This design comes from an exercise in tuning for small area on the open sky130 flow, not from production work.
Where RTL was checked, it was by simulation tests only, not by an equivalence proof against the original.
Some runs may be left out. An edit can pass the tests and still lose a function that they never use.
No functional check of the RTL was part of runs 5 to 9.
Power and IR drop assume default switching activity. The flow treats the clock pin as an ideal source, which a real chip does not have.

<file path="design/flow/config.mk">
export PLATFORM = sky130hd
export DESIGN_NAME = hub75
export DESIGN_NICKNAME = hub75
export VERILOG_FILES = /design/flow/design.v
export SDC_FILE = /design/flow/constraint.sdc
export NUM_CORES = 4
export LEC_CHECK = 0
export CAP_MARGIN = 20
export CORE_MARGIN = 2
export CORE_UTILIZATION = 40
export SLEW_MARGIN = 20
</file>
<file path="design/flow/constraint.sdc">
create_clock -name core_clock -period 10.0 [get_ports {clk}]
set_input_delay 2.0000 -clock core_clock [delete_from_list [all_inputs] [get_ports {clk}]]
set_output_delay 2.0000 -clock core_clock [all_outputs]
set_load 0.01 [all_outputs]
</file>
<file path="design/flow/design.v">
`default_nettype none
module hub75 #(
    parameter FIFO_WIDTH = 64,
    parameter OUT_REG = 6,
    parameter CLK_SPEED = 40_000_000
) (
    input wire clk,
    input wire s_axi_valid,
    output logic s_axi_ready,
    input wire reset_n,
    input wire [FIFO_WIDTH - 1 : 0] r0_in,
    input wire [FIFO_WIDTH - 1 : 0] g0_in,
    input wire [FIFO_WIDTH - 1 : 0] b0_in,
    input wire [FIFO_WIDTH - 1 : 0] r1_in,
    input wire [FIFO_WIDTH - 1 : 0] g1_in,
    input wire [FIFO_WIDTH - 1 : 0] b1_in,
    output logic r0_out,
    output logic g0_out,
    output logic b0_out,
    output logic r1_out,
    output logic g1_out,
    output logic b1_out,
    output logic [5 - 1 : 0] addr_out,
    output logic blank,
    output logic latch_out,
    output logic clk_out
);
  logic [FIFO_WIDTH - 1 : 0] piso [6];  
  logic [2 : 0 ] addr_cnt;
  int shift_cnt; 
  int timer;
  logic valid_data;
  int bcm_val;  
  typedef enum {
    S0,  
    S1,  
    S2,  
    S3,  
    S4,  
    S5,  
    S6,  
    S7,
    RST
  } state_t;
  state_t c_state, n_state;
  always_comb begin
    case (addr_cnt)
      3'b000 : bcm_val = 10418;
      3'b001 : bcm_val = 5210;
      3'b010 : bcm_val = 2604;
      3'b011 : bcm_val = 1302;
      3'b100 : bcm_val = 651;
      3'b101 : bcm_val = 325;
      3'b110 : bcm_val = 163;
      default : bcm_val = 82;
    endcase
  end
  always_comb begin
    case (c_state)
      S0: begin
        if (s_axi_valid == 1'b1) begin
          n_state = S1;
        end else begin
          n_state = S0;
        end
      end
      S1: n_state = S2;
      S2: begin
        if (shift_cnt < 63) begin
          n_state = S1;
        end else begin
          n_state = S3;
        end
      end
      S3: begin
        if (timer > 0) begin
          n_state = S3;
        end else begin
          n_state = S4;
        end
      end
      S4: n_state = S5;
      S5: n_state = S6;
      S6: n_state = S0;
      RST: begin
        if (reset_n == 1'b0) begin
          n_state = RST;
        end else begin
          n_state = S0;
        end
      end
      default: n_state = RST;
    endcase
  end
  always_ff @(posedge clk) begin
    if (reset_n == 0) begin
      c_state <= RST;
      clk_out <= 1'b0;
      latch_out <= 1'b0;
      blank <= 1'b1;
      s_axi_ready <= 1'b0;
      addr_cnt <= '0;
      addr_out <= '0;
      valid_data <= 1'b0;
      shift_cnt <= 0;
      timer <= 0;
    end else begin
      c_state <= n_state;
      clk_out <= 1'b0;
      latch_out <= 1'b0;
      blank <= 1'b1;
      s_axi_ready <= (n_state == S0);
      if (timer > 0) begin
        timer <= timer - 1;
      end
      if (c_state == S0) begin
        if (valid_data) begin
          blank <= 1'b0; 
        end
        if (s_axi_valid == 1'b1) begin
          shift_cnt <= 0;
        end
      end
      if (c_state == S1) begin
        clk_out <= 1'b1;
        if (valid_data) begin
          blank <= 1'b0;
        end
      end
      if (c_state == S2) begin
        if (valid_data) begin
          blank <= 1'b0;
        end
        shift_cnt <= shift_cnt + 1;
      end
      if (c_state == S3) begin
        if (valid_data) begin
          blank <= 1'b0;
        end
      end
      if (c_state == S5) begin
        if (valid_data && (addr_cnt == 0)) begin
          addr_out <= addr_out + 1;
        end
      end
      if (c_state == S6) begin
        latch_out <= 1'b1;
        valid_data <= 1'b1;
        addr_cnt <= addr_cnt + 1;
        timer <= bcm_val;
      end
    end
  end
  always_ff @(posedge clk) begin
    if (c_state == S0) begin
      if (s_axi_valid == 1'b1) begin
        piso[0] <= r0_in;
        piso[1] <= g0_in;
        piso[2] <= b0_in;
        piso[3] <= r1_in;
        piso[4] <= g1_in;
        piso[5] <= b1_in;
      end
    end
    if (c_state == S2) begin
      for (int i = 0; i < 6; i++) begin
        for (int k = 0; k < 63; k++) begin
          piso[i][k] <= piso[i][k + 1];
        end
        piso[i][63] <= 1'b0;
      end
    end
  end
  always_comb begin
    r0_out = piso[0][0];
    g0_out = piso[1][0];
    b0_out = piso[2][0];
    r1_out = piso[3][0];
    g1_out = piso[4][0];
    b1_out = piso[5][0];
  end
endmodule
</file>
<file path="design/flow/run.sh">
#!/bin/bash
# synth_recipe.tcl (not shown) runs the flow's synth.tcl, then flattens the netlist and writes it again
# the make line also repeats each setting of config.mk as NAME=value (left out here)
make -C /OpenROAD-flow-scripts/flow DESIGN_CONFIG=/design/flow/config.mk WORK_HOME=/design/flow/orfs CLKGATE_MAP_FILE= SYNTH_SCRIPT=/design/flow/synth_recipe.tcl finish
</file>
Run 1, routed metal, one color a layer:
Scale bar: 50 um.
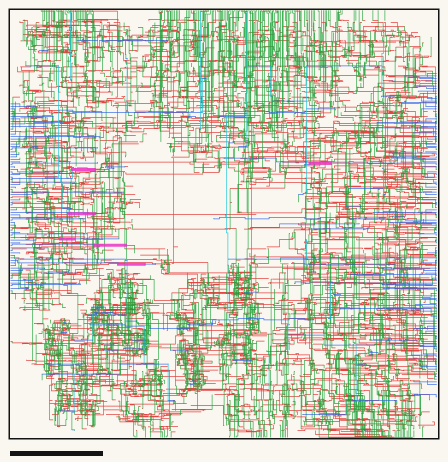
color	layer	wire length
green	met2	24.2 mm
magenta	met5	74.5 um
red	met1	24.1 mm
cyan	met4	864 um
blue	met3	4030 um

Run 1, port wiring:
Scale bar: 50 um.
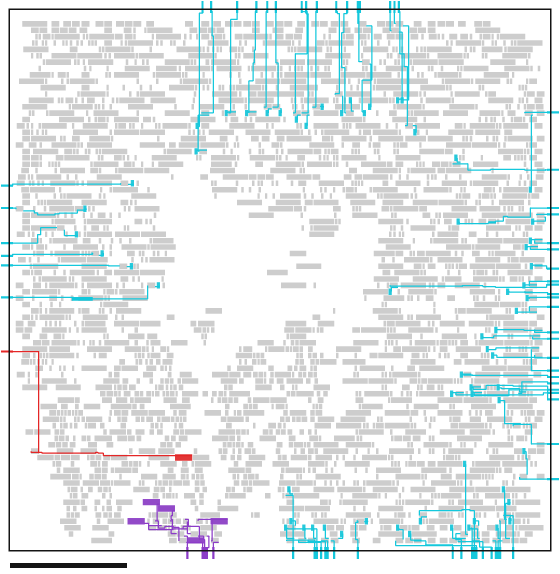
color	port	direction	edge	end cells	buffers	wire
purple	addr_out	output	bottom	5	5	156 um
cyan	r0_in	input	23 right, 19 bottom, 16 top, 6 left	64	64	2250 um
red	s_axi_ready	output	left	1	1	126 um

Run 1, wiring heat map:
23 x 23 tiles, from black (low) to pale yellow (high), scaled to the fullest tile. Values are wire area over tile area, all layers added.
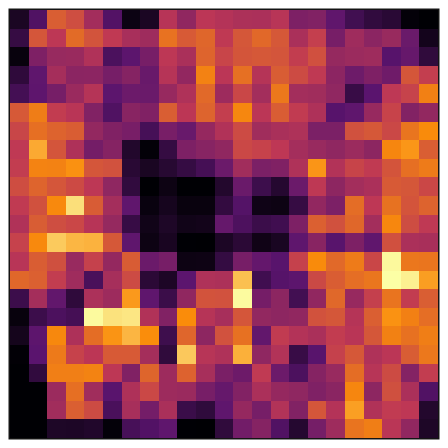
fullest tile	0.39
tiles over half the peak	37%
densest ninth of the die	middle right
mean over tiles	0.16
nearly empty tiles	3.6%
emptiest ninth of the die	center

Run 1, critical path on the layout:
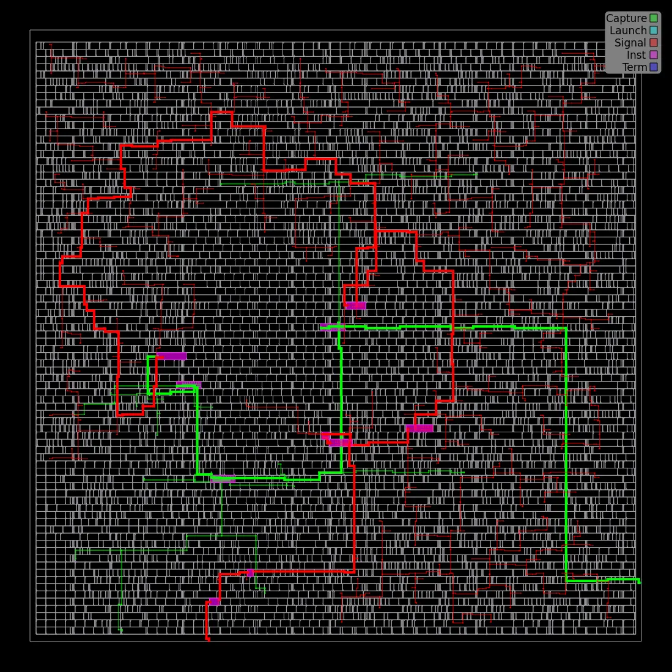
Final TNS setup: 0 ns
Cell Count, Final, Fillers Out: 3219

==> flow_summary.toml, run 1 <==
[layout]
n_fill_cell = 4616
multiInputGateArea_um2 = 6933
seqCellArea_um2 = 13090
layout_common_cells = "nand2_1 (1185), clkdlybuf4s50_1 (401), edfxtp_1 (378)"
nets = 2903
top_register = "piso"
area_growth_pct = 30.08
drive_gt1_frac = 0.04249
largest_reg_flops = 384
layout_commonest_cell = "nand2_1"

[logic_synthesis]
netlist_area_um2 = 20490
synth_top_area_cell = "edfxtp_1"
synth_top_area_frac = 0.5540
synth_top_family_by_area = "simple AND/OR/NAND/NOR gates"
yosysSeqAreaShare = 0.6391
synthArstFlopShare = 0
ys_ff_latch = 465
synth_mux_area_frac = 0.004153
yosysWarnings = 2
yosys-top-cells-area = "edfxtp_1 (55%), nand2_1 (22%), dfxtp_1 (8.5%)"
synthCells = 2154

[cts]
clkLatencyLatePin_ns = 0.59
postCtsHoldBufs = 0
postCtsSetupRepairBufs = 0
numCtsBuffers = 51
htreeDepth = 2
cts_tree = "built"
cts_resized = 0
cts.clk_slew.worst_paths_ns = 0.06

[placed_design]
detailed_place.area_um2 = 25050
pre_cts_slack_ns = 4.510
dp_hpwl_um = 34580
io_buffers = 401

[detailed_routing]
vias_per_cell = 4.930
drt-initial-drc-count = 1256
first_pass_iters = 6
wl_um = 53310
vias = 15870
wl_met2_um = 24190
drcViolationCount = 0
drt-met1-wl_um = 24150
ant_nets = 0
highest_layer = "met5"
wire_per_inst_um = 16.56

[floorplanning]
row_count = 82
die_x_um = 230.3
die_h_um = 230.3
start_util = 0.4067

[power_and_ir_drop]
p_comb_w = 0.000831
power_density_nw_per_um2 = 187.7
p_leak_nw = 10.69
pg_clk_w = 0.00178
intPower_w = 0.003693
power_switching_w = 0.001309
seq_cell_power_w = 0.00239
power_leader = "sequential cells"

[run]
drv_cap = 0

[timing]
finalSetupViolations = 0
min_period_over_period = 0.4983
finalClockSkew_ns = 0.01813
slew_headroom = 0.2577
setup_ws_ns = 5.017
hold_viol = 0

[worst_setup_path]
max_stage_delay_ns = 0.62
worstPathCellList = "clkdlybuf4s50_1, and2_1, nor2_1, clkinvlp_4, buf_12, buf_16, buf_12"
crit_path_end_kind = "flop"
crit_slowest_cell = "buf_12"
worstSetupStartpointType = "primary input"
critical_path_class = "primary input to flop"
required_ns = 10.20

[global_routing]
grt_use_met1 = 0.2713
grt_pass1_vias = 15327
grt_use_met3 = 0.05704
grtUsageTotal = 0.1970
grt.busiest_layer = "met2"
grt_pass1_wl_um = 83390

[hold_path]
hold_path.class = "flop to flop"

[status]
status = "complete, no violations"
-- run 1: final timing paths --
path	start	end	slack, ns	cells past startpoint
min	valid_data	blank	0.43	1
min reg2reg	valid_data	blank	0.43	1
max reg2reg	c_state[1]	piso[4][42]	5.82	7
max	s_axi_valid	piso[4][42]	5.02	7
-- run 1: stage by stage --
| stage | util | power (W) | hold slack [ns] |
|---|---|---|---|
| after CTS | 0.5282 | 0.005058 | 0.4353 |
| after detailed placement | 0.4973 | 0.003259 | 0.4232 |
| after floorplan | - | 0.002978 | 0.3969 |
| final | 0.5290 | 0.005002 | 0.4312 |
| after global routing | 0.5289 | 0.005250 | 0.4704 |
| after global placement | 0.4972 | 0.003233 | 0.4237 |
-- run 1: area by class of cell --
class,instances,area share
multi-input cells,1563,0.2601
clock inverters,17,0.004366
flip-flops and latches,465,0.4913
diodes,5,0.0004695
well taps,672,0.03155
inverters,12,0.001831
repair buffers,414,0.1564
clock buffers,71,0.05394
-- run 1: synthesized netlist by cell type (all sizes together) (13+ instances only) --
master  number
nand3       30
clkbuf     106
or3         25
or4         16
nand4       19
nand2     1187
dfxtp       87
a21oi       47
nor4        17
nor3        15
nor2        48
o21ai       19
and3        13
edfxtp     378
Run 1, clock network drawn from the DEF:
Scale bar: 50 um.
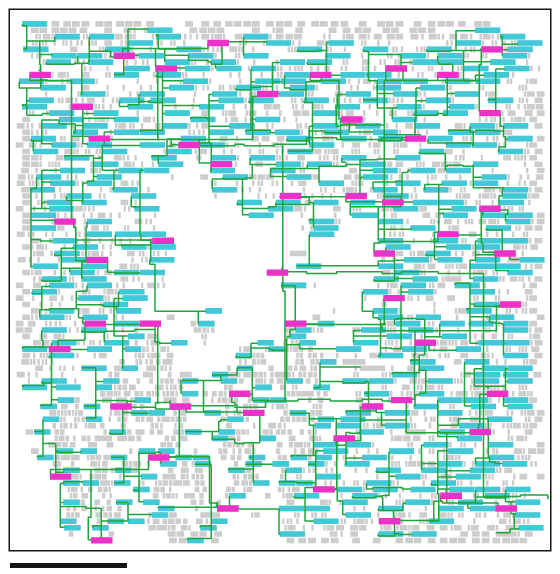

==> run 2: a larger rewrite; changed files in full <==
removed: design/flow/run.sh
==> design/flow/design.v <==
`default_nettype none
module hub75 #(
    parameter FIFO_WIDTH = 64,
    parameter OUT_REG = 6,
    parameter CLK_SPEED = 40_000_000
) (
    input wire clk,
    input wire s_axi_valid,
    output logic s_axi_ready,
    input wire reset_n,
    input wire [FIFO_WIDTH - 1 : 0] r0_in,
    input wire [FIFO_WIDTH - 1 : 0] g0_in,
    input wire [FIFO_WIDTH - 1 : 0] b0_in,
    input wire [FIFO_WIDTH - 1 : 0] r1_in,
    input wire [FIFO_WIDTH - 1 : 0] g1_in,
    input wire [FIFO_WIDTH - 1 : 0] b1_in,
    output logic r0_out,
    output logic g0_out,
    output logic b0_out,
    output logic r1_out,
    output logic g1_out,
    output logic b1_out,
    output logic [5 - 1 : 0] addr_out,
    output logic blank,
    output logic latch_out,
    output logic clk_out
);
  logic ld_n;             
  logic sh, s3, s4, s5, s6, vd;
  logic [2:0] addr_cnt;
  logic [13:0] tmr;      
  logic tz;               
  logic [6:0] cnt;      
  logic [13:0] tload;
  logic done, rst_st, tterm, ldv;
  logic [5:0] head, col_q;
  logic [62:0] ring [6];
  logic [63:0] din [6];
  assign din[0] = r0_in;
  assign din[1] = g0_in;
  assign din[2] = b0_in;
  assign din[3] = r1_in;
  assign din[4] = g1_in;
  assign din[5] = b1_in;
  always_comb begin
    case (addr_cnt)
      3'd0: tload = 14'd0;
      3'd1: tload = 14'd13990;
      3'd2: tload = 14'd3472;
      3'd3: tload = 14'd10367;
      3'd4: tload = 14'd640;
      3'd5: tload = 14'd14945;
      3'd6: tload = 14'd851;
      3'd7: tload = 14'd10089;
      default: tload = 'x;
    endcase
  end
  assign done = (cnt == 7'd0);
  assign tterm = (tmr == 14'd5077);
  assign rst_st = ~(s_axi_ready | sh | s3 | s4 | s5 | s6);
  assign ldv = s_axi_ready & s_axi_valid;
  always_ff @(posedge clk) begin
    if (reset_n == 1'b0) begin
      s_axi_ready <= 1'b0;
      ld_n <= 1'b1;
      sh <= 1'b0;
      clk_out <= 1'b0;
      s3 <= 1'b0;
      s4 <= 1'b0;
      s5 <= 1'b0;
      s6 <= 1'b0;
      latch_out <= 1'b0;
      blank <= 1'b1;
      vd <= 1'b0;
      addr_cnt <= '0;
      addr_out <= '0;
      tz <= 1'b1;
    end else begin
      s_axi_ready <= s6 | rst_st | (s_axi_ready & ~s_axi_valid);
      ld_n <= ~(s6 | rst_st | (s_axi_ready & ~s_axi_valid));
      sh <= ldv | (sh & ~(clk_out & done));
      clk_out <= sh & ~clk_out;
      s3 <= (clk_out & done) | (s3 & ~tz);
      s4 <= s3 & tz;
      s5 <= s4;
      s6 <= s5;
      latch_out <= s6;
      blank <= ~(vd & (s_axi_ready | sh | s3));
      if (s6) vd <= 1'b1;
      if (s6) addr_cnt <= addr_cnt + 3'd1;
      if (s5 && vd && addr_cnt == 3'd0) addr_out <= addr_out + 5'd1;
      tz <= ~s6 & (tz | tterm);
    end
  end
  always_ff @(posedge clk) begin
    if (s6) tmr <= tload;
    else tmr <= {tmr[12:0], ~(^{tmr[13], tmr[12], tmr[11], tmr[1]})};
    if (s_axi_ready) cnt <= 7'd0;
    else cnt <= {cnt[5:0], ~(^{cnt[6], cnt[5]})};
  end
  always_ff @(posedge clk) begin
    ring[0][1] <= ~((ld_n | din[0][1]) & (s_axi_ready | ring[0][2]));
    ring[0][3] <= ~((ld_n | din[0][2]) & (s_axi_ready | ring[0][4]));
    ring[0][5] <= ~((ld_n | din[0][3]) & (s_axi_ready | ring[0][6]));
    ring[0][7] <= ~((ld_n | din[0][4]) & (s_axi_ready | ring[0][8]));
    ring[0][9] <= ~((ld_n | din[0][5]) & (s_axi_ready | ring[0][10]));
    ring[0][11] <= ~((ld_n | din[0][6]) & (s_axi_ready | ring[0][12]));
    ring[0][13] <= ~((ld_n | din[0][7]) & (s_axi_ready | ring[0][14]));
    ring[0][15] <= ~((ld_n | din[0][8]) & (s_axi_ready | ring[0][16]));
    ring[0][17] <= ~((ld_n | din[0][9]) & (s_axi_ready | ring[0][18]));
    ring[0][19] <= ~((ld_n | din[0][10]) & (s_axi_ready | ring[0][20]));
    ring[0][21] <= ~((ld_n | din[0][11]) & (s_axi_ready | ring[0][22]));
    ring[0][23] <= ~((ld_n | din[0][12]) & (s_axi_ready | ring[0][24]));
    ring[0][25] <= ~((ld_n | din[0][13]) & (s_axi_ready | ring[0][26]));
    ring[0][27] <= ~((ld_n | din[0][14]) & (s_axi_ready | ring[0][28]));
    ring[0][29] <= ~((ld_n | din[0][15]) & (s_axi_ready | ring[0][30]));
    ring[0][31] <= ~((ld_n | din[0][16]) & (s_axi_ready | ring[0][32]));
    ring[0][33] <= ~((ld_n | din[0][17]) & (s_axi_ready | ring[0][34]));
    ring[0][35] <= ~((ld_n | din[0][18]) & (s_axi_ready | ring[0][36]));
    ring[0][37] <= ~((ld_n | din[0][19]) & (s_axi_ready | ring[0][38]));
    ring[0][39] <= ~((ld_n | din[0][20]) & (s_axi_ready | ring[0][40]));
    ring[0][41] <= ~((ld_n | din[0][21]) & (s_axi_ready | ring[0][42]));
    ring[0][43] <= ~((ld_n | din[0][22]) & (s_axi_ready | ring[0][44]));
    ring[0][45] <= ~((ld_n | din[0][23]) & (s_axi_ready | ring[0][46]));
    ring[0][47] <= ~((ld_n | din[0][24]) & (s_axi_ready | ring[0][48]));
    ring[0][49] <= ~((ld_n | din[0][25]) & (s_axi_ready | ring[0][50]));
    ring[0][51] <= ~((ld_n | din[0][26]) & (s_axi_ready | ring[0][52]));
    ring[0][53] <= ~((ld_n | din[0][27]) & (s_axi_ready | ring[0][54]));
    ring[0][55] <= ~((ld_n | din[0][28]) & (s_axi_ready | ring[0][56]));
    ring[0][57] <= ~((ld_n | din[0][29]) & (s_axi_ready | ring[0][58]));
    ring[0][59] <= ~((ld_n | din[0][30]) & (s_axi_ready | ring[0][60]));
    ring[0][61] <= ~((ld_n | din[0][31]) & (s_axi_ready | ring[0][62]));
    ring[0][0] <= ~((ld_n | din[0][32]) & (s_axi_ready | ring[0][1]));
    ring[0][2] <= ~((ld_n | din[0][33]) & (s_axi_ready | ring[0][3]));
    ring[0][4] <= ~((ld_n | din[0][34]) & (s_axi_ready | ring[0][5]));
    ring[0][6] <= ~((ld_n | din[0][35]) & (s_axi_ready | ring[0][7]));
    ring[0][8] <= ~((ld_n | din[0][36]) & (s_axi_ready | ring[0][9]));
    ring[0][10] <= ~((ld_n | din[0][37]) & (s_axi_ready | ring[0][11]));
    ring[0][12] <= ~((ld_n | din[0][38]) & (s_axi_ready | ring[0][13]));
    ring[0][14] <= ~((ld_n | din[0][39]) & (s_axi_ready | ring[0][15]));
    ring[0][16] <= ~((ld_n | din[0][40]) & (s_axi_ready | ring[0][17]));
    ring[0][18] <= ~((ld_n | din[0][41]) & (s_axi_ready | ring[0][19]));
    ring[0][20] <= ~((ld_n | din[0][42]) & (s_axi_ready | ring[0][21]));
    ring[0][22] <= ~((ld_n | din[0][43]) & (s_axi_ready | ring[0][23]));
    ring[0][24] <= ~((ld_n | din[0][44]) & (s_axi_ready | ring[0][25]));
    ring[0][26] <= ~((ld_n | din[0][45]) & (s_axi_ready | ring[0][27]));
    ring[0][28] <= ~((ld_n | din[0][46]) & (s_axi_ready | ring[0][29]));
    ring[0][30] <= ~((ld_n | din[0][47]) & (s_axi_ready | ring[0][31]));
    ring[0][32] <= ~((ld_n | din[0][48]) & (s_axi_ready | ring[0][33]));
    ring[0][34] <= ~((ld_n | din[0][49]) & (s_axi_ready | ring[0][35]));
    ring[0][36] <= ~((ld_n | din[0][50]) & (s_axi_ready | ring[0][37]));
    ring[0][38] <= ~((ld_n | din[0][51]) & (s_axi_ready | ring[0][39]));
    ring[0][40] <= ~((ld_n | din[0][52]) & (s_axi_ready | ring[0][41]));
    ring[0][42] <= ~((ld_n | din[0][53]) & (s_axi_ready | ring[0][43]));
    ring[0][44] <= ~((ld_n | din[0][54]) & (s_axi_ready | ring[0][45]));
    ring[0][46] <= ~((ld_n | din[0][55]) & (s_axi_ready | ring[0][47]));
    ring[0][48] <= ~((ld_n | din[0][56]) & (s_axi_ready | ring[0][49]));
    ring[0][50] <= ~((ld_n | din[0][57]) & (s_axi_ready | ring[0][51]));
    ring[0][52] <= ~((ld_n | din[0][58]) & (s_axi_ready | ring[0][53]));
    ring[0][54] <= ~((ld_n | din[0][59]) & (s_axi_ready | ring[0][55]));
    ring[0][56] <= ~((ld_n | din[0][60]) & (s_axi_ready | ring[0][57]));
    ring[0][58] <= ~((ld_n | din[0][61]) & (s_axi_ready | ring[0][59]));
    ring[0][60] <= ~((ld_n | din[0][62]) & (s_axi_ready | ring[0][61]));
    ring[0][62] <= ~((ld_n | din[0][63]) & (s_axi_ready | ring[0][0]));
    ring[1][1] <= ~((ld_n | din[1][1]) & (s_axi_ready | ring[1][2]));
    ring[1][3] <= ~((ld_n | din[1][2]) & (s_axi_ready | ring[1][4]));
    ring[1][5] <= ~((ld_n | din[1][3]) & (s_axi_ready | ring[1][6]));
    ring[1][7] <= ~((ld_n | din[1][4]) & (s_axi_ready | ring[1][8]));
    ring[1][9] <= ~((ld_n | din[1][5]) & (s_axi_ready | ring[1][10]));
    ring[1][11] <= ~((ld_n | din[1][6]) & (s_axi_ready | ring[1][12]));
    ring[1][13] <= ~((ld_n | din[1][7]) & (s_axi_ready | ring[1][14]));
    ring[1][15] <= ~((ld_n | din[1][8]) & (s_axi_ready | ring[1][16]));
    ring[1][17] <= ~((ld_n | din[1][9]) & (s_axi_ready | ring[1][18]));
    ring[1][19] <= ~((ld_n | din[1][10]) & (s_axi_ready | ring[1][20]));
    ring[1][21] <= ~((ld_n | din[1][11]) & (s_axi_ready | ring[1][22]));
    ring[1][23] <= ~((ld_n | din[1][12]) & (s_axi_ready | ring[1][24]));
    ring[1][25] <= ~((ld_n | din[1][13]) & (s_axi_ready | ring[1][26]));
    ring[1][27] <= ~((ld_n | din[1][14]) & (s_axi_ready | ring[1][28]));
    ring[1][29] <= ~((ld_n | din[1][15]) & (s_axi_ready | ring[1][30]));
    ring[1][31] <= ~((ld_n | din[1][16]) & (s_axi_ready | ring[1][32]));
    ring[1][33] <= ~((ld_n | din[1][17]) & (s_axi_ready | ring[1][34]));
    ring[1][35] <= ~((ld_n | din[1][18]) & (s_axi_ready | ring[1][36]));
    ring[1][37] <= ~((ld_n | din[1][19]) & (s_axi_ready | ring[1][38]));
    ring[1][39] <= ~((ld_n | din[1][20]) & (s_axi_ready | ring[1][40]));
    ring[1][41] <= ~((ld_n | din[1][21]) & (s_axi_ready | ring[1][42]));
    ring[1][43] <= ~((ld_n | din[1][22]) & (s_axi_ready | ring[1][44]));
    ring[1][45] <= ~((ld_n | din[1][23]) & (s_axi_ready | ring[1][46]));
    ring[1][47] <= ~((ld_n | din[1][24]) & (s_axi_ready | ring[1][48]));
    ring[1][49] <= ~((ld_n | din[1][25]) & (s_axi_ready | ring[1][50]));
    ring[1][51] <= ~((ld_n | din[1][26]) & (s_axi_ready | ring[1][52]));
    ring[1][53] <= ~((ld_n | din[1][27]) & (s_axi_ready | ring[1][54]));
    ring[1][55] <= ~((ld_n | din[1][28]) & (s_axi_ready | ring[1][56]));
    ring[1][57] <= ~((ld_n | din[1][29]) & (s_axi_ready | ring[1][58]));
    ring[1][59] <= ~((ld_n | din[1][30]) & (s_axi_ready | ring[1][60]));
    ring[1][61] <= ~((ld_n | din[1][31]) & (s_axi_ready | ring[1][62]));
    ring[1][0] <= ~((ld_n | din[1][32]) & (s_axi_ready | ring[1][1]));
    ring[1][2] <= ~((ld_n | din[1][33]) & (s_axi_ready | ring[1][3]));
    ring[1][4] <= ~((ld_n | din[1][34]) & (s_axi_ready | ring[1][5]));
    ring[1][6] <= ~((ld_n | din[1][35]) & (s_axi_ready | ring[1][7]));
    ring[1][8] <= ~((ld_n | din[1][36]) & (s_axi_ready | ring[1][9]));
    ring[1][10] <= ~((ld_n | din[1][37]) & (s_axi_ready | ring[1][11]));
    ring[1][12] <= ~((ld_n | din[1][38]) & (s_axi_ready | ring[1][13]));
    ring[1][14] <= ~((ld_n | din[1][39]) & (s_axi_ready | ring[1][15]));
    ring[1][16] <= ~((ld_n | din[1][40]) & (s_axi_ready | ring[1][17]));
    ring[1][18] <= ~((ld_n | din[1][41]) & (s_axi_ready | ring[1][19]));
    ring[1][20] <= ~((ld_n | din[1][42]) & (s_axi_ready | ring[1][21]));
    ring[1][22] <= ~((ld_n | din[1][43]) & (s_axi_ready | ring[1][23]));
    ring[1][24] <= ~((ld_n | din[1][44]) & (s_axi_ready | ring[1][25]));
    ring[1][26] <= ~((ld_n | din[1][45]) & (s_axi_ready | ring[1][27]));
    ring[1][28] <= ~((ld_n | din[1][46]) & (s_axi_ready | ring[1][29]));
    ring[1][30] <= ~((ld_n | din[1][47]) & (s_axi_ready | ring[1][31]));
    ring[1][32] <= ~((ld_n | din[1][48]) & (s_axi_ready | ring[1][33]));
    ring[1][34] <= ~((ld_n | din[1][49]) & (s_axi_ready | ring[1][35]));
    ring[1][36] <= ~((ld_n | din[1][50]) & (s_axi_ready | ring[1][37]));
    ring[1][38] <= ~((ld_n | din[1][51]) & (s_axi_ready | ring[1][39]));
    ring[1][40] <= ~((ld_n | din[1][52]) & (s_axi_ready | ring[1][41]));
    ring[1][42] <= ~((ld_n | din[1][53]) & (s_axi_ready | ring[1][43]));
    ring[1][44] <= ~((ld_n | din[1][54]) & (s_axi_ready | ring[1][45]));
    ring[1][46] <= ~((ld_n | din[1][55]) & (s_axi_ready | ring[1][47]));
    ring[1][48] <= ~((ld_n | din[1][56]) & (s_axi_ready | ring[1][49]));
    ring[1][50] <= ~((ld_n | din[1][57]) & (s_axi_ready | ring[1][51]));
    ring[1][52] <= ~((ld_n | din[1][58]) & (s_axi_ready | ring[1][53]));
    ring[1][54] <= ~((ld_n | din[1][59]) & (s_axi_ready | ring[1][55]));
    ring[1][56] <= ~((ld_n | din[1][60]) & (s_axi_ready | ring[1][57]));
    ring[1][58] <= ~((ld_n | din[1][61]) & (s_axi_ready | ring[1][59]));
    ring[1][60] <= ~((ld_n | din[1][62]) & (s_axi_ready | ring[1][61]));
    ring[1][62] <= ~((ld_n | din[1][63]) & (s_axi_ready | ring[1][0]));
    ring[2][1] <= ~((ld_n | din[2][1]) & (s_axi_ready | ring[2][2]));
    ring[2][3] <= ~((ld_n | din[2][2]) & (s_axi_ready | ring[2][4]));
    ring[2][5] <= ~((ld_n | din[2][3]) & (s_axi_ready | ring[2][6]));
    ring[2][7] <= ~((ld_n | din[2][4]) & (s_axi_ready | ring[2][8]));
    ring[2][9] <= ~((ld_n | din[2][5]) & (s_axi_ready | ring[2][10]));
    ring[2][11] <= ~((ld_n | din[2][6]) & (s_axi_ready | ring[2][12]));
    ring[2][13] <= ~((ld_n | din[2][7]) & (s_axi_ready | ring[2][14]));
    ring[2][15] <= ~((ld_n | din[2][8]) & (s_axi_ready | ring[2][16]));
    ring[2][17] <= ~((ld_n | din[2][9]) & (s_axi_ready | ring[2][18]));
    ring[2][19] <= ~((ld_n | din[2][10]) & (s_axi_ready | ring[2][20]));
    ring[2][21] <= ~((ld_n | din[2][11]) & (s_axi_ready | ring[2][22]));
    ring[2][23] <= ~((ld_n | din[2][12]) & (s_axi_ready | ring[2][24]));
    ring[2][25] <= ~((ld_n | din[2][13]) & (s_axi_ready | ring[2][26]));
    ring[2][27] <= ~((ld_n | din[2][14]) & (s_axi_ready | ring[2][28]));
    ring[2][29] <= ~((ld_n | din[2][15]) & (s_axi_ready | ring[2][30]));
    ring[2][31] <= ~((ld_n | din[2][16]) & (s_axi_ready | ring[2][32]));
    ring[2][33] <= ~((ld_n | din[2][17]) & (s_axi_ready | ring[2][34]));
    ring[2][35] <= ~((ld_n | din[2][18]) & (s_axi_ready | ring[2][36]));
    ring[2][37] <= ~((ld_n | din[2][19]) & (s_axi_ready | ring[2][38]));
    ring[2][39] <= ~((ld_n | din[2][20]) & (s_axi_ready | ring[2][40]));
    ring[2][41] <= ~((ld_n | din[2][21]) & (s_axi_ready | ring[2][42]));
    ring[2][43] <= ~((ld_n | din[2][22]) & (s_axi_ready | ring[2][44]));
    ring[2][45] <= ~((ld_n | din[2][23]) & (s_axi_ready | ring[2][46]));
    ring[2][47] <= ~((ld_n | din[2][24]) & (s_axi_ready | ring[2][48]));
    ring[2][49] <= ~((ld_n | din[2][25]) & (s_axi_ready | ring[2][50]));
    ring[2][51] <= ~((ld_n | din[2][26]) & (s_axi_ready | ring[2][52]));
    ring[2][53] <= ~((ld_n | din[2][27]) & (s_axi_ready | ring[2][54]));
    ring[2][55] <= ~((ld_n | din[2][28]) & (s_axi_ready | ring[2][56]));
    ring[2][57] <= ~((ld_n | din[2][29]) & (s_axi_ready | ring[2][58]));
    ring[2][59] <= ~((ld_n | din[2][30]) & (s_axi_ready | ring[2][60]));
    ring[2][61] <= ~((ld_n | din[2][31]) & (s_axi_ready | ring[2][62]));
    ring[2][0] <= ~((ld_n | din[2][32]) & (s_axi_ready | ring[2][1]));
    ring[2][2] <= ~((ld_n | din[2][33]) & (s_axi_ready | ring[2][3]));
    ring[2][4] <= ~((ld_n | din[2][34]) & (s_axi_ready | ring[2][5]));
    ring[2][6] <= ~((ld_n | din[2][35]) & (s_axi_ready | ring[2][7]));
    ring[2][8] <= ~((ld_n | din[2][36]) & (s_axi_ready | ring[2][9]));
    ring[2][10] <= ~((ld_n | din[2][37]) & (s_axi_ready | ring[2][11]));
    ring[2][12] <= ~((ld_n | din[2][38]) & (s_axi_ready | ring[2][13]));
    ring[2][14] <= ~((ld_n | din[2][39]) & (s_axi_ready | ring[2][15]));
    ring[2][16] <= ~((ld_n | din[2][40]) & (s_axi_ready | ring[2][17]));
    ring[2][18] <= ~((ld_n | din[2][41]) & (s_axi_ready | ring[2][19]));
    ring[2][20] <= ~((ld_n | din[2][42]) & (s_axi_ready | ring[2][21]));
    ring[2][22] <= ~((ld_n | din[2][43]) & (s_axi_ready | ring[2][23]));
    ring[2][24] <= ~((ld_n | din[2][44]) & (s_axi_ready | ring[2][25]));
    ring[2][26] <= ~((ld_n | din[2][45]) & (s_axi_ready | ring[2][27]));
    ring[2][28] <= ~((ld_n | din[2][46]) & (s_axi_ready | ring[2][29]));
    ring[2][30] <= ~((ld_n | din[2][47]) & (s_axi_ready | ring[2][31]));
    ring[2][32] <= ~((ld_n | din[2][48]) & (s_axi_ready | ring[2][33]));
    ring[2][34] <= ~((ld_n | din[2][49]) & (s_axi_ready | ring[2][35]));
    ring[2][36] <= ~((ld_n | din[2][50]) & (s_axi_ready | ring[2][37]));
    ring[2][38] <= ~((ld_n | din[2][51]) & (s_axi_ready | ring[2][39]));
    ring[2][40] <= ~((ld_n | din[2][52]) & (s_axi_ready | ring[2][41]));
    ring[2][42] <= ~((ld_n | din[2][53]) & (s_axi_ready | ring[2][43]));
    ring[2][44] <= ~((ld_n | din[2][54]) & (s_axi_ready | ring[2][45]));
    ring[2][46] <= ~((ld_n | din[2][55]) & (s_axi_ready | ring[2][47]));
    ring[2][48] <= ~((ld_n | din[2][56]) & (s_axi_ready | ring[2][49]));
    ring[2][50] <= ~((ld_n | din[2][57]) & (s_axi_ready | ring[2][51]));
    ring[2][52] <= ~((ld_n | din[2][58]) & (s_axi_ready | ring[2][53]));
    ring[2][54] <= ~((ld_n | din[2][59]) & (s_axi_ready | ring[2][55]));
    ring[2][56] <= ~((ld_n | din[2][60]) & (s_axi_ready | ring[2][57]));
    ring[2][58] <= ~((ld_n | din[2][61]) & (s_axi_ready | ring[2][59]));
    ring[2][60] <= ~((ld_n | din[2][62]) & (s_axi_ready | ring[2][61]));
    ring[2][62] <= ~((ld_n | din[2][63]) & (s_axi_ready | ring[2][0]));
    ring[3][1] <= ~((ld_n | din[3][1]) & (s_axi_ready | ring[3][2]));
    ring[3][3] <= ~((ld_n | din[3][2]) & (s_axi_ready | ring[3][4]));
    ring[3][5] <= ~((ld_n | din[3][3]) & (s_axi_ready | ring[3][6]));
    ring[3][7] <= ~((ld_n | din[3][4]) & (s_axi_ready | ring[3][8]));
    ring[3][9] <= ~((ld_n | din[3][5]) & (s_axi_ready | ring[3][10]));
    ring[3][11] <= ~((ld_n | din[3][6]) & (s_axi_ready | ring[3][12]));
    ring[3][13] <= ~((ld_n | din[3][7]) & (s_axi_ready | ring[3][14]));
    ring[3][15] <= ~((ld_n | din[3][8]) & (s_axi_ready | ring[3][16]));
    ring[3][17] <= ~((ld_n | din[3][9]) & (s_axi_ready | ring[3][18]));
    ring[3][19] <= ~((ld_n | din[3][10]) & (s_axi_ready | ring[3][20]));
    ring[3][21] <= ~((ld_n | din[3][11]) & (s_axi_ready | ring[3][22]));
    ring[3][23] <= ~((ld_n | din[3][12]) & (s_axi_ready | ring[3][24]));
    ring[3][25] <= ~((ld_n | din[3][13]) & (s_axi_ready | ring[3][26]));
    ring[3][27] <= ~((ld_n | din[3][14]) & (s_axi_ready | ring[3][28]));
    ring[3][29] <= ~((ld_n | din[3][15]) & (s_axi_ready | ring[3][30]));
    ring[3][31] <= ~((ld_n | din[3][16]) & (s_axi_ready | ring[3][32]));
    ring[3][33] <= ~((ld_n | din[3][17]) & (s_axi_ready | ring[3][34]));
    ring[3][35] <= ~((ld_n | din[3][18]) & (s_axi_ready | ring[3][36]));
    ring[3][37] <= ~((ld_n | din[3][19]) & (s_axi_ready | ring[3][38]));
    ring[3][39] <= ~((ld_n | din[3][20]) & (s_axi_ready | ring[3][40]));
    ring[3][41] <= ~((ld_n | din[3][21]) & (s_axi_ready | ring[3][42]));
    ring[3][43] <= ~((ld_n | din[3][22]) & (s_axi_ready | ring[3][44]));
    ring[3][45] <= ~((ld_n | din[3][23]) & (s_axi_ready | ring[3][46]));
    ring[3][47] <= ~((ld_n | din[3][24]) & (s_axi_ready | ring[3][48]));
    ring[3][49] <= ~((ld_n | din[3][25]) & (s_axi_ready | ring[3][50]));
    ring[3][51] <= ~((ld_n | din[3][26]) & (s_axi_ready | ring[3][52]));
    ring[3][53] <= ~((ld_n | din[3][27]) & (s_axi_ready | ring[3][54]));
    ring[3][55] <= ~((ld_n | din[3][28]) & (s_axi_ready | ring[3][56]));
    ring[3][57] <= ~((ld_n | din[3][29]) & (s_axi_ready | ring[3][58]));
    ring[3][59] <= ~((ld_n | din[3][30]) & (s_axi_ready | ring[3][60]));
    ring[3][61] <= ~((ld_n | din[3][31]) & (s_axi_ready | ring[3][62]));
    ring[3][0] <= ~((ld_n | din[3][32]) & (s_axi_ready | ring[3][1]));
    ring[3][2] <= ~((ld_n | din[3][33]) & (s_axi_ready | ring[3][3]));
    ring[3][4] <= ~((ld_n | din[3][34]) & (s_axi_ready | ring[3][5]));
    ring[3][6] <= ~((ld_n | din[3][35]) & (s_axi_ready | ring[3][7]));
    ring[3][8] <= ~((ld_n | din[3][36]) & (s_axi_ready | ring[3][9]));
    ring[3][10] <= ~((ld_n | din[3][37]) & (s_axi_ready | ring[3][11]));
    ring[3][12] <= ~((ld_n | din[3][38]) & (s_axi_ready | ring[3][13]));
    ring[3][14] <= ~((ld_n | din[3][39]) & (s_axi_ready | ring[3][15]));
    ring[3][16] <= ~((ld_n | din[3][40]) & (s_axi_ready | ring[3][17]));
    ring[3][18] <= ~((ld_n | din[3][41]) & (s_axi_ready | ring[3][19]));
    ring[3][20] <= ~((ld_n | din[3][42]) & (s_axi_ready | ring[3][21]));
    ring[3][22] <= ~((ld_n | din[3][43]) & (s_axi_ready | ring[3][23]));
    ring[3][24] <= ~((ld_n | din[3][44]) & (s_axi_ready | ring[3][25]));
    ring[3][26] <= ~((ld_n | din[3][45]) & (s_axi_ready | ring[3][27]));
    ring[3][28] <= ~((ld_n | din[3][46]) & (s_axi_ready | ring[3][29]));
    ring[3][30] <= ~((ld_n | din[3][47]) & (s_axi_ready | ring[3][31]));
    ring[3][32] <= ~((ld_n | din[3][48]) & (s_axi_ready | ring[3][33]));
    ring[3][34] <= ~((ld_n | din[3][49]) & (s_axi_ready | ring[3][35]));
    ring[3][36] <= ~((ld_n | din[3][50]) & (s_axi_ready | ring[3][37]));
    ring[3][38] <= ~((ld_n | din[3][51]) & (s_axi_ready | ring[3][39]));
    ring[3][40] <= ~((ld_n | din[3][52]) & (s_axi_ready | ring[3][41]));
    ring[3][42] <= ~((ld_n | din[3][53]) & (s_axi_ready | ring[3][43]));
    ring[3][44] <= ~((ld_n | din[3][54]) & (s_axi_ready | ring[3][45]));
    ring[3][46] <= ~((ld_n | din[3][55]) & (s_axi_ready | ring[3][47]));
    ring[3][48] <= ~((ld_n | din[3][56]) & (s_axi_ready | ring[3][49]));
    ring[3][50] <= ~((ld_n | din[3][57]) & (s_axi_ready | ring[3][51]));
    ring[3][52] <= ~((ld_n | din[3][58]) & (s_axi_ready | ring[3][53]));
    ring[3][54] <= ~((ld_n | din[3][59]) & (s_axi_ready | ring[3][55]));
    ring[3][56] <= ~((ld_n | din[3][60]) & (s_axi_ready | ring[3][57]));
    ring[3][58] <= ~((ld_n | din[3][61]) & (s_axi_ready | ring[3][59]));
    ring[3][60] <= ~((ld_n | din[3][62]) & (s_axi_ready | ring[3][61]));
    ring[3][62] <= ~((ld_n | din[3][63]) & (s_axi_ready | ring[3][0]));
    ring[4][1] <= ~((ld_n | din[4][1]) & (s_axi_ready | ring[4][2]));
    ring[4][3] <= ~((ld_n | din[4][2]) & (s_axi_ready | ring[4][4]));
    ring[4][5] <= ~((ld_n | din[4][3]) & (s_axi_ready | ring[4][6]));
    ring[4][7] <= ~((ld_n | din[4][4]) & (s_axi_ready | ring[4][8]));
    ring[4][9] <= ~((ld_n | din[4][5]) & (s_axi_ready | ring[4][10]));
    ring[4][11] <= ~((ld_n | din[4][6]) & (s_axi_ready | ring[4][12]));
    ring[4][13] <= ~((ld_n | din[4][7]) & (s_axi_ready | ring[4][14]));
    ring[4][15] <= ~((ld_n | din[4][8]) & (s_axi_ready | ring[4][16]));
    ring[4][17] <= ~((ld_n | din[4][9]) & (s_axi_ready | ring[4][18]));
    ring[4][19] <= ~((ld_n | din[4][10]) & (s_axi_ready | ring[4][20]));
    ring[4][21] <= ~((ld_n | din[4][11]) & (s_axi_ready | ring[4][22]));
    ring[4][23] <= ~((ld_n | din[4][12]) & (s_axi_ready | ring[4][24]));
    ring[4][25] <= ~((ld_n | din[4][13]) & (s_axi_ready | ring[4][26]));
    ring[4][27] <= ~((ld_n | din[4][14]) & (s_axi_ready | ring[4][28]));
    ring[4][29] <= ~((ld_n | din[4][15]) & (s_axi_ready | ring[4][30]));
    ring[4][31] <= ~((ld_n | din[4][16]) & (s_axi_ready | ring[4][32]));
    ring[4][33] <= ~((ld_n | din[4][17]) & (s_axi_ready | ring[4][34]));
    ring[4][35] <= ~((ld_n | din[4][18]) & (s_axi_ready | ring[4][36]));
    ring[4][37] <= ~((ld_n | din[4][19]) & (s_axi_ready | ring[4][38]));
    ring[4][39] <= ~((ld_n | din[4][20]) & (s_axi_ready | ring[4][40]));
    ring[4][41] <= ~((ld_n | din[4][21]) & (s_axi_ready | ring[4][42]));
    ring[4][43] <= ~((ld_n | din[4][22]) & (s_axi_ready | ring[4][44]));
    ring[4][45] <= ~((ld_n | din[4][23]) & (s_axi_ready | ring[4][46]));
    ring[4][47] <= ~((ld_n | din[4][24]) & (s_axi_ready | ring[4][48]));
    ring[4][49] <= ~((ld_n | din[4][25]) & (s_axi_ready | ring[4][50]));
    ring[4][51] <= ~((ld_n | din[4][26]) & (s_axi_ready | ring[4][52]));
    ring[4][53] <= ~((ld_n | din[4][27]) & (s_axi_ready | ring[4][54]));
    ring[4][55] <= ~((ld_n | din[4][28]) & (s_axi_ready | ring[4][56]));
    ring[4][57] <= ~((ld_n | din[4][29]) & (s_axi_ready | ring[4][58]));
    ring[4][59] <= ~((ld_n | din[4][30]) & (s_axi_ready | ring[4][60]));
    ring[4][61] <= ~((ld_n | din[4][31]) & (s_axi_ready | ring[4][62]));
    ring[4][0] <= ~((ld_n | din[4][32]) & (s_axi_ready | ring[4][1]));
    ring[4][2] <= ~((ld_n | din[4][33]) & (s_axi_ready | ring[4][3]));
    ring[4][4] <= ~((ld_n | din[4][34]) & (s_axi_ready | ring[4][5]));
    ring[4][6] <= ~((ld_n | din[4][35]) & (s_axi_ready | ring[4][7]));
    ring[4][8] <= ~((ld_n | din[4][36]) & (s_axi_ready | ring[4][9]));
    ring[4][10] <= ~((ld_n | din[4][37]) & (s_axi_ready | ring[4][11]));
    ring[4][12] <= ~((ld_n | din[4][38]) & (s_axi_ready | ring[4][13]));
    ring[4][14] <= ~((ld_n | din[4][39]) & (s_axi_ready | ring[4][15]));
    ring[4][16] <= ~((ld_n | din[4][40]) & (s_axi_ready | ring[4][17]));
    ring[4][18] <= ~((ld_n | din[4][41]) & (s_axi_ready | ring[4][19]));
    ring[4][20] <= ~((ld_n | din[4][42]) & (s_axi_ready | ring[4][21]));
    ring[4][22] <= ~((ld_n | din[4][43]) & (s_axi_ready | ring[4][23]));
    ring[4][24] <= ~((ld_n | din[4][44]) & (s_axi_ready | ring[4][25]));
    ring[4][26] <= ~((ld_n | din[4][45]) & (s_axi_ready | ring[4][27]));
    ring[4][28] <= ~((ld_n | din[4][46]) & (s_axi_ready | ring[4][29]));
    ring[4][30] <= ~((ld_n | din[4][47]) & (s_axi_ready | ring[4][31]));
    ring[4][32] <= ~((ld_n | din[4][48]) & (s_axi_ready | ring[4][33]));
    ring[4][34] <= ~((ld_n | din[4][49]) & (s_axi_ready | ring[4][35]));
    ring[4][36] <= ~((ld_n | din[4][50]) & (s_axi_ready | ring[4][37]));
    ring[4][38] <= ~((ld_n | din[4][51]) & (s_axi_ready | ring[4][39]));
    ring[4][40] <= ~((ld_n | din[4][52]) & (s_axi_ready | ring[4][41]));
    ring[4][42] <= ~((ld_n | din[4][53]) & (s_axi_ready | ring[4][43]));
    ring[4][44] <= ~((ld_n | din[4][54]) & (s_axi_ready | ring[4][45]));
    ring[4][46] <= ~((ld_n | din[4][55]) & (s_axi_ready | ring[4][47]));
    ring[4][48] <= ~((ld_n | din[4][56]) & (s_axi_ready | ring[4][49]));
    ring[4][50] <= ~((ld_n | din[4][57]) & (s_axi_ready | ring[4][51]));
    ring[4][52] <= ~((ld_n | din[4][58]) & (s_axi_ready | ring[4][53]));
    ring[4][54] <= ~((ld_n | din[4][59]) & (s_axi_ready | ring[4][55]));
    ring[4][56] <= ~((ld_n | din[4][60]) & (s_axi_ready | ring[4][57]));
    ring[4][58] <= ~((ld_n | din[4][61]) & (s_axi_ready | ring[4][59]));
    ring[4][60] <= ~((ld_n | din[4][62]) & (s_axi_ready | ring[4][61]));
    ring[4][62] <= ~((ld_n | din[4][63]) & (s_axi_ready | ring[4][0]));
    ring[5][1] <= ~((ld_n | din[5][1]) & (s_axi_ready | ring[5][2]));
    ring[5][3] <= ~((ld_n | din[5][2]) & (s_axi_ready | ring[5][4]));
    ring[5][5] <= ~((ld_n | din[5][3]) & (s_axi_ready | ring[5][6]));
    ring[5][7] <= ~((ld_n | din[5][4]) & (s_axi_ready | ring[5][8]));
    ring[5][9] <= ~((ld_n | din[5][5]) & (s_axi_ready | ring[5][10]));
    ring[5][11] <= ~((ld_n | din[5][6]) & (s_axi_ready | ring[5][12]));
    ring[5][13] <= ~((ld_n | din[5][7]) & (s_axi_ready | ring[5][14]));
    ring[5][15] <= ~((ld_n | din[5][8]) & (s_axi_ready | ring[5][16]));
    ring[5][17] <= ~((ld_n | din[5][9]) & (s_axi_ready | ring[5][18]));
    ring[5][19] <= ~((ld_n | din[5][10]) & (s_axi_ready | ring[5][20]));
    ring[5][21] <= ~((ld_n | din[5][11]) & (s_axi_ready | ring[5][22]));
    ring[5][23] <= ~((ld_n | din[5][12]) & (s_axi_ready | ring[5][24]));
    ring[5][25] <= ~((ld_n | din[5][13]) & (s_axi_ready | ring[5][26]));
    ring[5][27] <= ~((ld_n | din[5][14]) & (s_axi_ready | ring[5][28]));
    ring[5][29] <= ~((ld_n | din[5][15]) & (s_axi_ready | ring[5][30]));
    ring[5][31] <= ~((ld_n | din[5][16]) & (s_axi_ready | ring[5][32]));
    ring[5][33] <= ~((ld_n | din[5][17]) & (s_axi_ready | ring[5][34]));
    ring[5][35] <= ~((ld_n | din[5][18]) & (s_axi_ready | ring[5][36]));
    ring[5][37] <= ~((ld_n | din[5][19]) & (s_axi_ready | ring[5][38]));
    ring[5][39] <= ~((ld_n | din[5][20]) & (s_axi_ready | ring[5][40]));
    ring[5][41] <= ~((ld_n | din[5][21]) & (s_axi_ready | ring[5][42]));
    ring[5][43] <= ~((ld_n | din[5][22]) & (s_axi_ready | ring[5][44]));
    ring[5][45] <= ~((ld_n | din[5][23]) & (s_axi_ready | ring[5][46]));
    ring[5][47] <= ~((ld_n | din[5][24]) & (s_axi_ready | ring[5][48]));
    ring[5][49] <= ~((ld_n | din[5][25]) & (s_axi_ready | ring[5][50]));
    ring[5][51] <= ~((ld_n | din[5][26]) & (s_axi_ready | ring[5][52]));
    ring[5][53] <= ~((ld_n | din[5][27]) & (s_axi_ready | ring[5][54]));
    ring[5][55] <= ~((ld_n | din[5][28]) & (s_axi_ready | ring[5][56]));
    ring[5][57] <= ~((ld_n | din[5][29]) & (s_axi_ready | ring[5][58]));
    ring[5][59] <= ~((ld_n | din[5][30]) & (s_axi_ready | ring[5][60]));
    ring[5][61] <= ~((ld_n | din[5][31]) & (s_axi_ready | ring[5][62]));
    ring[5][0] <= ~((ld_n | din[5][32]) & (s_axi_ready | ring[5][1]));
    ring[5][2] <= ~((ld_n | din[5][33]) & (s_axi_ready | ring[5][3]));
    ring[5][4] <= ~((ld_n | din[5][34]) & (s_axi_ready | ring[5][5]));
    ring[5][6] <= ~((ld_n | din[5][35]) & (s_axi_ready | ring[5][7]));
    ring[5][8] <= ~((ld_n | din[5][36]) & (s_axi_ready | ring[5][9]));
    ring[5][10] <= ~((ld_n | din[5][37]) & (s_axi_ready | ring[5][11]));
    ring[5][12] <= ~((ld_n | din[5][38]) & (s_axi_ready | ring[5][13]));
    ring[5][14] <= ~((ld_n | din[5][39]) & (s_axi_ready | ring[5][15]));
    ring[5][16] <= ~((ld_n | din[5][40]) & (s_axi_ready | ring[5][17]));
    ring[5][18] <= ~((ld_n | din[5][41]) & (s_axi_ready | ring[5][19]));
    ring[5][20] <= ~((ld_n | din[5][42]) & (s_axi_ready | ring[5][21]));
    ring[5][22] <= ~((ld_n | din[5][43]) & (s_axi_ready | ring[5][23]));
    ring[5][24] <= ~((ld_n | din[5][44]) & (s_axi_ready | ring[5][25]));
    ring[5][26] <= ~((ld_n | din[5][45]) & (s_axi_ready | ring[5][27]));
    ring[5][28] <= ~((ld_n | din[5][46]) & (s_axi_ready | ring[5][29]));
    ring[5][30] <= ~((ld_n | din[5][47]) & (s_axi_ready | ring[5][31]));
    ring[5][32] <= ~((ld_n | din[5][48]) & (s_axi_ready | ring[5][33]));
    ring[5][34] <= ~((ld_n | din[5][49]) & (s_axi_ready | ring[5][35]));
    ring[5][36] <= ~((ld_n | din[5][50]) & (s_axi_ready | ring[5][37]));
    ring[5][38] <= ~((ld_n | din[5][51]) & (s_axi_ready | ring[5][39]));
    ring[5][40] <= ~((ld_n | din[5][52]) & (s_axi_ready | ring[5][41]));
    ring[5][42] <= ~((ld_n | din[5][53]) & (s_axi_ready | ring[5][43]));
    ring[5][44] <= ~((ld_n | din[5][54]) & (s_axi_ready | ring[5][45]));
    ring[5][46] <= ~((ld_n | din[5][55]) & (s_axi_ready | ring[5][47]));
    ring[5][48] <= ~((ld_n | din[5][56]) & (s_axi_ready | ring[5][49]));
    ring[5][50] <= ~((ld_n | din[5][57]) & (s_axi_ready | ring[5][51]));
    ring[5][52] <= ~((ld_n | din[5][58]) & (s_axi_ready | ring[5][53]));
    ring[5][54] <= ~((ld_n | din[5][59]) & (s_axi_ready | ring[5][55]));
    ring[5][56] <= ~((ld_n | din[5][60]) & (s_axi_ready | ring[5][57]));
    ring[5][58] <= ~((ld_n | din[5][61]) & (s_axi_ready | ring[5][59]));
    ring[5][60] <= ~((ld_n | din[5][62]) & (s_axi_ready | ring[5][61]));
    ring[5][62] <= ~((ld_n | din[5][63]) & (s_axi_ready | ring[5][0]));
  end
  always_ff @(posedge clk) begin
    for (int c = 0; c < 6; c++) begin
      if (s_axi_ready) col_q[c] <= din[c][0];
      else if (clk_out) col_q[c] <= ring[c][0];
    end
  end
  always_comb begin
    r0_out = col_q[0];
    g0_out = col_q[1];
    b0_out = col_q[2];
    r1_out = col_q[3];
    g1_out = col_q[4];
    b1_out = col_q[5];
  end
endmodule
==> design/flow/flow/run.sh <==
#!/bin/bash
# Standard layout, but with the smallest buffer on the ports.
set -euo pipefail
bash standard.sh "BUFFER_PORTS_ARGS=-buffer_cell sky130_fd_sc_hd__buf_1" finish > standard_flow.log 2>&1
==> design/flow/standard.sh <==
#!/bin/bash
# synth_recipe.tcl (not shown) runs the flow's synth.tcl, then flattens the netlist and writes it again
# the make line also repeats each setting of config.mk as NAME=value (left out here)
make -C /OpenROAD-flow-scripts/flow DESIGN_CONFIG=/design/flow/config.mk WORK_HOME=/design/flow/orfs CLKGATE_MAP_FILE= SYNTH_SCRIPT=/design/flow/synth_recipe.tcl "${@:-finish}"
==> design/flow/config.mk <==
export PLATFORM = sky130hd
export DESIGN_NAME = hub75
export DESIGN_NICKNAME = hub75
export VERILOG_FILES = /design/flow/design.v
export SDC_FILE = /design/flow/constraint.sdc
export NUM_CORES = 4
export LEC_CHECK = 0
export CAP_MARGIN = 20
export CORE_MARGIN = 2
export CORE_UTILIZATION = 40
export CTS_BUF_LIST = sky130_fd_sc_hd__clkbuf_4
export CTS_CLUSTER_SIZE = 20
export SLEW_MARGIN = 20
Run 2, clock network drawn from the DEF:
Scale bar: 50 um.
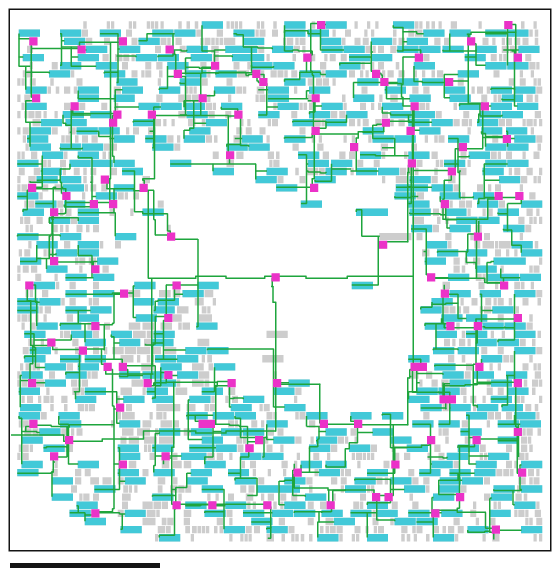
[cyan] flip-flops | count: 437
[magenta] cells driving clock nets | count: 107
[green] clock wires | length: 5220 um
flops lie	spread over the die
routed clock nets	108

Run 2, critical path on the layout:
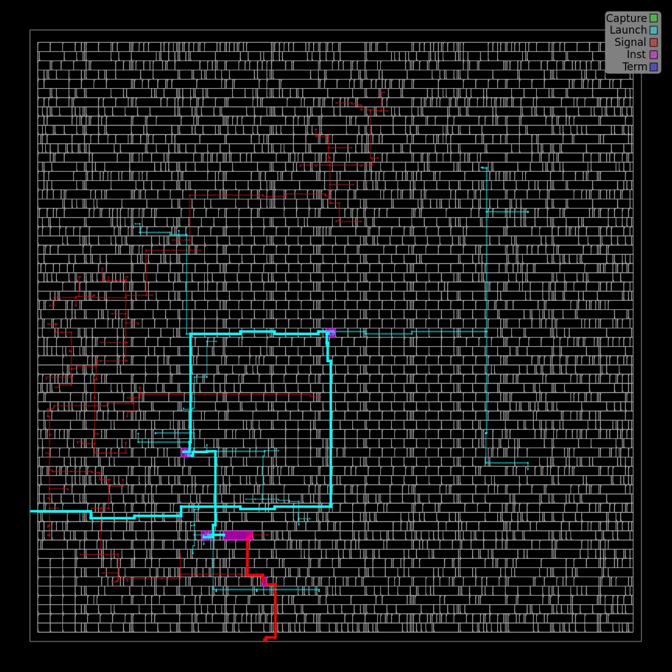
worst setup margin: 6.161 ns
Core Util, Final: 0.5034

Run 2, routed metal, one color a layer:
Scale bar: 50 um.
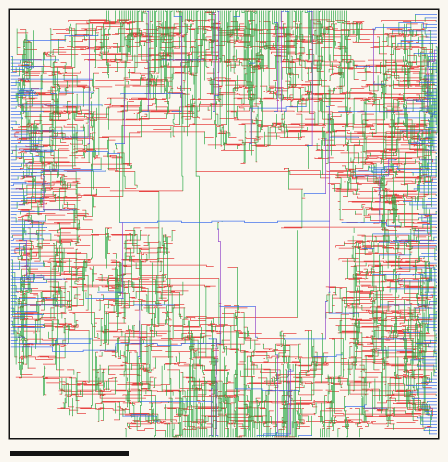
color	layer	wire length
red	met1	13400 um
purple	met4	866 um
green	met2	14500 um
blue	met3	2610 um

==> flow_summary.toml, run 2 <==
[status]
status = "complete, no violations"

[cts]
cts_tree = "built"
clkLatencyLatePin_ns = 0.71
postCtsSetupRepairBufs = 0
cts_resized = 0
numCtsBuffers = 107
postCtsHoldBufs = 0

[logic_synthesis]
ys_top_cells_by_count = "dfxtp_1 (431), o22ai_1 (378), buf_2 (40), clkbuf_1 (32), mux2_2 (22)"
yosysWarnings = 3
synth_top_area_frac = 0.6927
yosys-top-cells-area = "dfxtp_1 (69%), o22ai_1 (19%), mux2_2 (2.0%)"
synth_top_family_by_area = "compound AO/OA/AOI/OAI gates"
netlist_area_um2 = 12460
yosysSeqAreaShare = 0.7072
synth_mux_area_frac = 0.02411

[global_routing]
grt_pass1_wl_um = 48890
grt.busiest_layer = "met2"
grt_pass1_vias = 9530
grt_use_met3 = 0.06973

[run]
drv_cap = 0

[timing]
hold_viol = 0
finalSetupTns_ns = 0
min_period_over_period = 0.3839
finalClockSkew_ns = 0.03261
hold_slack_ns = 0.3856
slew_headroom = 0.2349

[power_and_ir_drop]
power_switching_w = 0.001038
power_leader = "sequential cells"
intPower_w = 0.003132
pg_clk_w = 0.00136
power.total_w = 0.004170

[worst_setup_path]
worstSetupStartpointType = "flop"
worstPathCellList = "buf_1"
crit_slowest_cell = "dfxtp_4"
crit_path_end_kind = "primary output"

[detailed_routing]
drt-initial-drc-count = 399
drcViolationCount = 0
first_pass_iters = 4
wl_um = 31390
wire_per_inst_um = 16.44
vias_per_cell = 4.959
vias = 9472

[layout]
area_growth_pct = 23.62
top_register = "ring"
largest_reg_flops = 378
drive_gt1_frac = 0.1257
nets = 1838

[placed_design]
dp_hpwl_um = 20540
io_buffers = 401
detailed_place.area_um2 = 14120

[floorplanning]
die_x_um = 180.5
row_count = 64
die_h_um = 180.5

[hold_path]
hold_path.class = "flop to flop"
==> run 2: final cells by class <==
cell class,instances,area [um2],share of cell area
inverter,12,45.04,0.002925
sequential,437,8816,0.5726
multi-input combinational,479,3203,0.2080
clock buffer,151,1134,0.07362
antenna,3,7.507,0.0004876
tap,396,495.5,0.03218
timing repair buffer,405,1560,0.1013
clock inverter,27,136.4,0.008857
==> run 2: logic make-up after synthesis <==
family,Yosys count
buffers and inverters,103
XOR/XNOR,5
AO/OA/AOI/OAI,395
adder cells (fa/ha/maj),9
AND/OR/NAND/NOR,44
flip-flops,437
multiplexers,26
==> run 2: per-layer routing <==
metal,up-vias,share of wire
li1,4753,-
met5,-,0
met4,0,0.028
met2,372,0.46
met1,4286,0.43
met3,61,0.083
==> run 2: final timing paths <==
| check | startpoint | end | slack [ns] | cells past startpoint |
|---|---|---|---|---|
| worst max-delay path | s_axi_ready | s_axi_ready | 6.16 | 1 |
| worst min-delay path | ring[2][2] | ring[2][1] | 0.39 | 1 |
| worst max register to register | s_axi_ready | col_q[3] | 7.44 | 2 |
| worst min register to register | ring[2][2] | ring[2][1] | 0.39 | 1 |
Run 2, wiring heat map:
36 x 36 tiles, from black (low) to pale yellow (high), scaled to the fullest tile. Values are wire area over tile area, all layers added.
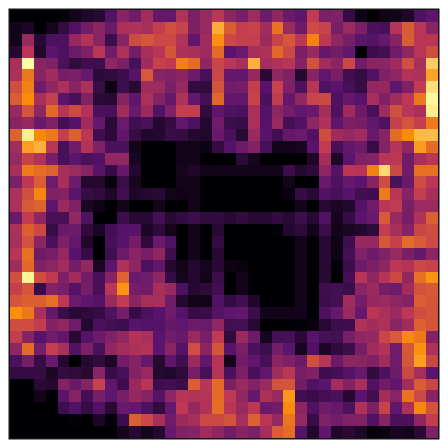

==> run 2 -> run 3 <==
==> design/flow/run.sh (new file) <==
#!/bin/bash
# synth_recipe.tcl (not shown) runs the flow's synth.tcl, then flattens the netlist and writes it again
# the make line also repeats each setting of config.mk as NAME=value (left out here)
make -C /OpenROAD-flow-scripts/flow DESIGN_CONFIG=/design/flow/config.mk WORK_HOME=/design/flow/orfs CLKGATE_MAP_FILE= SYNTH_SCRIPT=/design/flow/synth_recipe.tcl finish
removed: design/flow/flow/run.sh
removed: design/flow/standard.sh
Run 3, wiring heat map:
36 x 36 tiles, from black (low) to pale yellow (high), scaled to the fullest tile. Values are wire area over tile area, all layers added.
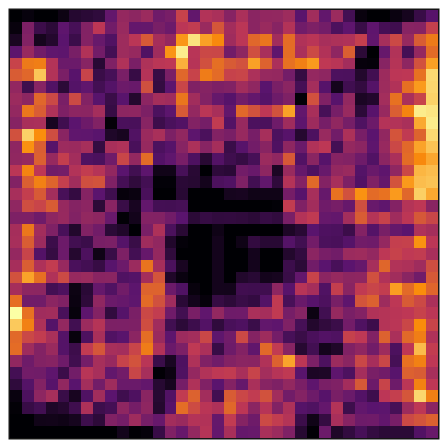
mean over tiles	0.17
tiles over half the peak	19%
fullest tile	0.50
nearly empty tiles	5.8%
emptiest ninth of the die	center

Run 3, critical path on the layout:
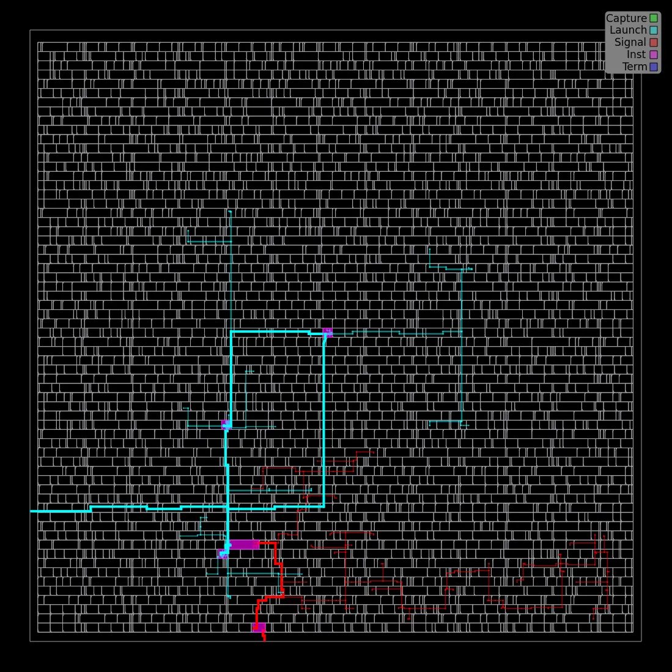
worst setup margin: 5.895 ns
Cell Count, Final, Fillers Out: 1915

Run 3, port wiring:
Scale bar: 50 um.
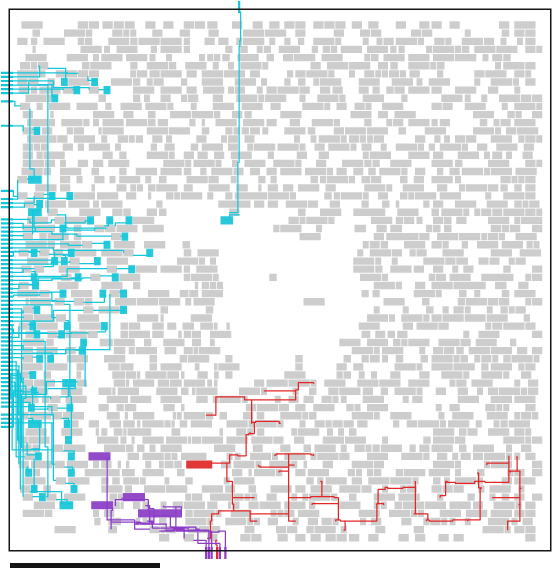
color	port	direction	edge	end cells	buffers	wire
cyan	r0_in	input	63 left, 1 top	64	64	1790 um
red	s_axi_ready	output	bottom	1	1	462 um
purple	addr_out	output	bottom	5	5	242 um

==> flow_summary.toml, run 3 <==
[status]
status = "complete, no violations"

[layout]
drive_gt1_frac = 0.1327
layout_common_cells = "dfxtp_1 (429), clkdlybuf4s50_1 (401), o22ai_1 (378)"
multiInputGateArea_um2 = 3203
layout_commonest_cell = "dfxtp_1"
clkbuf_count = 158
area_growth_pct = 43.96
n_fill_cell = 2642
top_register = "ring"
largest_class = "sequential cells"
nonClkBufAreaFrac = 0.2271
clkCellAreaFrac = 0.07194
largest_reg_flops = 378
multi_input_gates = 479
seq_cells = 437
multi_input_area_share = 0.1786
nets = 1841
antenna_cells = 4

[detailed_routing]
drt-initial-drc-count = 484
highest_layer = "met4"
wire_per_inst_um = 17.94
first_pass_iters = 5

[cts]
numCtsBuffers = 108
cts_tree = "built"
htreeDepth = 3
postCtsSetupRepairBufs = 0
cts.clk_slew.worst_paths_ns = 0.06
cts_resized = 0
clkLatencyLatePin_ns = 0.72
postCtsHoldBufs = 0

[worst_setup_path]
r2r_end = "col_q[3]"
rr_startpoint = "s_axi_ready"
endpoint = "s_axi_ready"
cp.depth = 1
worstSetupStartpoint = "s_axi_ready"

[placed_design]
pre_cts_slack_ns = 5.821
dp_hpwl_um = 22790

[hold_path]
min_from = "ring[4][51]"
worstHoldPathCells = 1
hold_end = "ring[4][50]"
hold_path.class = "flop to flop"

[power_and_ir_drop]
power.total_w = 0.004288
power_density_nw_per_um2 = 239.2
p_leak_nw = 6.975

[global_routing]
grt_use_met1 = 0.2460
grt_use_met3 = 0.07619
grt.busiest_layer = "met2"
grt_pass1_vias = 9701
grtUsageTotal = 0.2023
grt_pass1_wl_um = 52680

[floorplanning]
die_h_um = 180.5
nWellTaps = 396
start_util = 0.4072
die_x_um = 180.5

[timing]
finalSetupViolations = 0
finalClockSkew_ns = 0.04723
hold_viol = 0

[logic_synthesis]
synth_most_common_cell = "dfxtp_1"
synth_top_area_cell = "dfxtp_1"
ys_ff_latch = 437
netlist_area_um2 = 12460
yosysSeqAreaShare = 0.7072
yosysWarnings = 3
yosys-top-cells-area = "dfxtp_1 (69%), o22ai_1 (19%), mux2_2 (2.0%)"
ys_top_cells_by_count = "dfxtp_1 (431), o22ai_1 (378), buf_2 (40), clkbuf_1 (32), mux2_2 (22)"
run 3: cell counts after synthesis:
No cell type changed its count.
run 3: logic make-up after synthesis:
kind of cell | synth area share
adders and majority gates | 0.009041
buffers and inverters | 0.03566
AOI/OAI and AO/OA | 0.1988
muxes | 0.02411
xor gates and xnor gates | 0.003516
and+or+nand+nor | 0.02170
DFF | 0.7072
run 3: per-stage QoR:
stage          utilization  area [um2]  std cells
6_report            0.5862       17930       1915
3_5_place_dp        0.5437       16630       1731
3_3_place_gp        0.5437       16630       1731
4_1_cts             0.5859       17920       1911
5_1_grt             0.5862       17930       1915
2_1_floorplan            -       12460       1019
run 3: worst reg2reg max path, delay by kind of cell (launching register included):
kind                   cells  cell delay [ns]
DFF                        1             0.76
muxes                      1             0.41
buffers and inverters      2             1.77
run 3: power by group through the flow:
stage	Clock, W	Combinational (W)	Sequential, W
5_1_grt	0.00153	0.000646	0.00236
3_3_place_gp	0	0.000572	0.00235
3_5_place_dp	0	0.000586	0.00235
2_1_floorplan	0	0.000370	0.00230
4_1_cts	0.00144	0.000589	0.00232
6_report	0.00138	0.000585	0.00232
Run 3, routed metal, one color a layer:
Scale bar: 50 um.
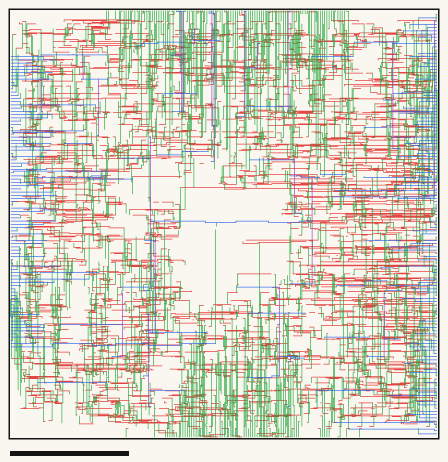

==> run 3 -> run 4 <==
--- a/design/flow/config.mk
+++ b/design/flow/config.mk
@@ -10,4 +10,2 @@
 export CORE_UTILIZATION = 40
-export CTS_BUF_LIST = sky130_fd_sc_hd__clkbuf_4
-export CTS_CLUSTER_SIZE = 20
 export SLEW_MARGIN = 20
Run 4, routed metal, one color a layer:
Scale bar: 50 um.
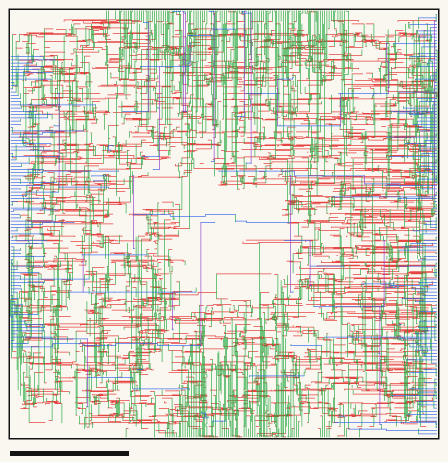
color	layer	wire length
red	met1	14700 um
purple	met4	805 um
green	met2	15700 um
blue	met3	2590 um

Run 4, port wiring:
Scale bar: 50 um.
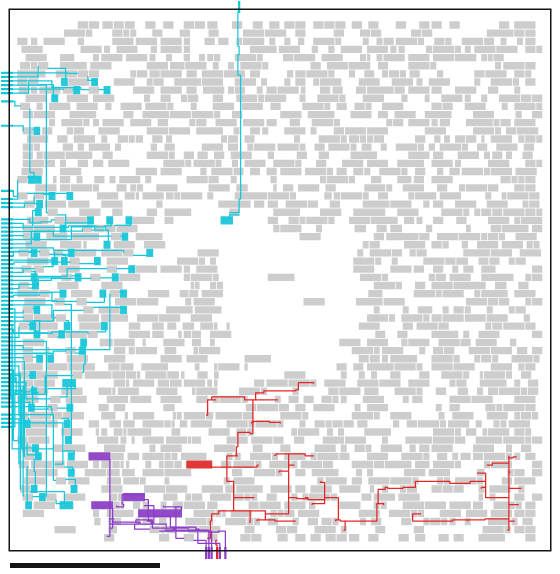
color	port	direction	edge	end cells	buffers	wire
cyan	r0_in	input	63 left, 1 top	64	64	1790 um
red	s_axi_ready	output	bottom	1	1	458 um
purple	addr_out	output	bottom	5	5	247 um

==> flow_summary.toml, run 4 <==
[layout]
drive_gt1_frac = 0.07420
layout_commonest_cell = "dfxtp_1"
largest_reg_flops = 378
top_register = "ring"
area_growth_pct = 45.24
stdcell_count = 1814
n_fill_cell = 2575
layout_common_cells = "dfxtp_1 (429), clkdlybuf4s50_1 (401), o22ai_1 (378)"
stdcell_area_um2 = 18090

[placed_design]
dpl.cell_count = 1731
detailed_place.area_um2 = 16630
pre_cts_slack_ns = 5.821
io_buffers = 401

[detailed_routing]
wl_um = 33870
drcViolationCount = 0
first_pass_iters = 4
ant_nets = 0

[cts]
postCtsHoldBufs = 0
numCtsBuffers = 45
htreeDepth = 2
cts_resized = 0
cts.clk_slew.worst_paths_ns = 0.06
cts_tree = "built"

[logic_synthesis]
synthCells = 1019
netlist_area_um2 = 12460
synthArstFlopShare = 0
yosysSeqAreaShare = 0.7072
ys_ff_latch = 437
synth_top_area_cell = "dfxtp_1"
ys_top_cells_by_count = "dfxtp_1 (431), o22ai_1 (378), buf_2 (40), clkbuf_1 (32), mux2_2 (22)"
synth_most_common_cell = "dfxtp_1"
yosys-top-cells-area = "dfxtp_1 (69%), o22ai_1 (19%), mux2_2 (2.0%)"
synth_top_area_frac = 0.6927

[floorplanning]
row_count = 64
die_h_um = 180.5
start_util = 0.4072

[power_and_ir_drop]
power_switching_w = 0.001032
power_leader = "sequential cells"
power_density_nw_per_um2 = 249.7
seq_cell_power_w = 0.00232
pg_clk_w = 0.00161
intPower_w = 0.003486
p_comb_w = 0.000584

[worst_setup_path]
crit_path_end_kind = "primary output"
cp.depth = 1
worstSetupStartpointType = "flop"
max_stage_delay_ns = 0.75
worstPathCellList = "clkdlybuf4s50_1"
crit_slowest_cell = "dfxtp_4"
r2r_slack_ns = 6.81
required_ns = 8.00
ff2ff_path_depth = 3
critical_path_class = "flop to primary output"

[timing]
hold_slack_ns = 0.3968
min_period_over_period = 0.3947
finalSetupTns_ns = 0

[global_routing]
grt_pass1_vias = 9238
grtUsageTotal = 0.1984
grt_pass1_wl_um = 51700

[status]
status = "complete, no violations"

[run]
drv_cap = 0

[hold_path]
worstHoldPathCells = 1
Run 4, clock network drawn from the DEF:
Scale bar: 50 um.
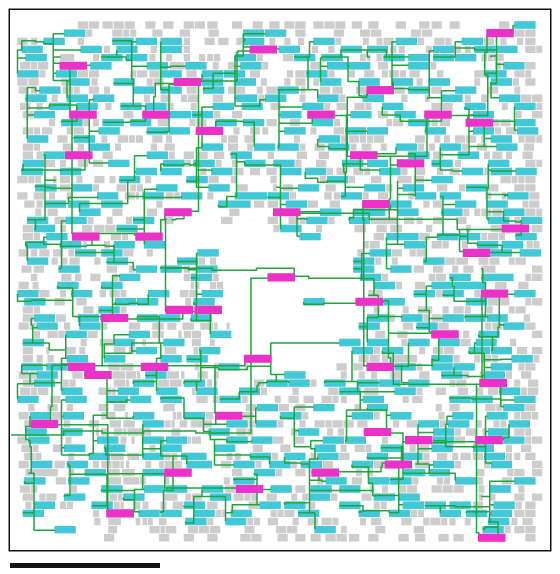
[magenta] cells driving clock nets | count: 45
[green] clock wires | length: 4730 um
[cyan] flip-flops | count: 437
flops lie	spread over the die
routed clock nets	46

run 4: cell families (layout without fill, tap and decap cells):
family                     count (synthesis)  count (layout)  synth area share
DFF                                      437             437            0.7072
AOI/OAI and AO/OA                        395             395            0.1988
buffers and inverters                    103             499           0.03566
and+or+nand+nor                           44              44           0.02170
other                                      0               3                 0
xor gates and xnor gates                   5               5          0.003516
muxes                                     26              26           0.02411
adders and majority gates                  9               9          0.009041
run 4: layer usage:
layer  global-route usage  vias up  routed length (um)
met1               0.2488     4245               14730
met4              0.06226        0                 804
met2               0.3249      319               15740
met3              0.06427       54                2592
met5                    0        -                   0
li1                     -     4577                   -
run 4: area by class of cell:
type,instances,area [um2],area share
Multi-Input combinational cell,479,3203,0.1771
Antenna cell,3,7.507,0.0004150
Clock inverter,11,83.83,0.004634
Tap cell,396,495.5,0.02739
Sequential cell,437,8816,0.4873
Timing Repair Buffer,407,4071,0.2250
Clock buffer,69,1369,0.07566
Inverter,12,45.04,0.002490
run 4: path summary, 6_finish.rpt:
path | start | end
worst min register to register | ring[1][60] | ring[1][59]
worst min-delay path | ring[1][60] | ring[1][59]
worst max register to register | s_axi_ready | col_q[3]
worst max-delay path | s_axi_ready | s_axi_ready
Run 4, critical path on the layout:
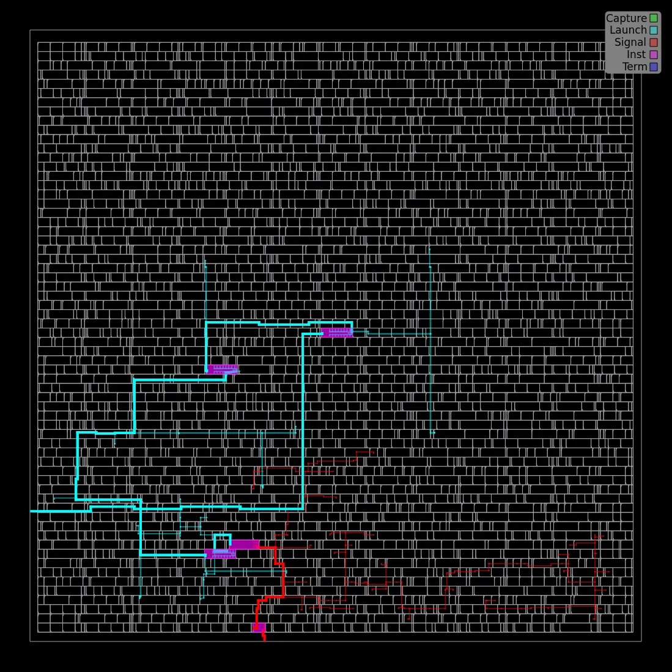

==> run 4 -> run 5 <==
--- a/design/flow/design.v
+++ b/design/flow/design.v
@@ -44,17 +44,18 @@
   assign din[5] = b1_in;
-  always_comb begin
-    case (addr_cnt)
-      3'd0: tload = 14'd0;
-      3'd1: tload = 14'd13990;
-      3'd2: tload = 14'd3472;
-      3'd3: tload = 14'd10367;
-      3'd4: tload = 14'd640;
-      3'd5: tload = 14'd14945;
-      3'd6: tload = 14'd851;
-      3'd7: tload = 14'd10089;
-      default: tload = 'x;
-    endcase
-  end
+  assign tload[0] = 8'b00011111 >> addr_cnt;
+  assign tload[1] = 8'b10010010 >> addr_cnt;
+  assign tload[2] = 8'b10100001 >> addr_cnt;
+  assign tload[3] = 8'b11011000 >> addr_cnt;
+  assign tload[4] = 8'b10111110 >> addr_cnt;
+  assign tload[5] = 8'b10110110 >> addr_cnt;
+  assign tload[6] = 8'b01101100 >> addr_cnt;
+  assign tload[7] = 8'b01101001 >> addr_cnt;
+  assign tload[8] = 8'b10001101 >> addr_cnt;
+  assign tload[9] = 8'b01011010 >> addr_cnt;
+  assign tload[10] = 8'b10101001 >> addr_cnt;
+  assign tload[11] = 8'b01011110 >> addr_cnt;
+  assign tload[12] = 8'b11111011 >> addr_cnt;
+  assign tload[13] = 8'b01000100 >> addr_cnt;
   assign done = (cnt == 7'd0);
-  assign tterm = (tmr == 14'd5077);
+  assign tterm = (tmr == 14'd9714);
   assign rst_st = ~(s_axi_ready | sh | s3 | s4 | s5 | s6);
==> design/flow/flow/run.sh (new file) <==
#!/bin/bash
# Standard layout, with the smallest buffer on the ports and a leaner clock tree.
set -euo pipefail
bash standard.sh "BUFFER_PORTS_ARGS=-buffer_cell sky130_fd_sc_hd__buf_1" \
  "CTS_ARGS=-sink_clustering_enable -repair_clock_nets -buf_list {sky130_fd_sc_hd__clkbuf_8} -sink_clustering_size 18 -sink_clustering_max_diameter 100 -dont_use_dummy_load" \
  finish > standard_flow.log 2>&1
==> design/flow/standard.sh (new file) <==
#!/bin/bash
# synth_recipe.tcl (not shown) runs the flow's synth.tcl, then flattens the netlist and writes it again
# the make line also repeats each setting of config.mk as NAME=value (left out here)
make -C /OpenROAD-flow-scripts/flow DESIGN_CONFIG=/design/flow/config.mk WORK_HOME=/design/flow/orfs CLKGATE_MAP_FILE= SYNTH_SCRIPT=/design/flow/synth_recipe.tcl "${@:-finish}"
--- a/design/flow/config.mk
+++ b/design/flow/config.mk
@@ -9,3 +9,4 @@
 export CORE_MARGIN = 2
-export CORE_UTILIZATION = 40
+export CORE_UTILIZATION = 65
+export PLACE_DENSITY = 0.75
 export SLEW_MARGIN = 20
removed: design/flow/run.sh
Run 5, critical path on the layout:
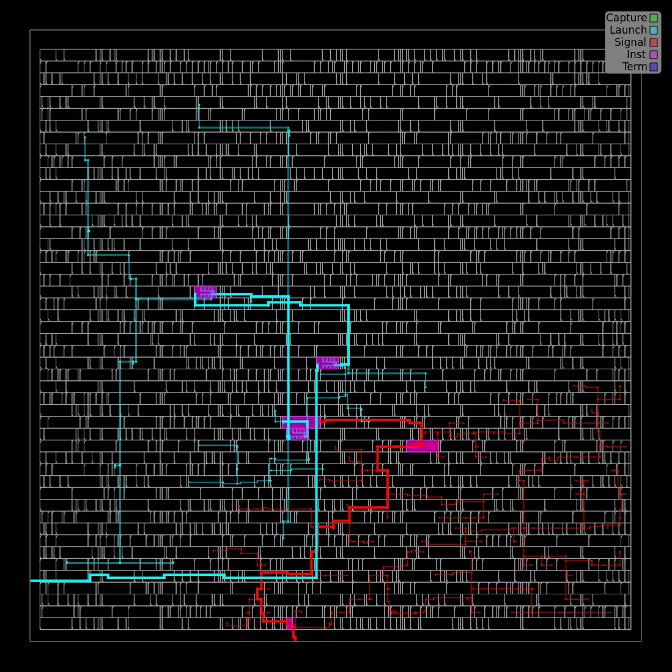
Core Util, Final: 0.7759
post-layout min period: 3.846 ns
worst setup margin: 6.154 ns

Run 5, clock network drawn from the DEF:
Scale bar: 50 um.
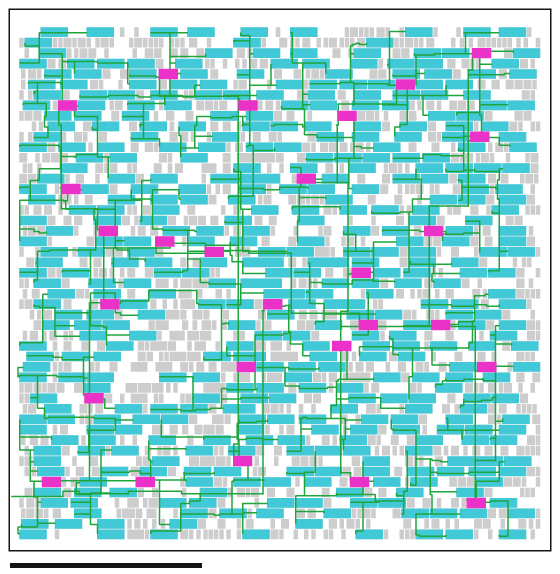
[cyan] flip-flops | count: 425
[green] clock wires | length: 3730 um
[magenta] cells driving clock nets | count: 27
flops lie	spread over the die

Run 5, routed metal, one color a layer:
Scale bar: 50 um.
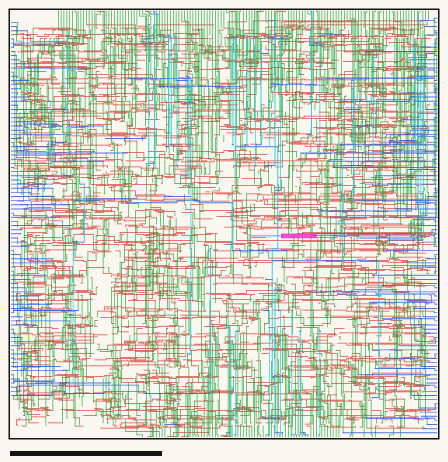
color	layer	wire length
magenta	met5	10.1 um
green	met2	14200 um
red	met1	12600 um
cyan	met4	1610 um
blue	met3	2470 um

==> flow_summary.toml, run 5 <==
[layout]
multiInputGateArea_um2 = 3139
layout_commonest_cell = "dfxtp_1"
stdcell_area_um2 = 14030
drive_gt1_frac = 0.03532
stdcell_count = 1597
layout_common_cells = "dfxtp_1 (417), buf_1 (401), o22ai_1 (379)"
n_fill_cell = 1268
top_register = "ring"
largest_reg_flops = 378
nets = 1755
area_growth_pct = 16.02

[logic_synthesis]
yosysSeqAreaShare = 0.7084
synth_most_common_cell = "dfxtp_1"
synth_top_area_frac = 0.6935
ys_ff_latch = 425
synthCells = 1018
yosys-top-cells-area = "dfxtp_1 (69%), o22ai_1 (20%), clkbuf_1 (2.5%)"
synth_top_area_cell = "dfxtp_1"
synthArstFlopShare = 0
yosysWarnings = 3
ys_top_cells_by_count = "dfxtp_1 (419), o22ai_1 (379), clkbuf_1 (82), nor2_1 (18), a21oi_1 (13)"

[detailed_routing]
drt-met1-wl_um = 12580
drt-initial-drc-count = 489
wl_met2_um = 14230
drcViolationCount = 0
highest_layer = "met5"
wire_per_inst_um = 19.35
wl_um = 30900
route.met3.wl_um = 2466
vias = 9064
vias_per_cell = 5.676
ant_nets = 0

[timing]
finalClockSkew_ns = 0.02786
min_period_over_period = 0.3846
hold_slack_ns = 0.4018
hold_viol = 0
finalSetupTns_ns = 0
slew_headroom = 0.2985
finalSetupViolations = 0

[global_routing]
grt_pass1_vias = 8565
grt_use_met1 = 0.3644
grt.busiest_layer = "met2"
grtUsageMet2 = 0.4623
grt_pass1_wl_um = 44910

[cts]
cts_resized = 0
numCtsBuffers = 27
cts_root_buf = "clkbuf_8"
postCtsSetupRepairBufs = 0
htreeDepth = 1
cts.clk_slew.worst_paths_ns = 0.10
clkLatencyLatePin_ns = 0.58

[placed_design]
detailed_place.area_um2 = 13590
io_buffers = 401
pre_cts_slack_ns = 6.690

[worst_setup_path]
r2r_end = "ring[2][5]"
worstSetupStartpoint = "s_axi_ready"
r2r_slack_ns = 7.09
endpoint = "s_axi_ready"
critical_path_class = "flop to primary output"
crit_path_end_kind = "primary output"
ff2ff_path_depth = 3
worstSetupStartpointType = "flop"
rr_startpoint = "ld_n"
required_ns = 8.00

[power_and_ir_drop]
power_density_nw_per_um2 = 248.6
power_switching_w = 0.0008770
pg_clk_w = 0.000721
power.total_w = 0.003489
switching_share = 0.2514
seq_cell_power_w = 0.00227
power_leader = "sequential cells"
intPower_w = 0.002612
p_leak_nw = 5.117
p_comb_w = 0.000495

[hold_path]
hold_end = "ring[0][16]"
min_from = "ring[0][17]"
worstHoldPathCells = 1
hold_path.class = "flop to flop"

[run]
drv_cap = 0

[floorplanning]
die_h_um = 140.4
start_util = 0.6688
die_x_um = 140.4
row_count = 49

[status]
status = "complete, no violations"
## run 5: changes by cell type in the layout (fill, tap and decap cells not counted), moves of 6 or more
cell             change
clkinv_2             -9
mux2_2              -13
dfxtp_1             -12
diode_2              +6
buf_1              +401
clkbuf_16           -47
clkbuf_1            -11
nor2_1              +15
a21oi_1             +12
clkbuf_8            +16
clkdlybuf4s50_1    -401
## run 5: cell families (layout without fill, tap and decap cells)
family | count (synthesis) | count (layout) | synth area share
flip-flops | 425 | 425 | 0.7084
AO/OA/AOI/OAI | 406 | 406 | 0.2098
buffers and inverters | 103 | 444 | 0.03207
AND/OR/NAND/NOR | 55 | 55 | 0.02410
multiplexers | 15 | 15 | 0.01334
adder cells (fa/ha/maj) | 7 | 7 | 0.007241
XOR/XNOR | 7 | 7 | 0.005069
other | 0 | 9 | 0
## run 5: layout make-up
type / count / area share
sequential: 425 / 0.6111
multi-input combinational: 490 / 0.2237
timing repair buffer: 407 / 0.1139
clock buffer: 27 / 0.02648
tap: 229 / 0.02042
inverter: 10 / 0.002764
antenna: 9 / 0.001605
## run 5: critical path: stages, from the launching register on
cell and delay, ns:
dfxtp_4 0.72, buf_12 0.33, buf_1 0.19
Run 5, wiring heat map:
28 x 28 tiles, from black (low) to pale yellow (high), scaled to the fullest tile. Values are wire area over tile area, all layers added.
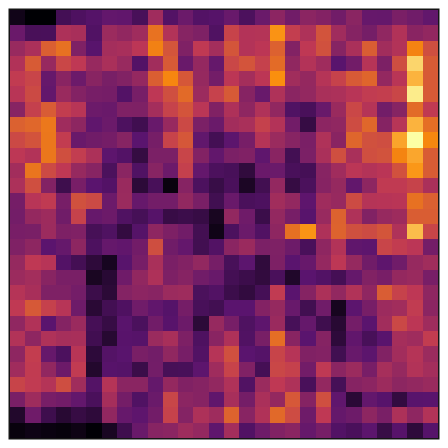

==> run 5 -> run 6 <==
==> design/flow/flow/run.sh (replaced) <==
#!/bin/bash
# Standard layout, with the smallest buffer on the ports and a leaner clock tree.
set -euo pipefail
bash standard.sh "BUFFER_PORTS_ARGS=-buffer_cell sky130_fd_sc_hd__buf_1" \
  "CTS_ARGS=-sink_clustering_enable -repair_clock_nets -buf_list {sky130_fd_sc_hd__clkbuf_16} -sink_clustering_size 34 -sink_clustering_max_diameter 100 -dont_use_dummy_load" \
  finish > standard_flow.log 2>&1
Run 6, wiring heat map:
28 x 28 tiles, from black (low) to pale yellow (high), scaled to the fullest tile. Values are wire area over tile area, all layers added.
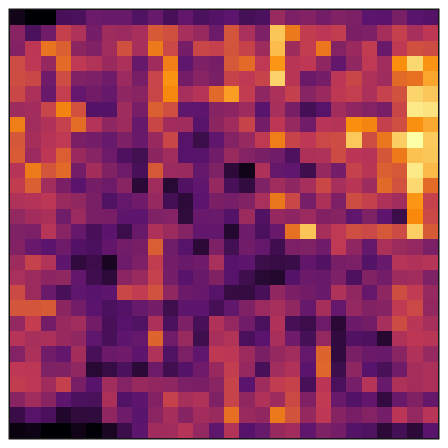
tiles over half the peak	22%
mean over tiles	0.26
nearly empty tiles	0.60%
densest ninth of the die	upper right
fullest tile	0.68

Run 6, routed metal, one color a layer:
Scale bar: 50 um.
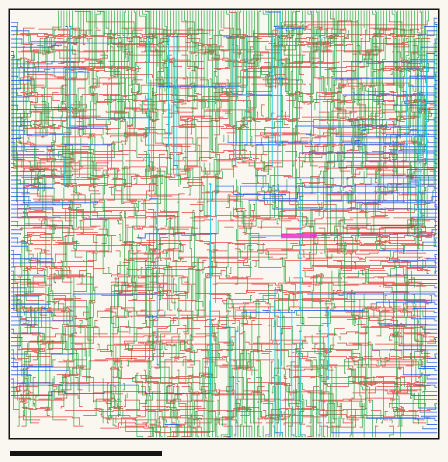
color	layer	wire length
magenta	met5	10.1 um
blue	met3	2680 um
green	met2	14300 um
red	met1	12200 um
cyan	met4	1490 um

Run 6, port wiring:
Scale bar: 50 um.
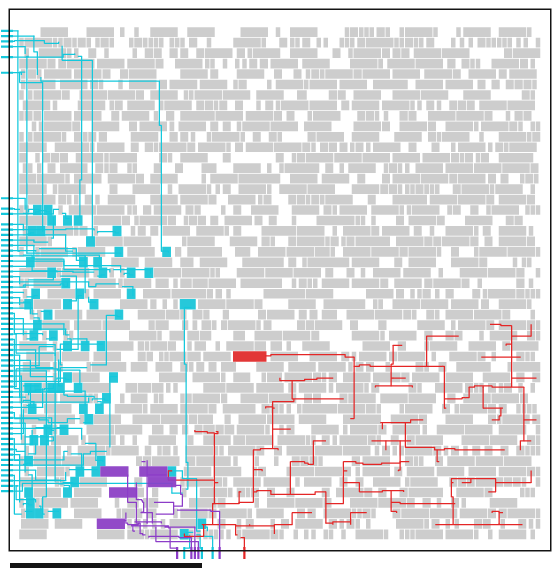
color	port	direction	edge	end cells	buffers	wire
purple	addr_out	output	bottom	5	5	181 um
red	s_axi_ready	output	bottom	1	2	718 um
cyan	r0_in	input	61 left, 3 bottom	64	64	1760 um

==> flow_summary.toml, run 6 <==
[status]
status = "complete, no violations"

[detailed_routing]
first_pass_iters = 5
vias = 9022
highest_layer = "met5"
ant_nets = 0
vias_per_cell = 5.696
drt-initial-drc-count = 592
drcViolationCount = 0

[global_routing]
grt.busiest_layer = "met2"
grt_use_met3 = 0.09094
grt_pass1_wl_um = 44440
grtUsageTotal = 0.2889
grt_pass1_vias = 8443

[power_and_ir_drop]
power_density_nw_per_um2 = 250.8
p_comb_w = 0.000499
pg_clk_w = 0.000759
power_switching_w = 0.0008662
power.total_w = 0.003528

[floorplanning]
start_util = 0.6688
row_count = 49
die_h_um = 140.4
die_x_um = 140.4

[layout]
layout_common_cells = "dfxtp_1 (417), buf_1 (401), o22ai_1 (379)"
nets = 1744
top_register = "ring"
post-route-util = 0.7777
area_growth_pct = 16.28
layout_commonest_cell = "dfxtp_1"
stdcell_count = 1584

[placed_design]
pre_cts_slack_ns = 6.690
dpl.cell_count = 1559
dp_hpwl_um = 21510
detailed_place.area_um2 = 13590

[cts]
numCtsBuffers = 16
postCtsSetupRepairBufs = 0
clkLatencyLatePin_ns = 0.51
postCtsHoldBufs = 0
cts_resized = 0
htreeDepth = 1
cts_tree = "built"
cts.clk_slew.worst_paths_ns = 0.12

[logic_synthesis]
synth_most_common_cell = "dfxtp_1"
yosys.area_share.simple = 0.02410
synth_compound_area_frac = 0.2098
synthCells = 1018
ys_top_cells_by_count = "dfxtp_1 (419), o22ai_1 (379), clkbuf_1 (82), nor2_1 (18), a21oi_1 (13)"
synth_top_area_cell = "dfxtp_1"

[worst_setup_path]
worstSetupStartpointType = "flop"
crit_path_end_kind = "primary output"
critical_path_class = "flop to primary output"
ff2ff_path_depth = 3
required_ns = 8.00
r2r_slack_ns = 7.02

[timing]
slew_headroom = 0.2823
hold_slack_ns = 0.3692
setup_ws_ns = 6.317

[hold_path]
min_from = "ring[0][29]"
worstHoldPathCells = 1
[run 6: cell counts after synthesis]
Identical to the previous run, type by type.
[run 6: area by class of cell]
type,count,area (um2)
antenna,7,17.52
clock buffer,16,400.4
fill,1269,4021
inverter,10,38.79
multi-input combinational,490,3139
sequential,425,8576
tap,229,286.5
timing repair buffer,407,1607
[run 6: kinds of logic after synthesis]
logic type | after synthesis
AOI/OAI and AO/OA | 406
xor gates and xnor gates | 7
adders and majority gates | 7
buffers and inverters | 103
DFF | 425
muxes | 15
and+or+nand+nor | 55
[run 6: how the worst max path moves through the flow]
stage,from,endpoint,depth (start not counted),slack (ns)
after floorplan,reset_n,addr_cnt[0],4,7.28
after global placement,s_axi_ready,s_axi_ready,1,6.70
after detailed placement,s_axi_ready,s_axi_ready,1,6.69
after CTS,s_axi_ready,s_axi_ready,1,6.13
after global routing,s_axi_ready,s_axi_ready,2,6.23
final,s_axi_ready,s_axi_ready,2,6.32
[run 6: critical path, stage by stage (launching register included)]
cell and delay [ns]:
dfxtp_4 0.62, buf_16 0.33, buf_1 0.19
Run 6, clock network drawn from the DEF:
Scale bar: 50 um.
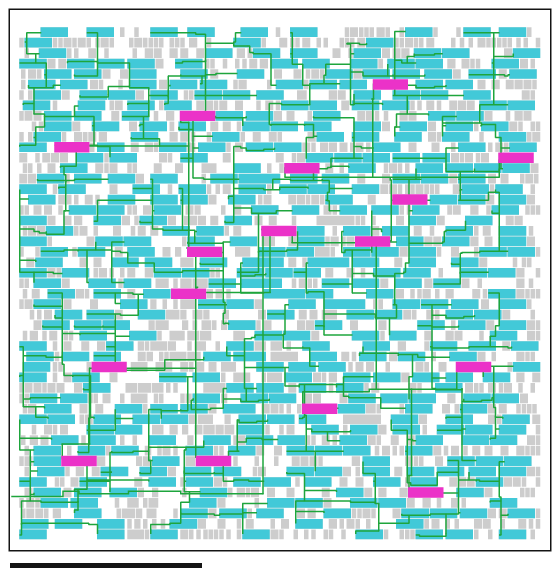

==> run 6 -> run 7 <==
==> design/flow/flow/run.sh (replaced) <==
#!/bin/bash
# Standard layout, with the smallest buffer on the ports and a leaner clock tree.
set -euo pipefail
bash standard.sh "BUFFER_PORTS_ARGS=-buffer_cell sky130_fd_sc_hd__buf_1" \
  "CTS_ARGS=-sink_clustering_enable -repair_clock_nets -buf_list {sky130_fd_sc_hd__clkbuf_8} -sink_clustering_size 20 -sink_clustering_max_diameter 100 -dont_use_dummy_load" \
  finish > standard_flow.log 2>&1
Run 7, clock network drawn from the DEF:
Scale bar: 50 um.
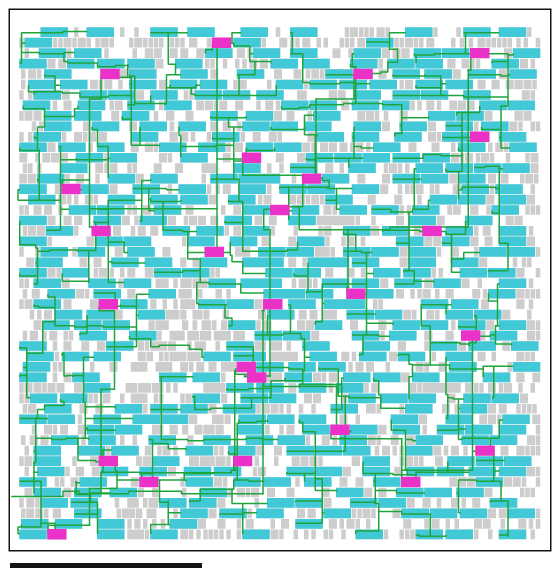
[cyan] flip-flops | count: 425
[magenta] cells driving clock nets | count: 25
[green] clock wires | length: 3680 um
routed clock nets	26
flops lie	spread over the die

Run 7, routed metal, one color a layer:
Scale bar: 50 um.
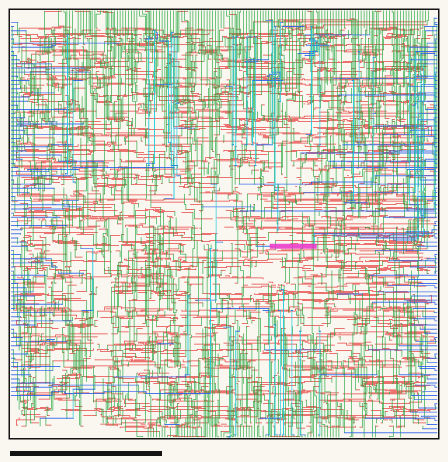
color	layer	wire length
cyan	met4	1630 um
blue	met3	2390 um
green	met2	14200 um
magenta	met5	13.8 um
red	met1	12600 um

==> flow_summary.toml, run 7 <==
[detailed_routing]
drcViolationCount = 0
highest_layer = "met5"
wl_met2_um = 14230
wl_um = 30810
wire_per_inst_um = 19.32

[hold_path]
hold_path.class = "flop to flop"

[power_and_ir_drop]
p_comb_w = 0.000495
power_switching_w = 0.0008680
p_leak_nw = 5.106
power_density_nw_per_um2 = 247.1
switching_share = 0.2506
intPower_w = 0.002595
seq_cell_power_w = 0.00227

[global_routing]
grt_use_met1 = 0.3586
grt.busiest_layer = "met2"
grt_pass1_vias = 8492
grt_use_met3 = 0.08308
grt_pass1_wl_um = 44680
grtUsageTotal = 0.2895
grtUsageMet2 = 0.4657

[placed_design]
detailed_place.area_um2 = 13590
io_buffers = 401
dp_hpwl_um = 21510

[floorplanning]
die_x_um = 140.4
row_count = 49
start_util = 0.6688

[timing]
finalClockSkew_ns = 0.05787
fin_crit_ns = 3.792
min_period_over_period = 0.3792
finalSetupTns_ns = 0
hold_viol = 0

[worst_setup_path]
endpoint = "s_axi_ready"
crit_slowest_cell = "dfxtp_4"
cp.depth = 2
critical_path_class = "flop to primary output"
path_delay_family = "flip-flops"
ff2ff_path_depth = 3
required_ns = 8.00
rr_startpoint = "ld_n"
worstPathCellList = "buf_16, buf_1"
crit_buf_inv = 2
r2r_end = "ring[2][26]"
r2r_slack_ns = 7.09

[logic_synthesis]
yosys-top-cells-area = "dfxtp_1 (69%), o22ai_1 (20%), clkbuf_1 (2.5%)"
synth_fa_ha_area_frac = 0.007241
ys_ff_latch = 425
synthCells = 1018
netlist_area_um2 = 12100
synth_compound_area_frac = 0.2098
yosys.area_share.simple = 0.02410
synth_top_family_by_area = "compound AO/OA/AOI/OAI gates"
synth_top_area_frac = 0.6935
synth_top_area_cell = "dfxtp_1"
yosysWarnings = 3
yosysSeqAreaShare = 0.7084
synth_mux_area_frac = 0.01334
synthXorXnorAreaFrac = 0.005069

[layout]
largest_reg_flops = 378
top_register = "ring"
nets = 1753
stdcell_area_um2 = 14010
drive_gt1_frac = 0.03390
layout_common_cells = "dfxtp_1 (417), buf_1 (401), o22ai_1 (379)"
multiInputGateArea_um2 = 3139
layout_commonest_cell = "dfxtp_1"

[cts]
cts_tree = "built"
clkLatencyLatePin_ns = 0.54
numCtsBuffers = 25
cts_root_buf = "clkbuf_8"
postCtsSetupRepairBufs = 0
cts_resized = 0

[run]
drv_cap = 0

[status]
status = "complete, no violations"
Run 7, wiring heat map:
28 x 28 tiles, from black (low) to pale yellow (high), scaled to the fullest tile. Values are wire area over tile area, all layers added.
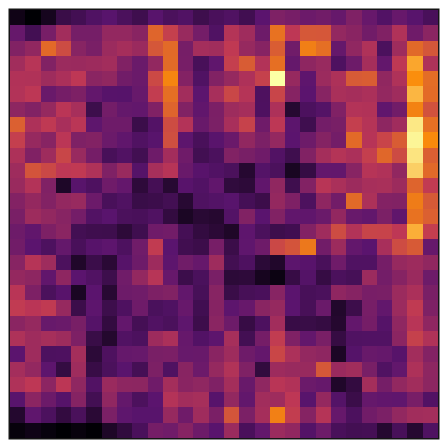
tiles over half the peak	12%
mean over tiles	0.26
emptiest ninth of the die	center
densest ninth of the die	upper right
nearly empty tiles	0.50%

==> run 7: cell counts after synthesis <==
Identical to the previous run, type by type.
==> run 7: per-stage QoR <==
step           instances  total power [W]    util  worst slack, ns  hold slack [ns]
3_3_place_gp        1559         0.002761  0.7513            6.703           0.3993
4_1_cts             1584         0.003465  0.7703            6.073           0.3534
3_5_place_dp        1559         0.002790  0.7513            6.690           0.4029
6_report            1595         0.003463  0.7748            6.208           0.3530
2_1_floorplan       1018         0.002615       -            7.277           0.3810
5_1_grt             1591         0.003614  0.7743            6.127           0.3628
==> run 7: worst min path at each step <==
stage / start / to / slack [ns] / cells past startpoint
final: ring[0][25] / ring[0][24] / 0.35 / 1
after global routing: ring[0][25] / ring[0][24] / 0.36 / 1
after CTS: ring[0][25] / ring[0][24] / 0.35 / 1
after detailed placement: vd / blank / 0.40 / 1
after global placement: ring[3][60] / ring[3][59] / 0.40 / 1
after floorplan: vd / blank / 0.38 / 1
==> run 7: final cells by class <==
cell class	instances	share of cell area
flip-flops and latches	425	0.6120
well taps	229	0.02045
repair buffers	407	0.1146
inverters	10	0.002768
diodes	9	0.001607
multi-input cells	490	0.2240
clock buffers	25	0.02455
Run 7, critical path on the layout:
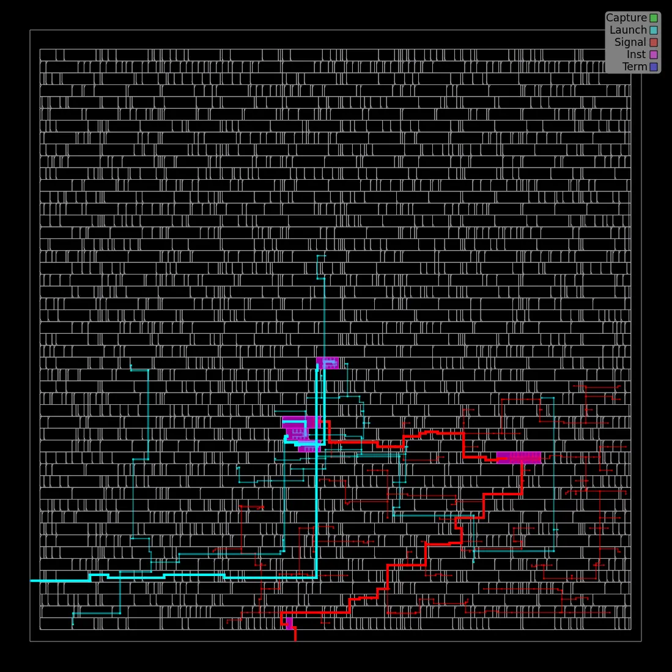

==> run 7 -> run 8 <==
==> design/flow/flow/run.sh (replaced) <==
#!/bin/bash
# Standard layout, with the smallest buffer on the ports and a leaner clock tree.
set -euo pipefail
bash standard.sh "BUFFER_PORTS_ARGS=-buffer_cell sky130_fd_sc_hd__buf_1" \
  "CTS_ARGS=-sink_clustering_enable -repair_clock_nets -buf_list {sky130_fd_sc_hd__clkbuf_8} -sink_clustering_size 17 -sink_clustering_max_diameter 60 -dont_use_dummy_load" \
  finish > standard_flow.log 2>&1
--- a/design/flow/config.mk
+++ b/design/flow/config.mk
@@ -9,4 +9,3 @@
 export CORE_MARGIN = 2
-export CORE_UTILIZATION = 65
-export PLACE_DENSITY = 0.75
+export CORE_UTILIZATION = 40
 export SLEW_MARGIN = 20
Run 8, critical path on the layout:
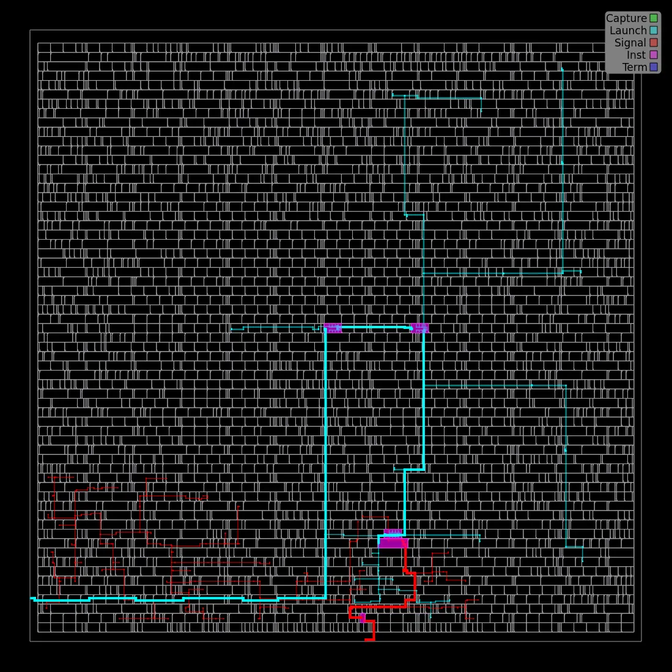
Cell Count, Final, Fillers Out: 1752
post-layout min period: 3.741 ns
Core Util, Final: 0.4788
worst setup margin: 6.259 ns

Run 8, routed metal, one color a layer:
Scale bar: 50 um.
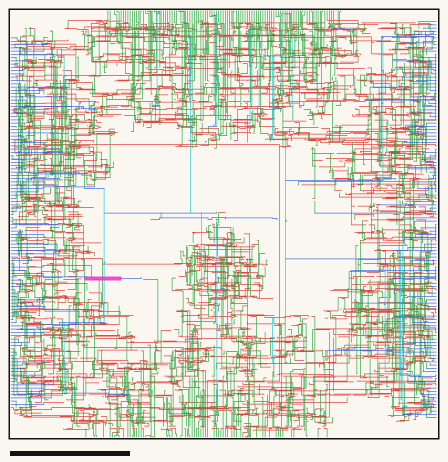
color	layer	wire length
blue	met3	2850 um
red	met1	13100 um
green	met2	13300 um
cyan	met4	902 um
magenta	met5	13.8 um

Run 8, port wiring:
Scale bar: 50 um.
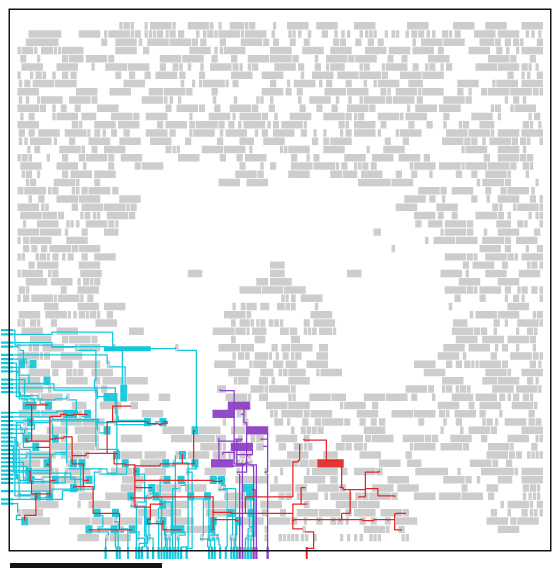
color	port	direction	edge	end cells	buffers	wire
purple	addr_out	output	bottom	5	5	265 um
cyan	r0_in	input	34 left, 30 bottom	64	64	1590 um
red	s_axi_ready	output	bottom	1	1	640 um

==> flow_summary.toml, run 8 <==
[floorplanning]
die_h_um = 177.9
die_x_um = 177.9
io_pins = 402
core-area_um2 = 29720
row_count = 63
start_util = 0.4070

[global_routing]
grt_use_met3 = 0.06320
grt_pass1_wl_um = 44500
grt_pass1_vias = 8391
grtUsageMet2 = 0.2776
antenna_found_initial = 1
grt_use_met1 = 0.2248
grtUsageTotal = 0.1759
grt.busiest_layer = "met2"

[layout]
layout_commonest_cell = "dfxtp_1"
drive_gt1_frac = 0.03744
area_growth_pct = 17.63
top_register = "ring"
stdcell_area_um2 = 14230
largest_reg_flops = 378
layout_common_cells = "dfxtp_1 (417), buf_1 (401), o22ai_1 (379)"
nets = 1758
antenna_cells = 0

[logic_synthesis]
synth_fp_nets = 1412
yosysSeqAreaShare = 0.7084
synth_mux_area_frac = 0.01334
synthXorXnorAreaFrac = 0.005069
synth_most_common_cell = "dfxtp_1"
synthArstFlopShare = 0
synth_top_area_cell = "dfxtp_1"
yosys.area_share.simple = 0.02410
yosys-top-cells-area = "dfxtp_1 (69%), o22ai_1 (20%), clkbuf_1 (2.5%)"
synthCells = 1018
synth_fa_ha_area_frac = 0.007241
yosysWarnings = 3
synth_compound_area_frac = 0.2098
ys_ff_latch = 425
avgSynthCellArea_um2 = 11.88
synth_top_family_by_area = "compound AO/OA/AOI/OAI gates"
synth_top_area_frac = 0.6935
netlist_area_um2 = 12100
ys_top_cells_by_count = "dfxtp_1 (419), o22ai_1 (379), clkbuf_1 (82), nor2_1 (18), a21oi_1 (13)"

[cts]
numCtsBuffers = 31
cts_max_path_buffers = 3
cts_resized = 0
clkLatencyLatePin_ns = 0.61
postCtsSetupRepairBufs = 0
cts_root_buf = "clkbuf_8"
postCtsHoldBufs = 0
cts_tree = "built"
cts.clk_slew.worst_paths_ns = 0.10
htreeDepth = 1

[worst_setup_path]
path_delay_family = "flip-flops"
r2r_slack_ns = 7.02
cp.depth = 1
max_stage_delay_ns = 0.93
required_ns = 8.00
endpoint = "s_axi_ready"
r2r_end = "ring[4][10]"
ff2ff_path_depth = 3
crit_slowest_cell = "dfxtp_4"
crit_path_end_kind = "primary output"
crit_buf_inv = 1
rr_startpoint = "ld_n"
worstSetupStartpointType = "flop"
worstPathCellList = "buf_1"
critical_path_class = "flop to primary output"
worstSetupStartpoint = "s_axi_ready"

[detailed_routing]
drt-met1-wl_um = 13100
wire_per_inst_um = 17.23
wl_um = 30190
highest_layer = "met5"
ant_nets = 0
drcViolationCount = 0
vias = 8845
wl_met2_um = 13330
drt-initial-drc-count = 511
first_pass_iters = 4
route.met3.wl_um = 2846
vias_per_cell = 5.049

[run]
drv_cap = 0

[timing]
tightestPinTransition_ns = 1.077
hold_viol = 0
finalSetupViolations = 0
finalSetupTns_ns = 0
finalClockSkew_ns = 0.04660
min_period_over_period = 0.3741
rsz0062_at_grt = "false"
hold_slack_ns = 0.3869
slew_headroom = 0.2813

[hold_path]
min_from = "ring[4][48]"
hold_end = "ring[4][47]"
worstHoldPathCells = 1
hold_path.class = "flop to flop"

[placed_design]
pre_cts_slack_ns = 6.864
place.gp.congestion = 0.7873
detailed_place.area_um2 = 13800
io_buffers = 401
dpl.cell_count = 1721
dp_hpwl_um = 20380

[status]
status = "complete, no violations"

[power_and_ir_drop]
p_leak_nw = 5.129
power_density_nw_per_um2 = 248.3
[run 8: cell count changes in the layout (fill, tap and decap cells not counted), sizes merged]
cell and delta:
diode -9, clkbuf +6, buf -1
[run 8: cell type report]
class	instances	area, um2
Clock buffer	31	426.7
Fill cell	2826	15490
Inverter	10	38.79
Multi-Input combinational cell	490	3139
Sequential cell	425	8576
Tap cell	390	488.0
Timing Repair Buffer	406	1559
[run 8: through the flow]
| step | power, W | util |
|---|---|---|
| 6_report | 0.003533 | 0.4788 |
| 5_1_grt | 0.003726 | 0.4788 |
| 4_1_cts | 0.003574 | 0.4786 |
| 3_5_place_dp | 0.002796 | 0.4643 |
| 3_3_place_gp | 0.002782 | 0.4643 |
| 2_1_floorplan | 0.002615 | - |
[run 8: kinds of logic after synthesis]
group / Yosys count
xor gates and xnor gates: 7
and+or+nand+nor: 55
DFF: 425
AOI/OAI and AO/OA: 406
adders and majority gates: 7
buffers and inverters: 103
muxes: 15
[run 8: power by group]
part,internal [W],total [W],switching [W]
Clock,0.000276,0.000771,0.000495
Sequential,0.00212,0.00228,0.000158
Combinational,0.000245,0.000482,0.000237
Total,0.00264,0.00353,0.000890
Run 8, clock network drawn from the DEF:
Scale bar: 50 um.
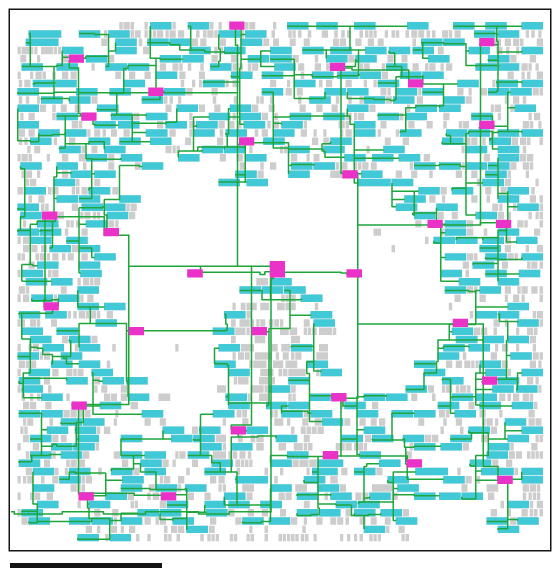

==> run 8 -> run 9 <==
==> design/flow/flow/run.sh (replaced) <==
#!/bin/bash
# Standard layout, with the smallest buffer on the ports and a leaner clock tree.
set -euo pipefail
bash standard.sh "BUFFER_PORTS_ARGS=-buffer_cell sky130_fd_sc_hd__buf_1" \
  "CTS_ARGS=-sink_clustering_enable -repair_clock_nets -buf_list {sky130_fd_sc_hd__clkbuf_8 sky130_fd_sc_hd__clkbuf_16} -sink_clustering_size 30 -sink_clustering_max_diameter 100 -dont_use_dummy_load" \
  finish > standard_flow.log 2>&1
Run 9, clock network drawn from the DEF:
Scale bar: 50 um.
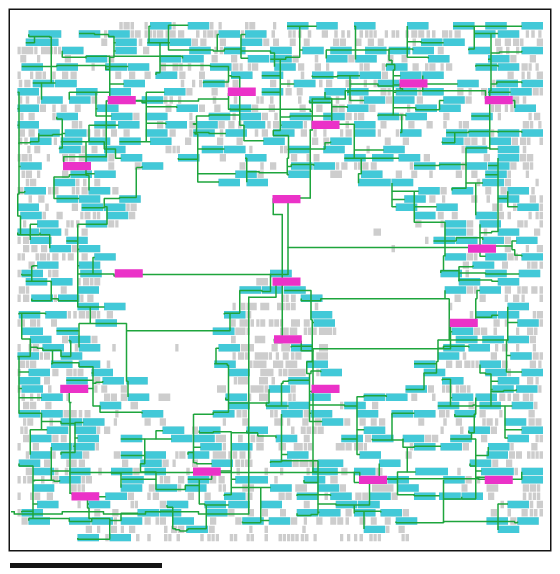
[green] clock wires | length: 4220 um
[magenta] cells driving clock nets | count: 18
[cyan] flip-flops | count: 425
flops lie	spread over the die
routed clock nets	19

Run 9, wiring heat map:
36 x 36 tiles, from black (low) to pale yellow (high), scaled to the fullest tile. Values are wire area over tile area, all layers added.
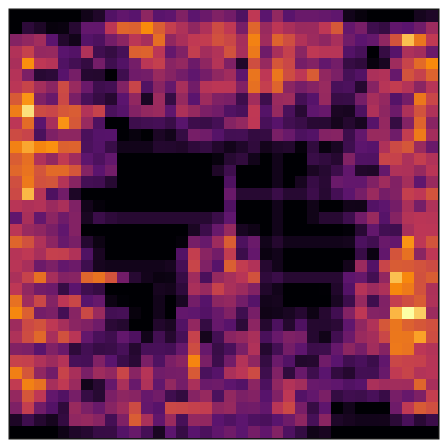
tiles over half the peak	16%
densest ninth of the die	top center
emptiest ninth of the die	center

==> flow_summary.toml, run 9 <==
[timing]
finalClockSkew_ns = 0.04417
tightestPinTransition_ns = 1.075
finalSetupTns_ns = 0
rsz0062_at_grt = "false"
fin_crit_ns = 3.697
setup_ws_ns = 6.303
finalSetupViolations = 0
hold_slack_ns = 0.3739
hold_viol = 0
slew_headroom = 0.2823

[detailed_routing]
first_pass_iters = 4
wl_um = 30160
wl_met2_um = 13460
drcViolationCount = 0
drt-met1-wl_um = 13170
wire_per_inst_um = 17.34
ant_nets = 0
vias = 8823
drt-initial-drc-count = 573
route.met3.wl_um = 2975
highest_layer = "met5"
vias_per_cell = 5.074

[power_and_ir_drop]
p_comb_frac = 0.135
power_density_nw_per_um2 = 251.3
pwr-share-seq = 0.637
clockPowerShare = 0.228
power_leader = "sequential cells"
switching_share = 0.2479
pg_clk_w = 0.000818
seq_cell_power_w = 0.00228
power_switching_w = 0.0008878
intPower_w = 0.002693
p_comb_w = 0.000483
power.total_w = 0.003581
p_leak_nw = 5.128

[logic_synthesis]
synth_top_area_frac = 0.6935
synthCells = 1018
ys_top_cells_by_count = "dfxtp_1 (419), o22ai_1 (379), clkbuf_1 (82), nor2_1 (18), a21oi_1 (13)"
yosysWarnings = 3
avgSynthCellArea_um2 = 11.88
ys_ff_latch = 425
yosys-top-cells-area = "dfxtp_1 (69%), o22ai_1 (20%), clkbuf_1 (2.5%)"
synth_fp_nets = 1412
synthArstFlopShare = 0
synth_top_area_cell = "dfxtp_1"
netlist_area_um2 = 12100
synth_most_common_cell = "dfxtp_1"

[cts]
postCtsHoldBufs = 0
htreeDepth = 1
cts_root_buf = "clkbuf_16"
cts_max_path_buffers = 3
cts.clk_slew.worst_paths_ns = 0.11
clkLatencyLatePin_ns = 0.53
cts_tree = "built"
numCtsBuffers = 18
cts_resized = 0
postCtsSetupRepairBufs = 0

[status]
status = "complete, no violations"

[placed_design]
dpl.cell_count = 1721
dp_hpwl_um = 20380
io_buffers = 401
pre_cts_slack_ns = 6.864
place.gp.congestion = 0.7873
detailed_place.area_um2 = 13800

[layout]
area_growth_pct = 17.82
antenna_cells = 0
stdcell_area_um2 = 14250
largest_reg_flops = 378
layout_commonest_cell = "dfxtp_1"
stdcell_count = 1739
top_register = "ring"
layout_common_cells = "dfxtp_1 (417), buf_1 (401), o22ai_1 (379)"
nets = 1745
post-route-util = 0.4796

[run]
drv_cap = 0

[floorplanning]
die_x_um = 177.9
core-area_um2 = 29720
io_pins = 402
start_util = 0.4070
die_h_um = 177.9
row_count = 63

[worst_setup_path]
path_delay_family = "flip-flops"
worstSetupStartpointType = "flop"
crit_buf_inv = 1
worstPathCellList = "buf_1"
cp.depth = 1
max_stage_delay_ns = 0.94
critPathArrivalTime_ns = 1.70
crit_path_end_kind = "primary output"
crit_slowest_cell = "dfxtp_4"
critical_path_class = "flop to primary output"
ff2ff_path_depth = 3
required_ns = 8.00

[hold_path]
worstHoldPathCells = 1
hold_path.class = "flop to flop"

[global_routing]
grt_pass1_wl_um = 44360
grtUsageTotal = 0.1751
grt_pass1_vias = 8341
antenna_found_initial = 1
Run 9, port wiring:
Scale bar: 50 um.
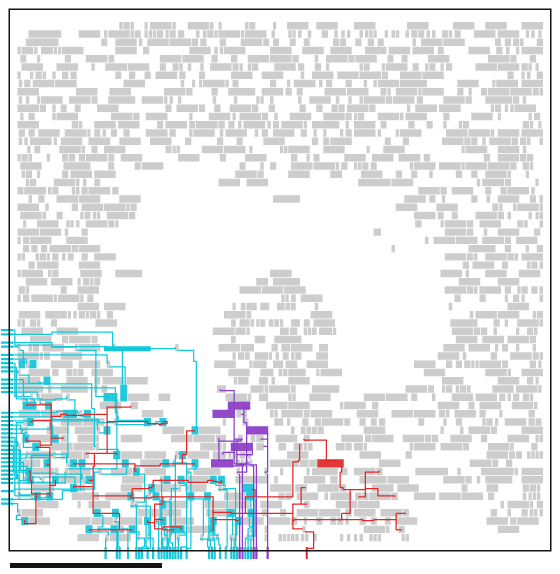
color	port	direction	edge	end cells	buffers	wire
cyan	r0_in	input	34 left, 30 bottom	64	64	1590 um
red	s_axi_ready	output	bottom	1	1	653 um
purple	addr_out	output	bottom	5	5	265 um

## run 9: changes by cell type in the layout (fill, tap and decap cells not counted)
cell,delta
clkbuf_16,+18
clkbuf_8,-31
## run 9: final timing paths
path / start / to / slack, ns
setup reg to reg: ld_n / ring[3][39] / 6.99
hold / removal: ring[0][23] / ring[0][22] / 0.37
setup / recovery: s_axi_ready / s_axi_ready / 6.30
hold reg to reg: ring[0][23] / ring[0][22] / 0.37
## run 9: cell type report
type                       instances  area, um2
multi-input combinational        490       3139
fill                            2816      15470
sequential                       425       8576
timing repair buffer             406       1559
tap                              390      488.0
clock buffer                      18      450.4
inverter                          10      38.79
## run 9: cells by family after synthesis
logic type	Yosys count	share of synthesized area
AND/OR/NAND/NOR	55	0.02410
adder cells (fa/ha/maj)	7	0.007241
multiplexers	15	0.01334
flip-flops	425	0.7084
AO/OA/AOI/OAI	406	0.2098
buffers and inverters	103	0.03207
XOR/XNOR	7	0.005069
## run 9: per-layer routing
layer	vias to the layer above	track usage
met5	-	0
met1	4007	0.2257
li1	4474	-
met2	306	0.2810
met3	34	0.06170
met4	2	0.04167

==> notes/layouts.md <==
Pictures saved along the way, in no particular order.

Port wiring.
Scale bar: 50 um.
shot_01.png
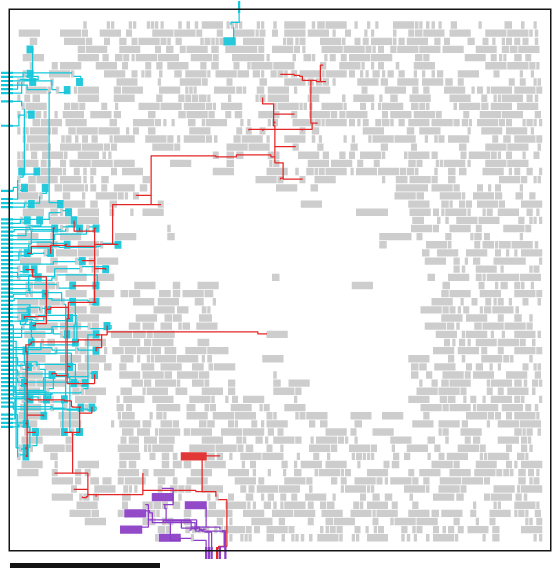
shot_02.png
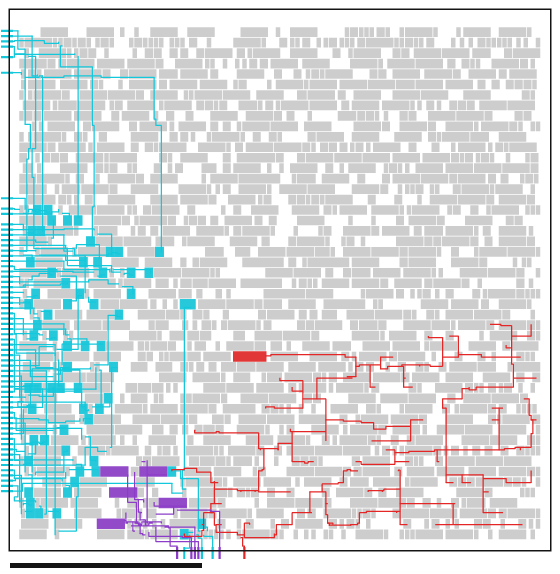
shot_01.png -> run 2
shot_02.png -> run 5

Key to shot_02.png:
color	port	direction	edge	end cells	buffers	wire
red	s_axi_ready	output	bottom	1	2	758 um
cyan	r0_in	input	61 left, 3 bottom	64	64	1830 um
purple	addr_out	output	bottom	5	5	183 um

separate check: timing with driven ports:
The flow's constraints put no driver on any port. The routed layouts listed below were extracted and timed again, unchanged, in two steps.
Step 1 assumes that a clkbuf_16 drives the clock port and a buf_2 every other input.
Step 2 moves the port delays by t, midway between the first and last clock arrival at a register: inputs arrive t later, outputs are due t later. That takes back most of the time a late clock gives input paths.
a / b / c = no drivers / after step 1 / after step 2; a / b = the first two.
| run | shift t [ns] | setup WS [ns] | worst data-port slew with drivers (ns) |
|---|---|---|---|
| run 1 | 0.643 | 5.017 / 5.044 / 4.400 | 0.11 |
| run 2 | 0.738 | 6.161 / 6.120 / 6.114 | 0.08 |
| run 3 | 0.736 | 5.895 / 5.857 / 5.810 | 0.13 |
| run 4 | 0.567 | 6.053 / 6.007 / 5.798 | 0.13 |
| run 5 | 0.604 | 6.154 / 6.115 / 6.719 | 0.12 |
| run 6 | 0.536 | 6.317 / 6.268 / 6.805 | 0.12 |
| run 7 | 0.577 | 6.208 / 6.168 / 6.745 | 0.13 |
| run 8 | 0.629 | 6.259 / 6.211 / 6.840 | 0.10 |
| run 9 | 0.552 | 6.303 / 6.253 / 6.806 | 0.09 |
After both steps every run listed still meets setup and hold. For run 1, which loses most, drivers alone change the setup slack by +0.027 ns; drivers and shift together by -0.617 ns.
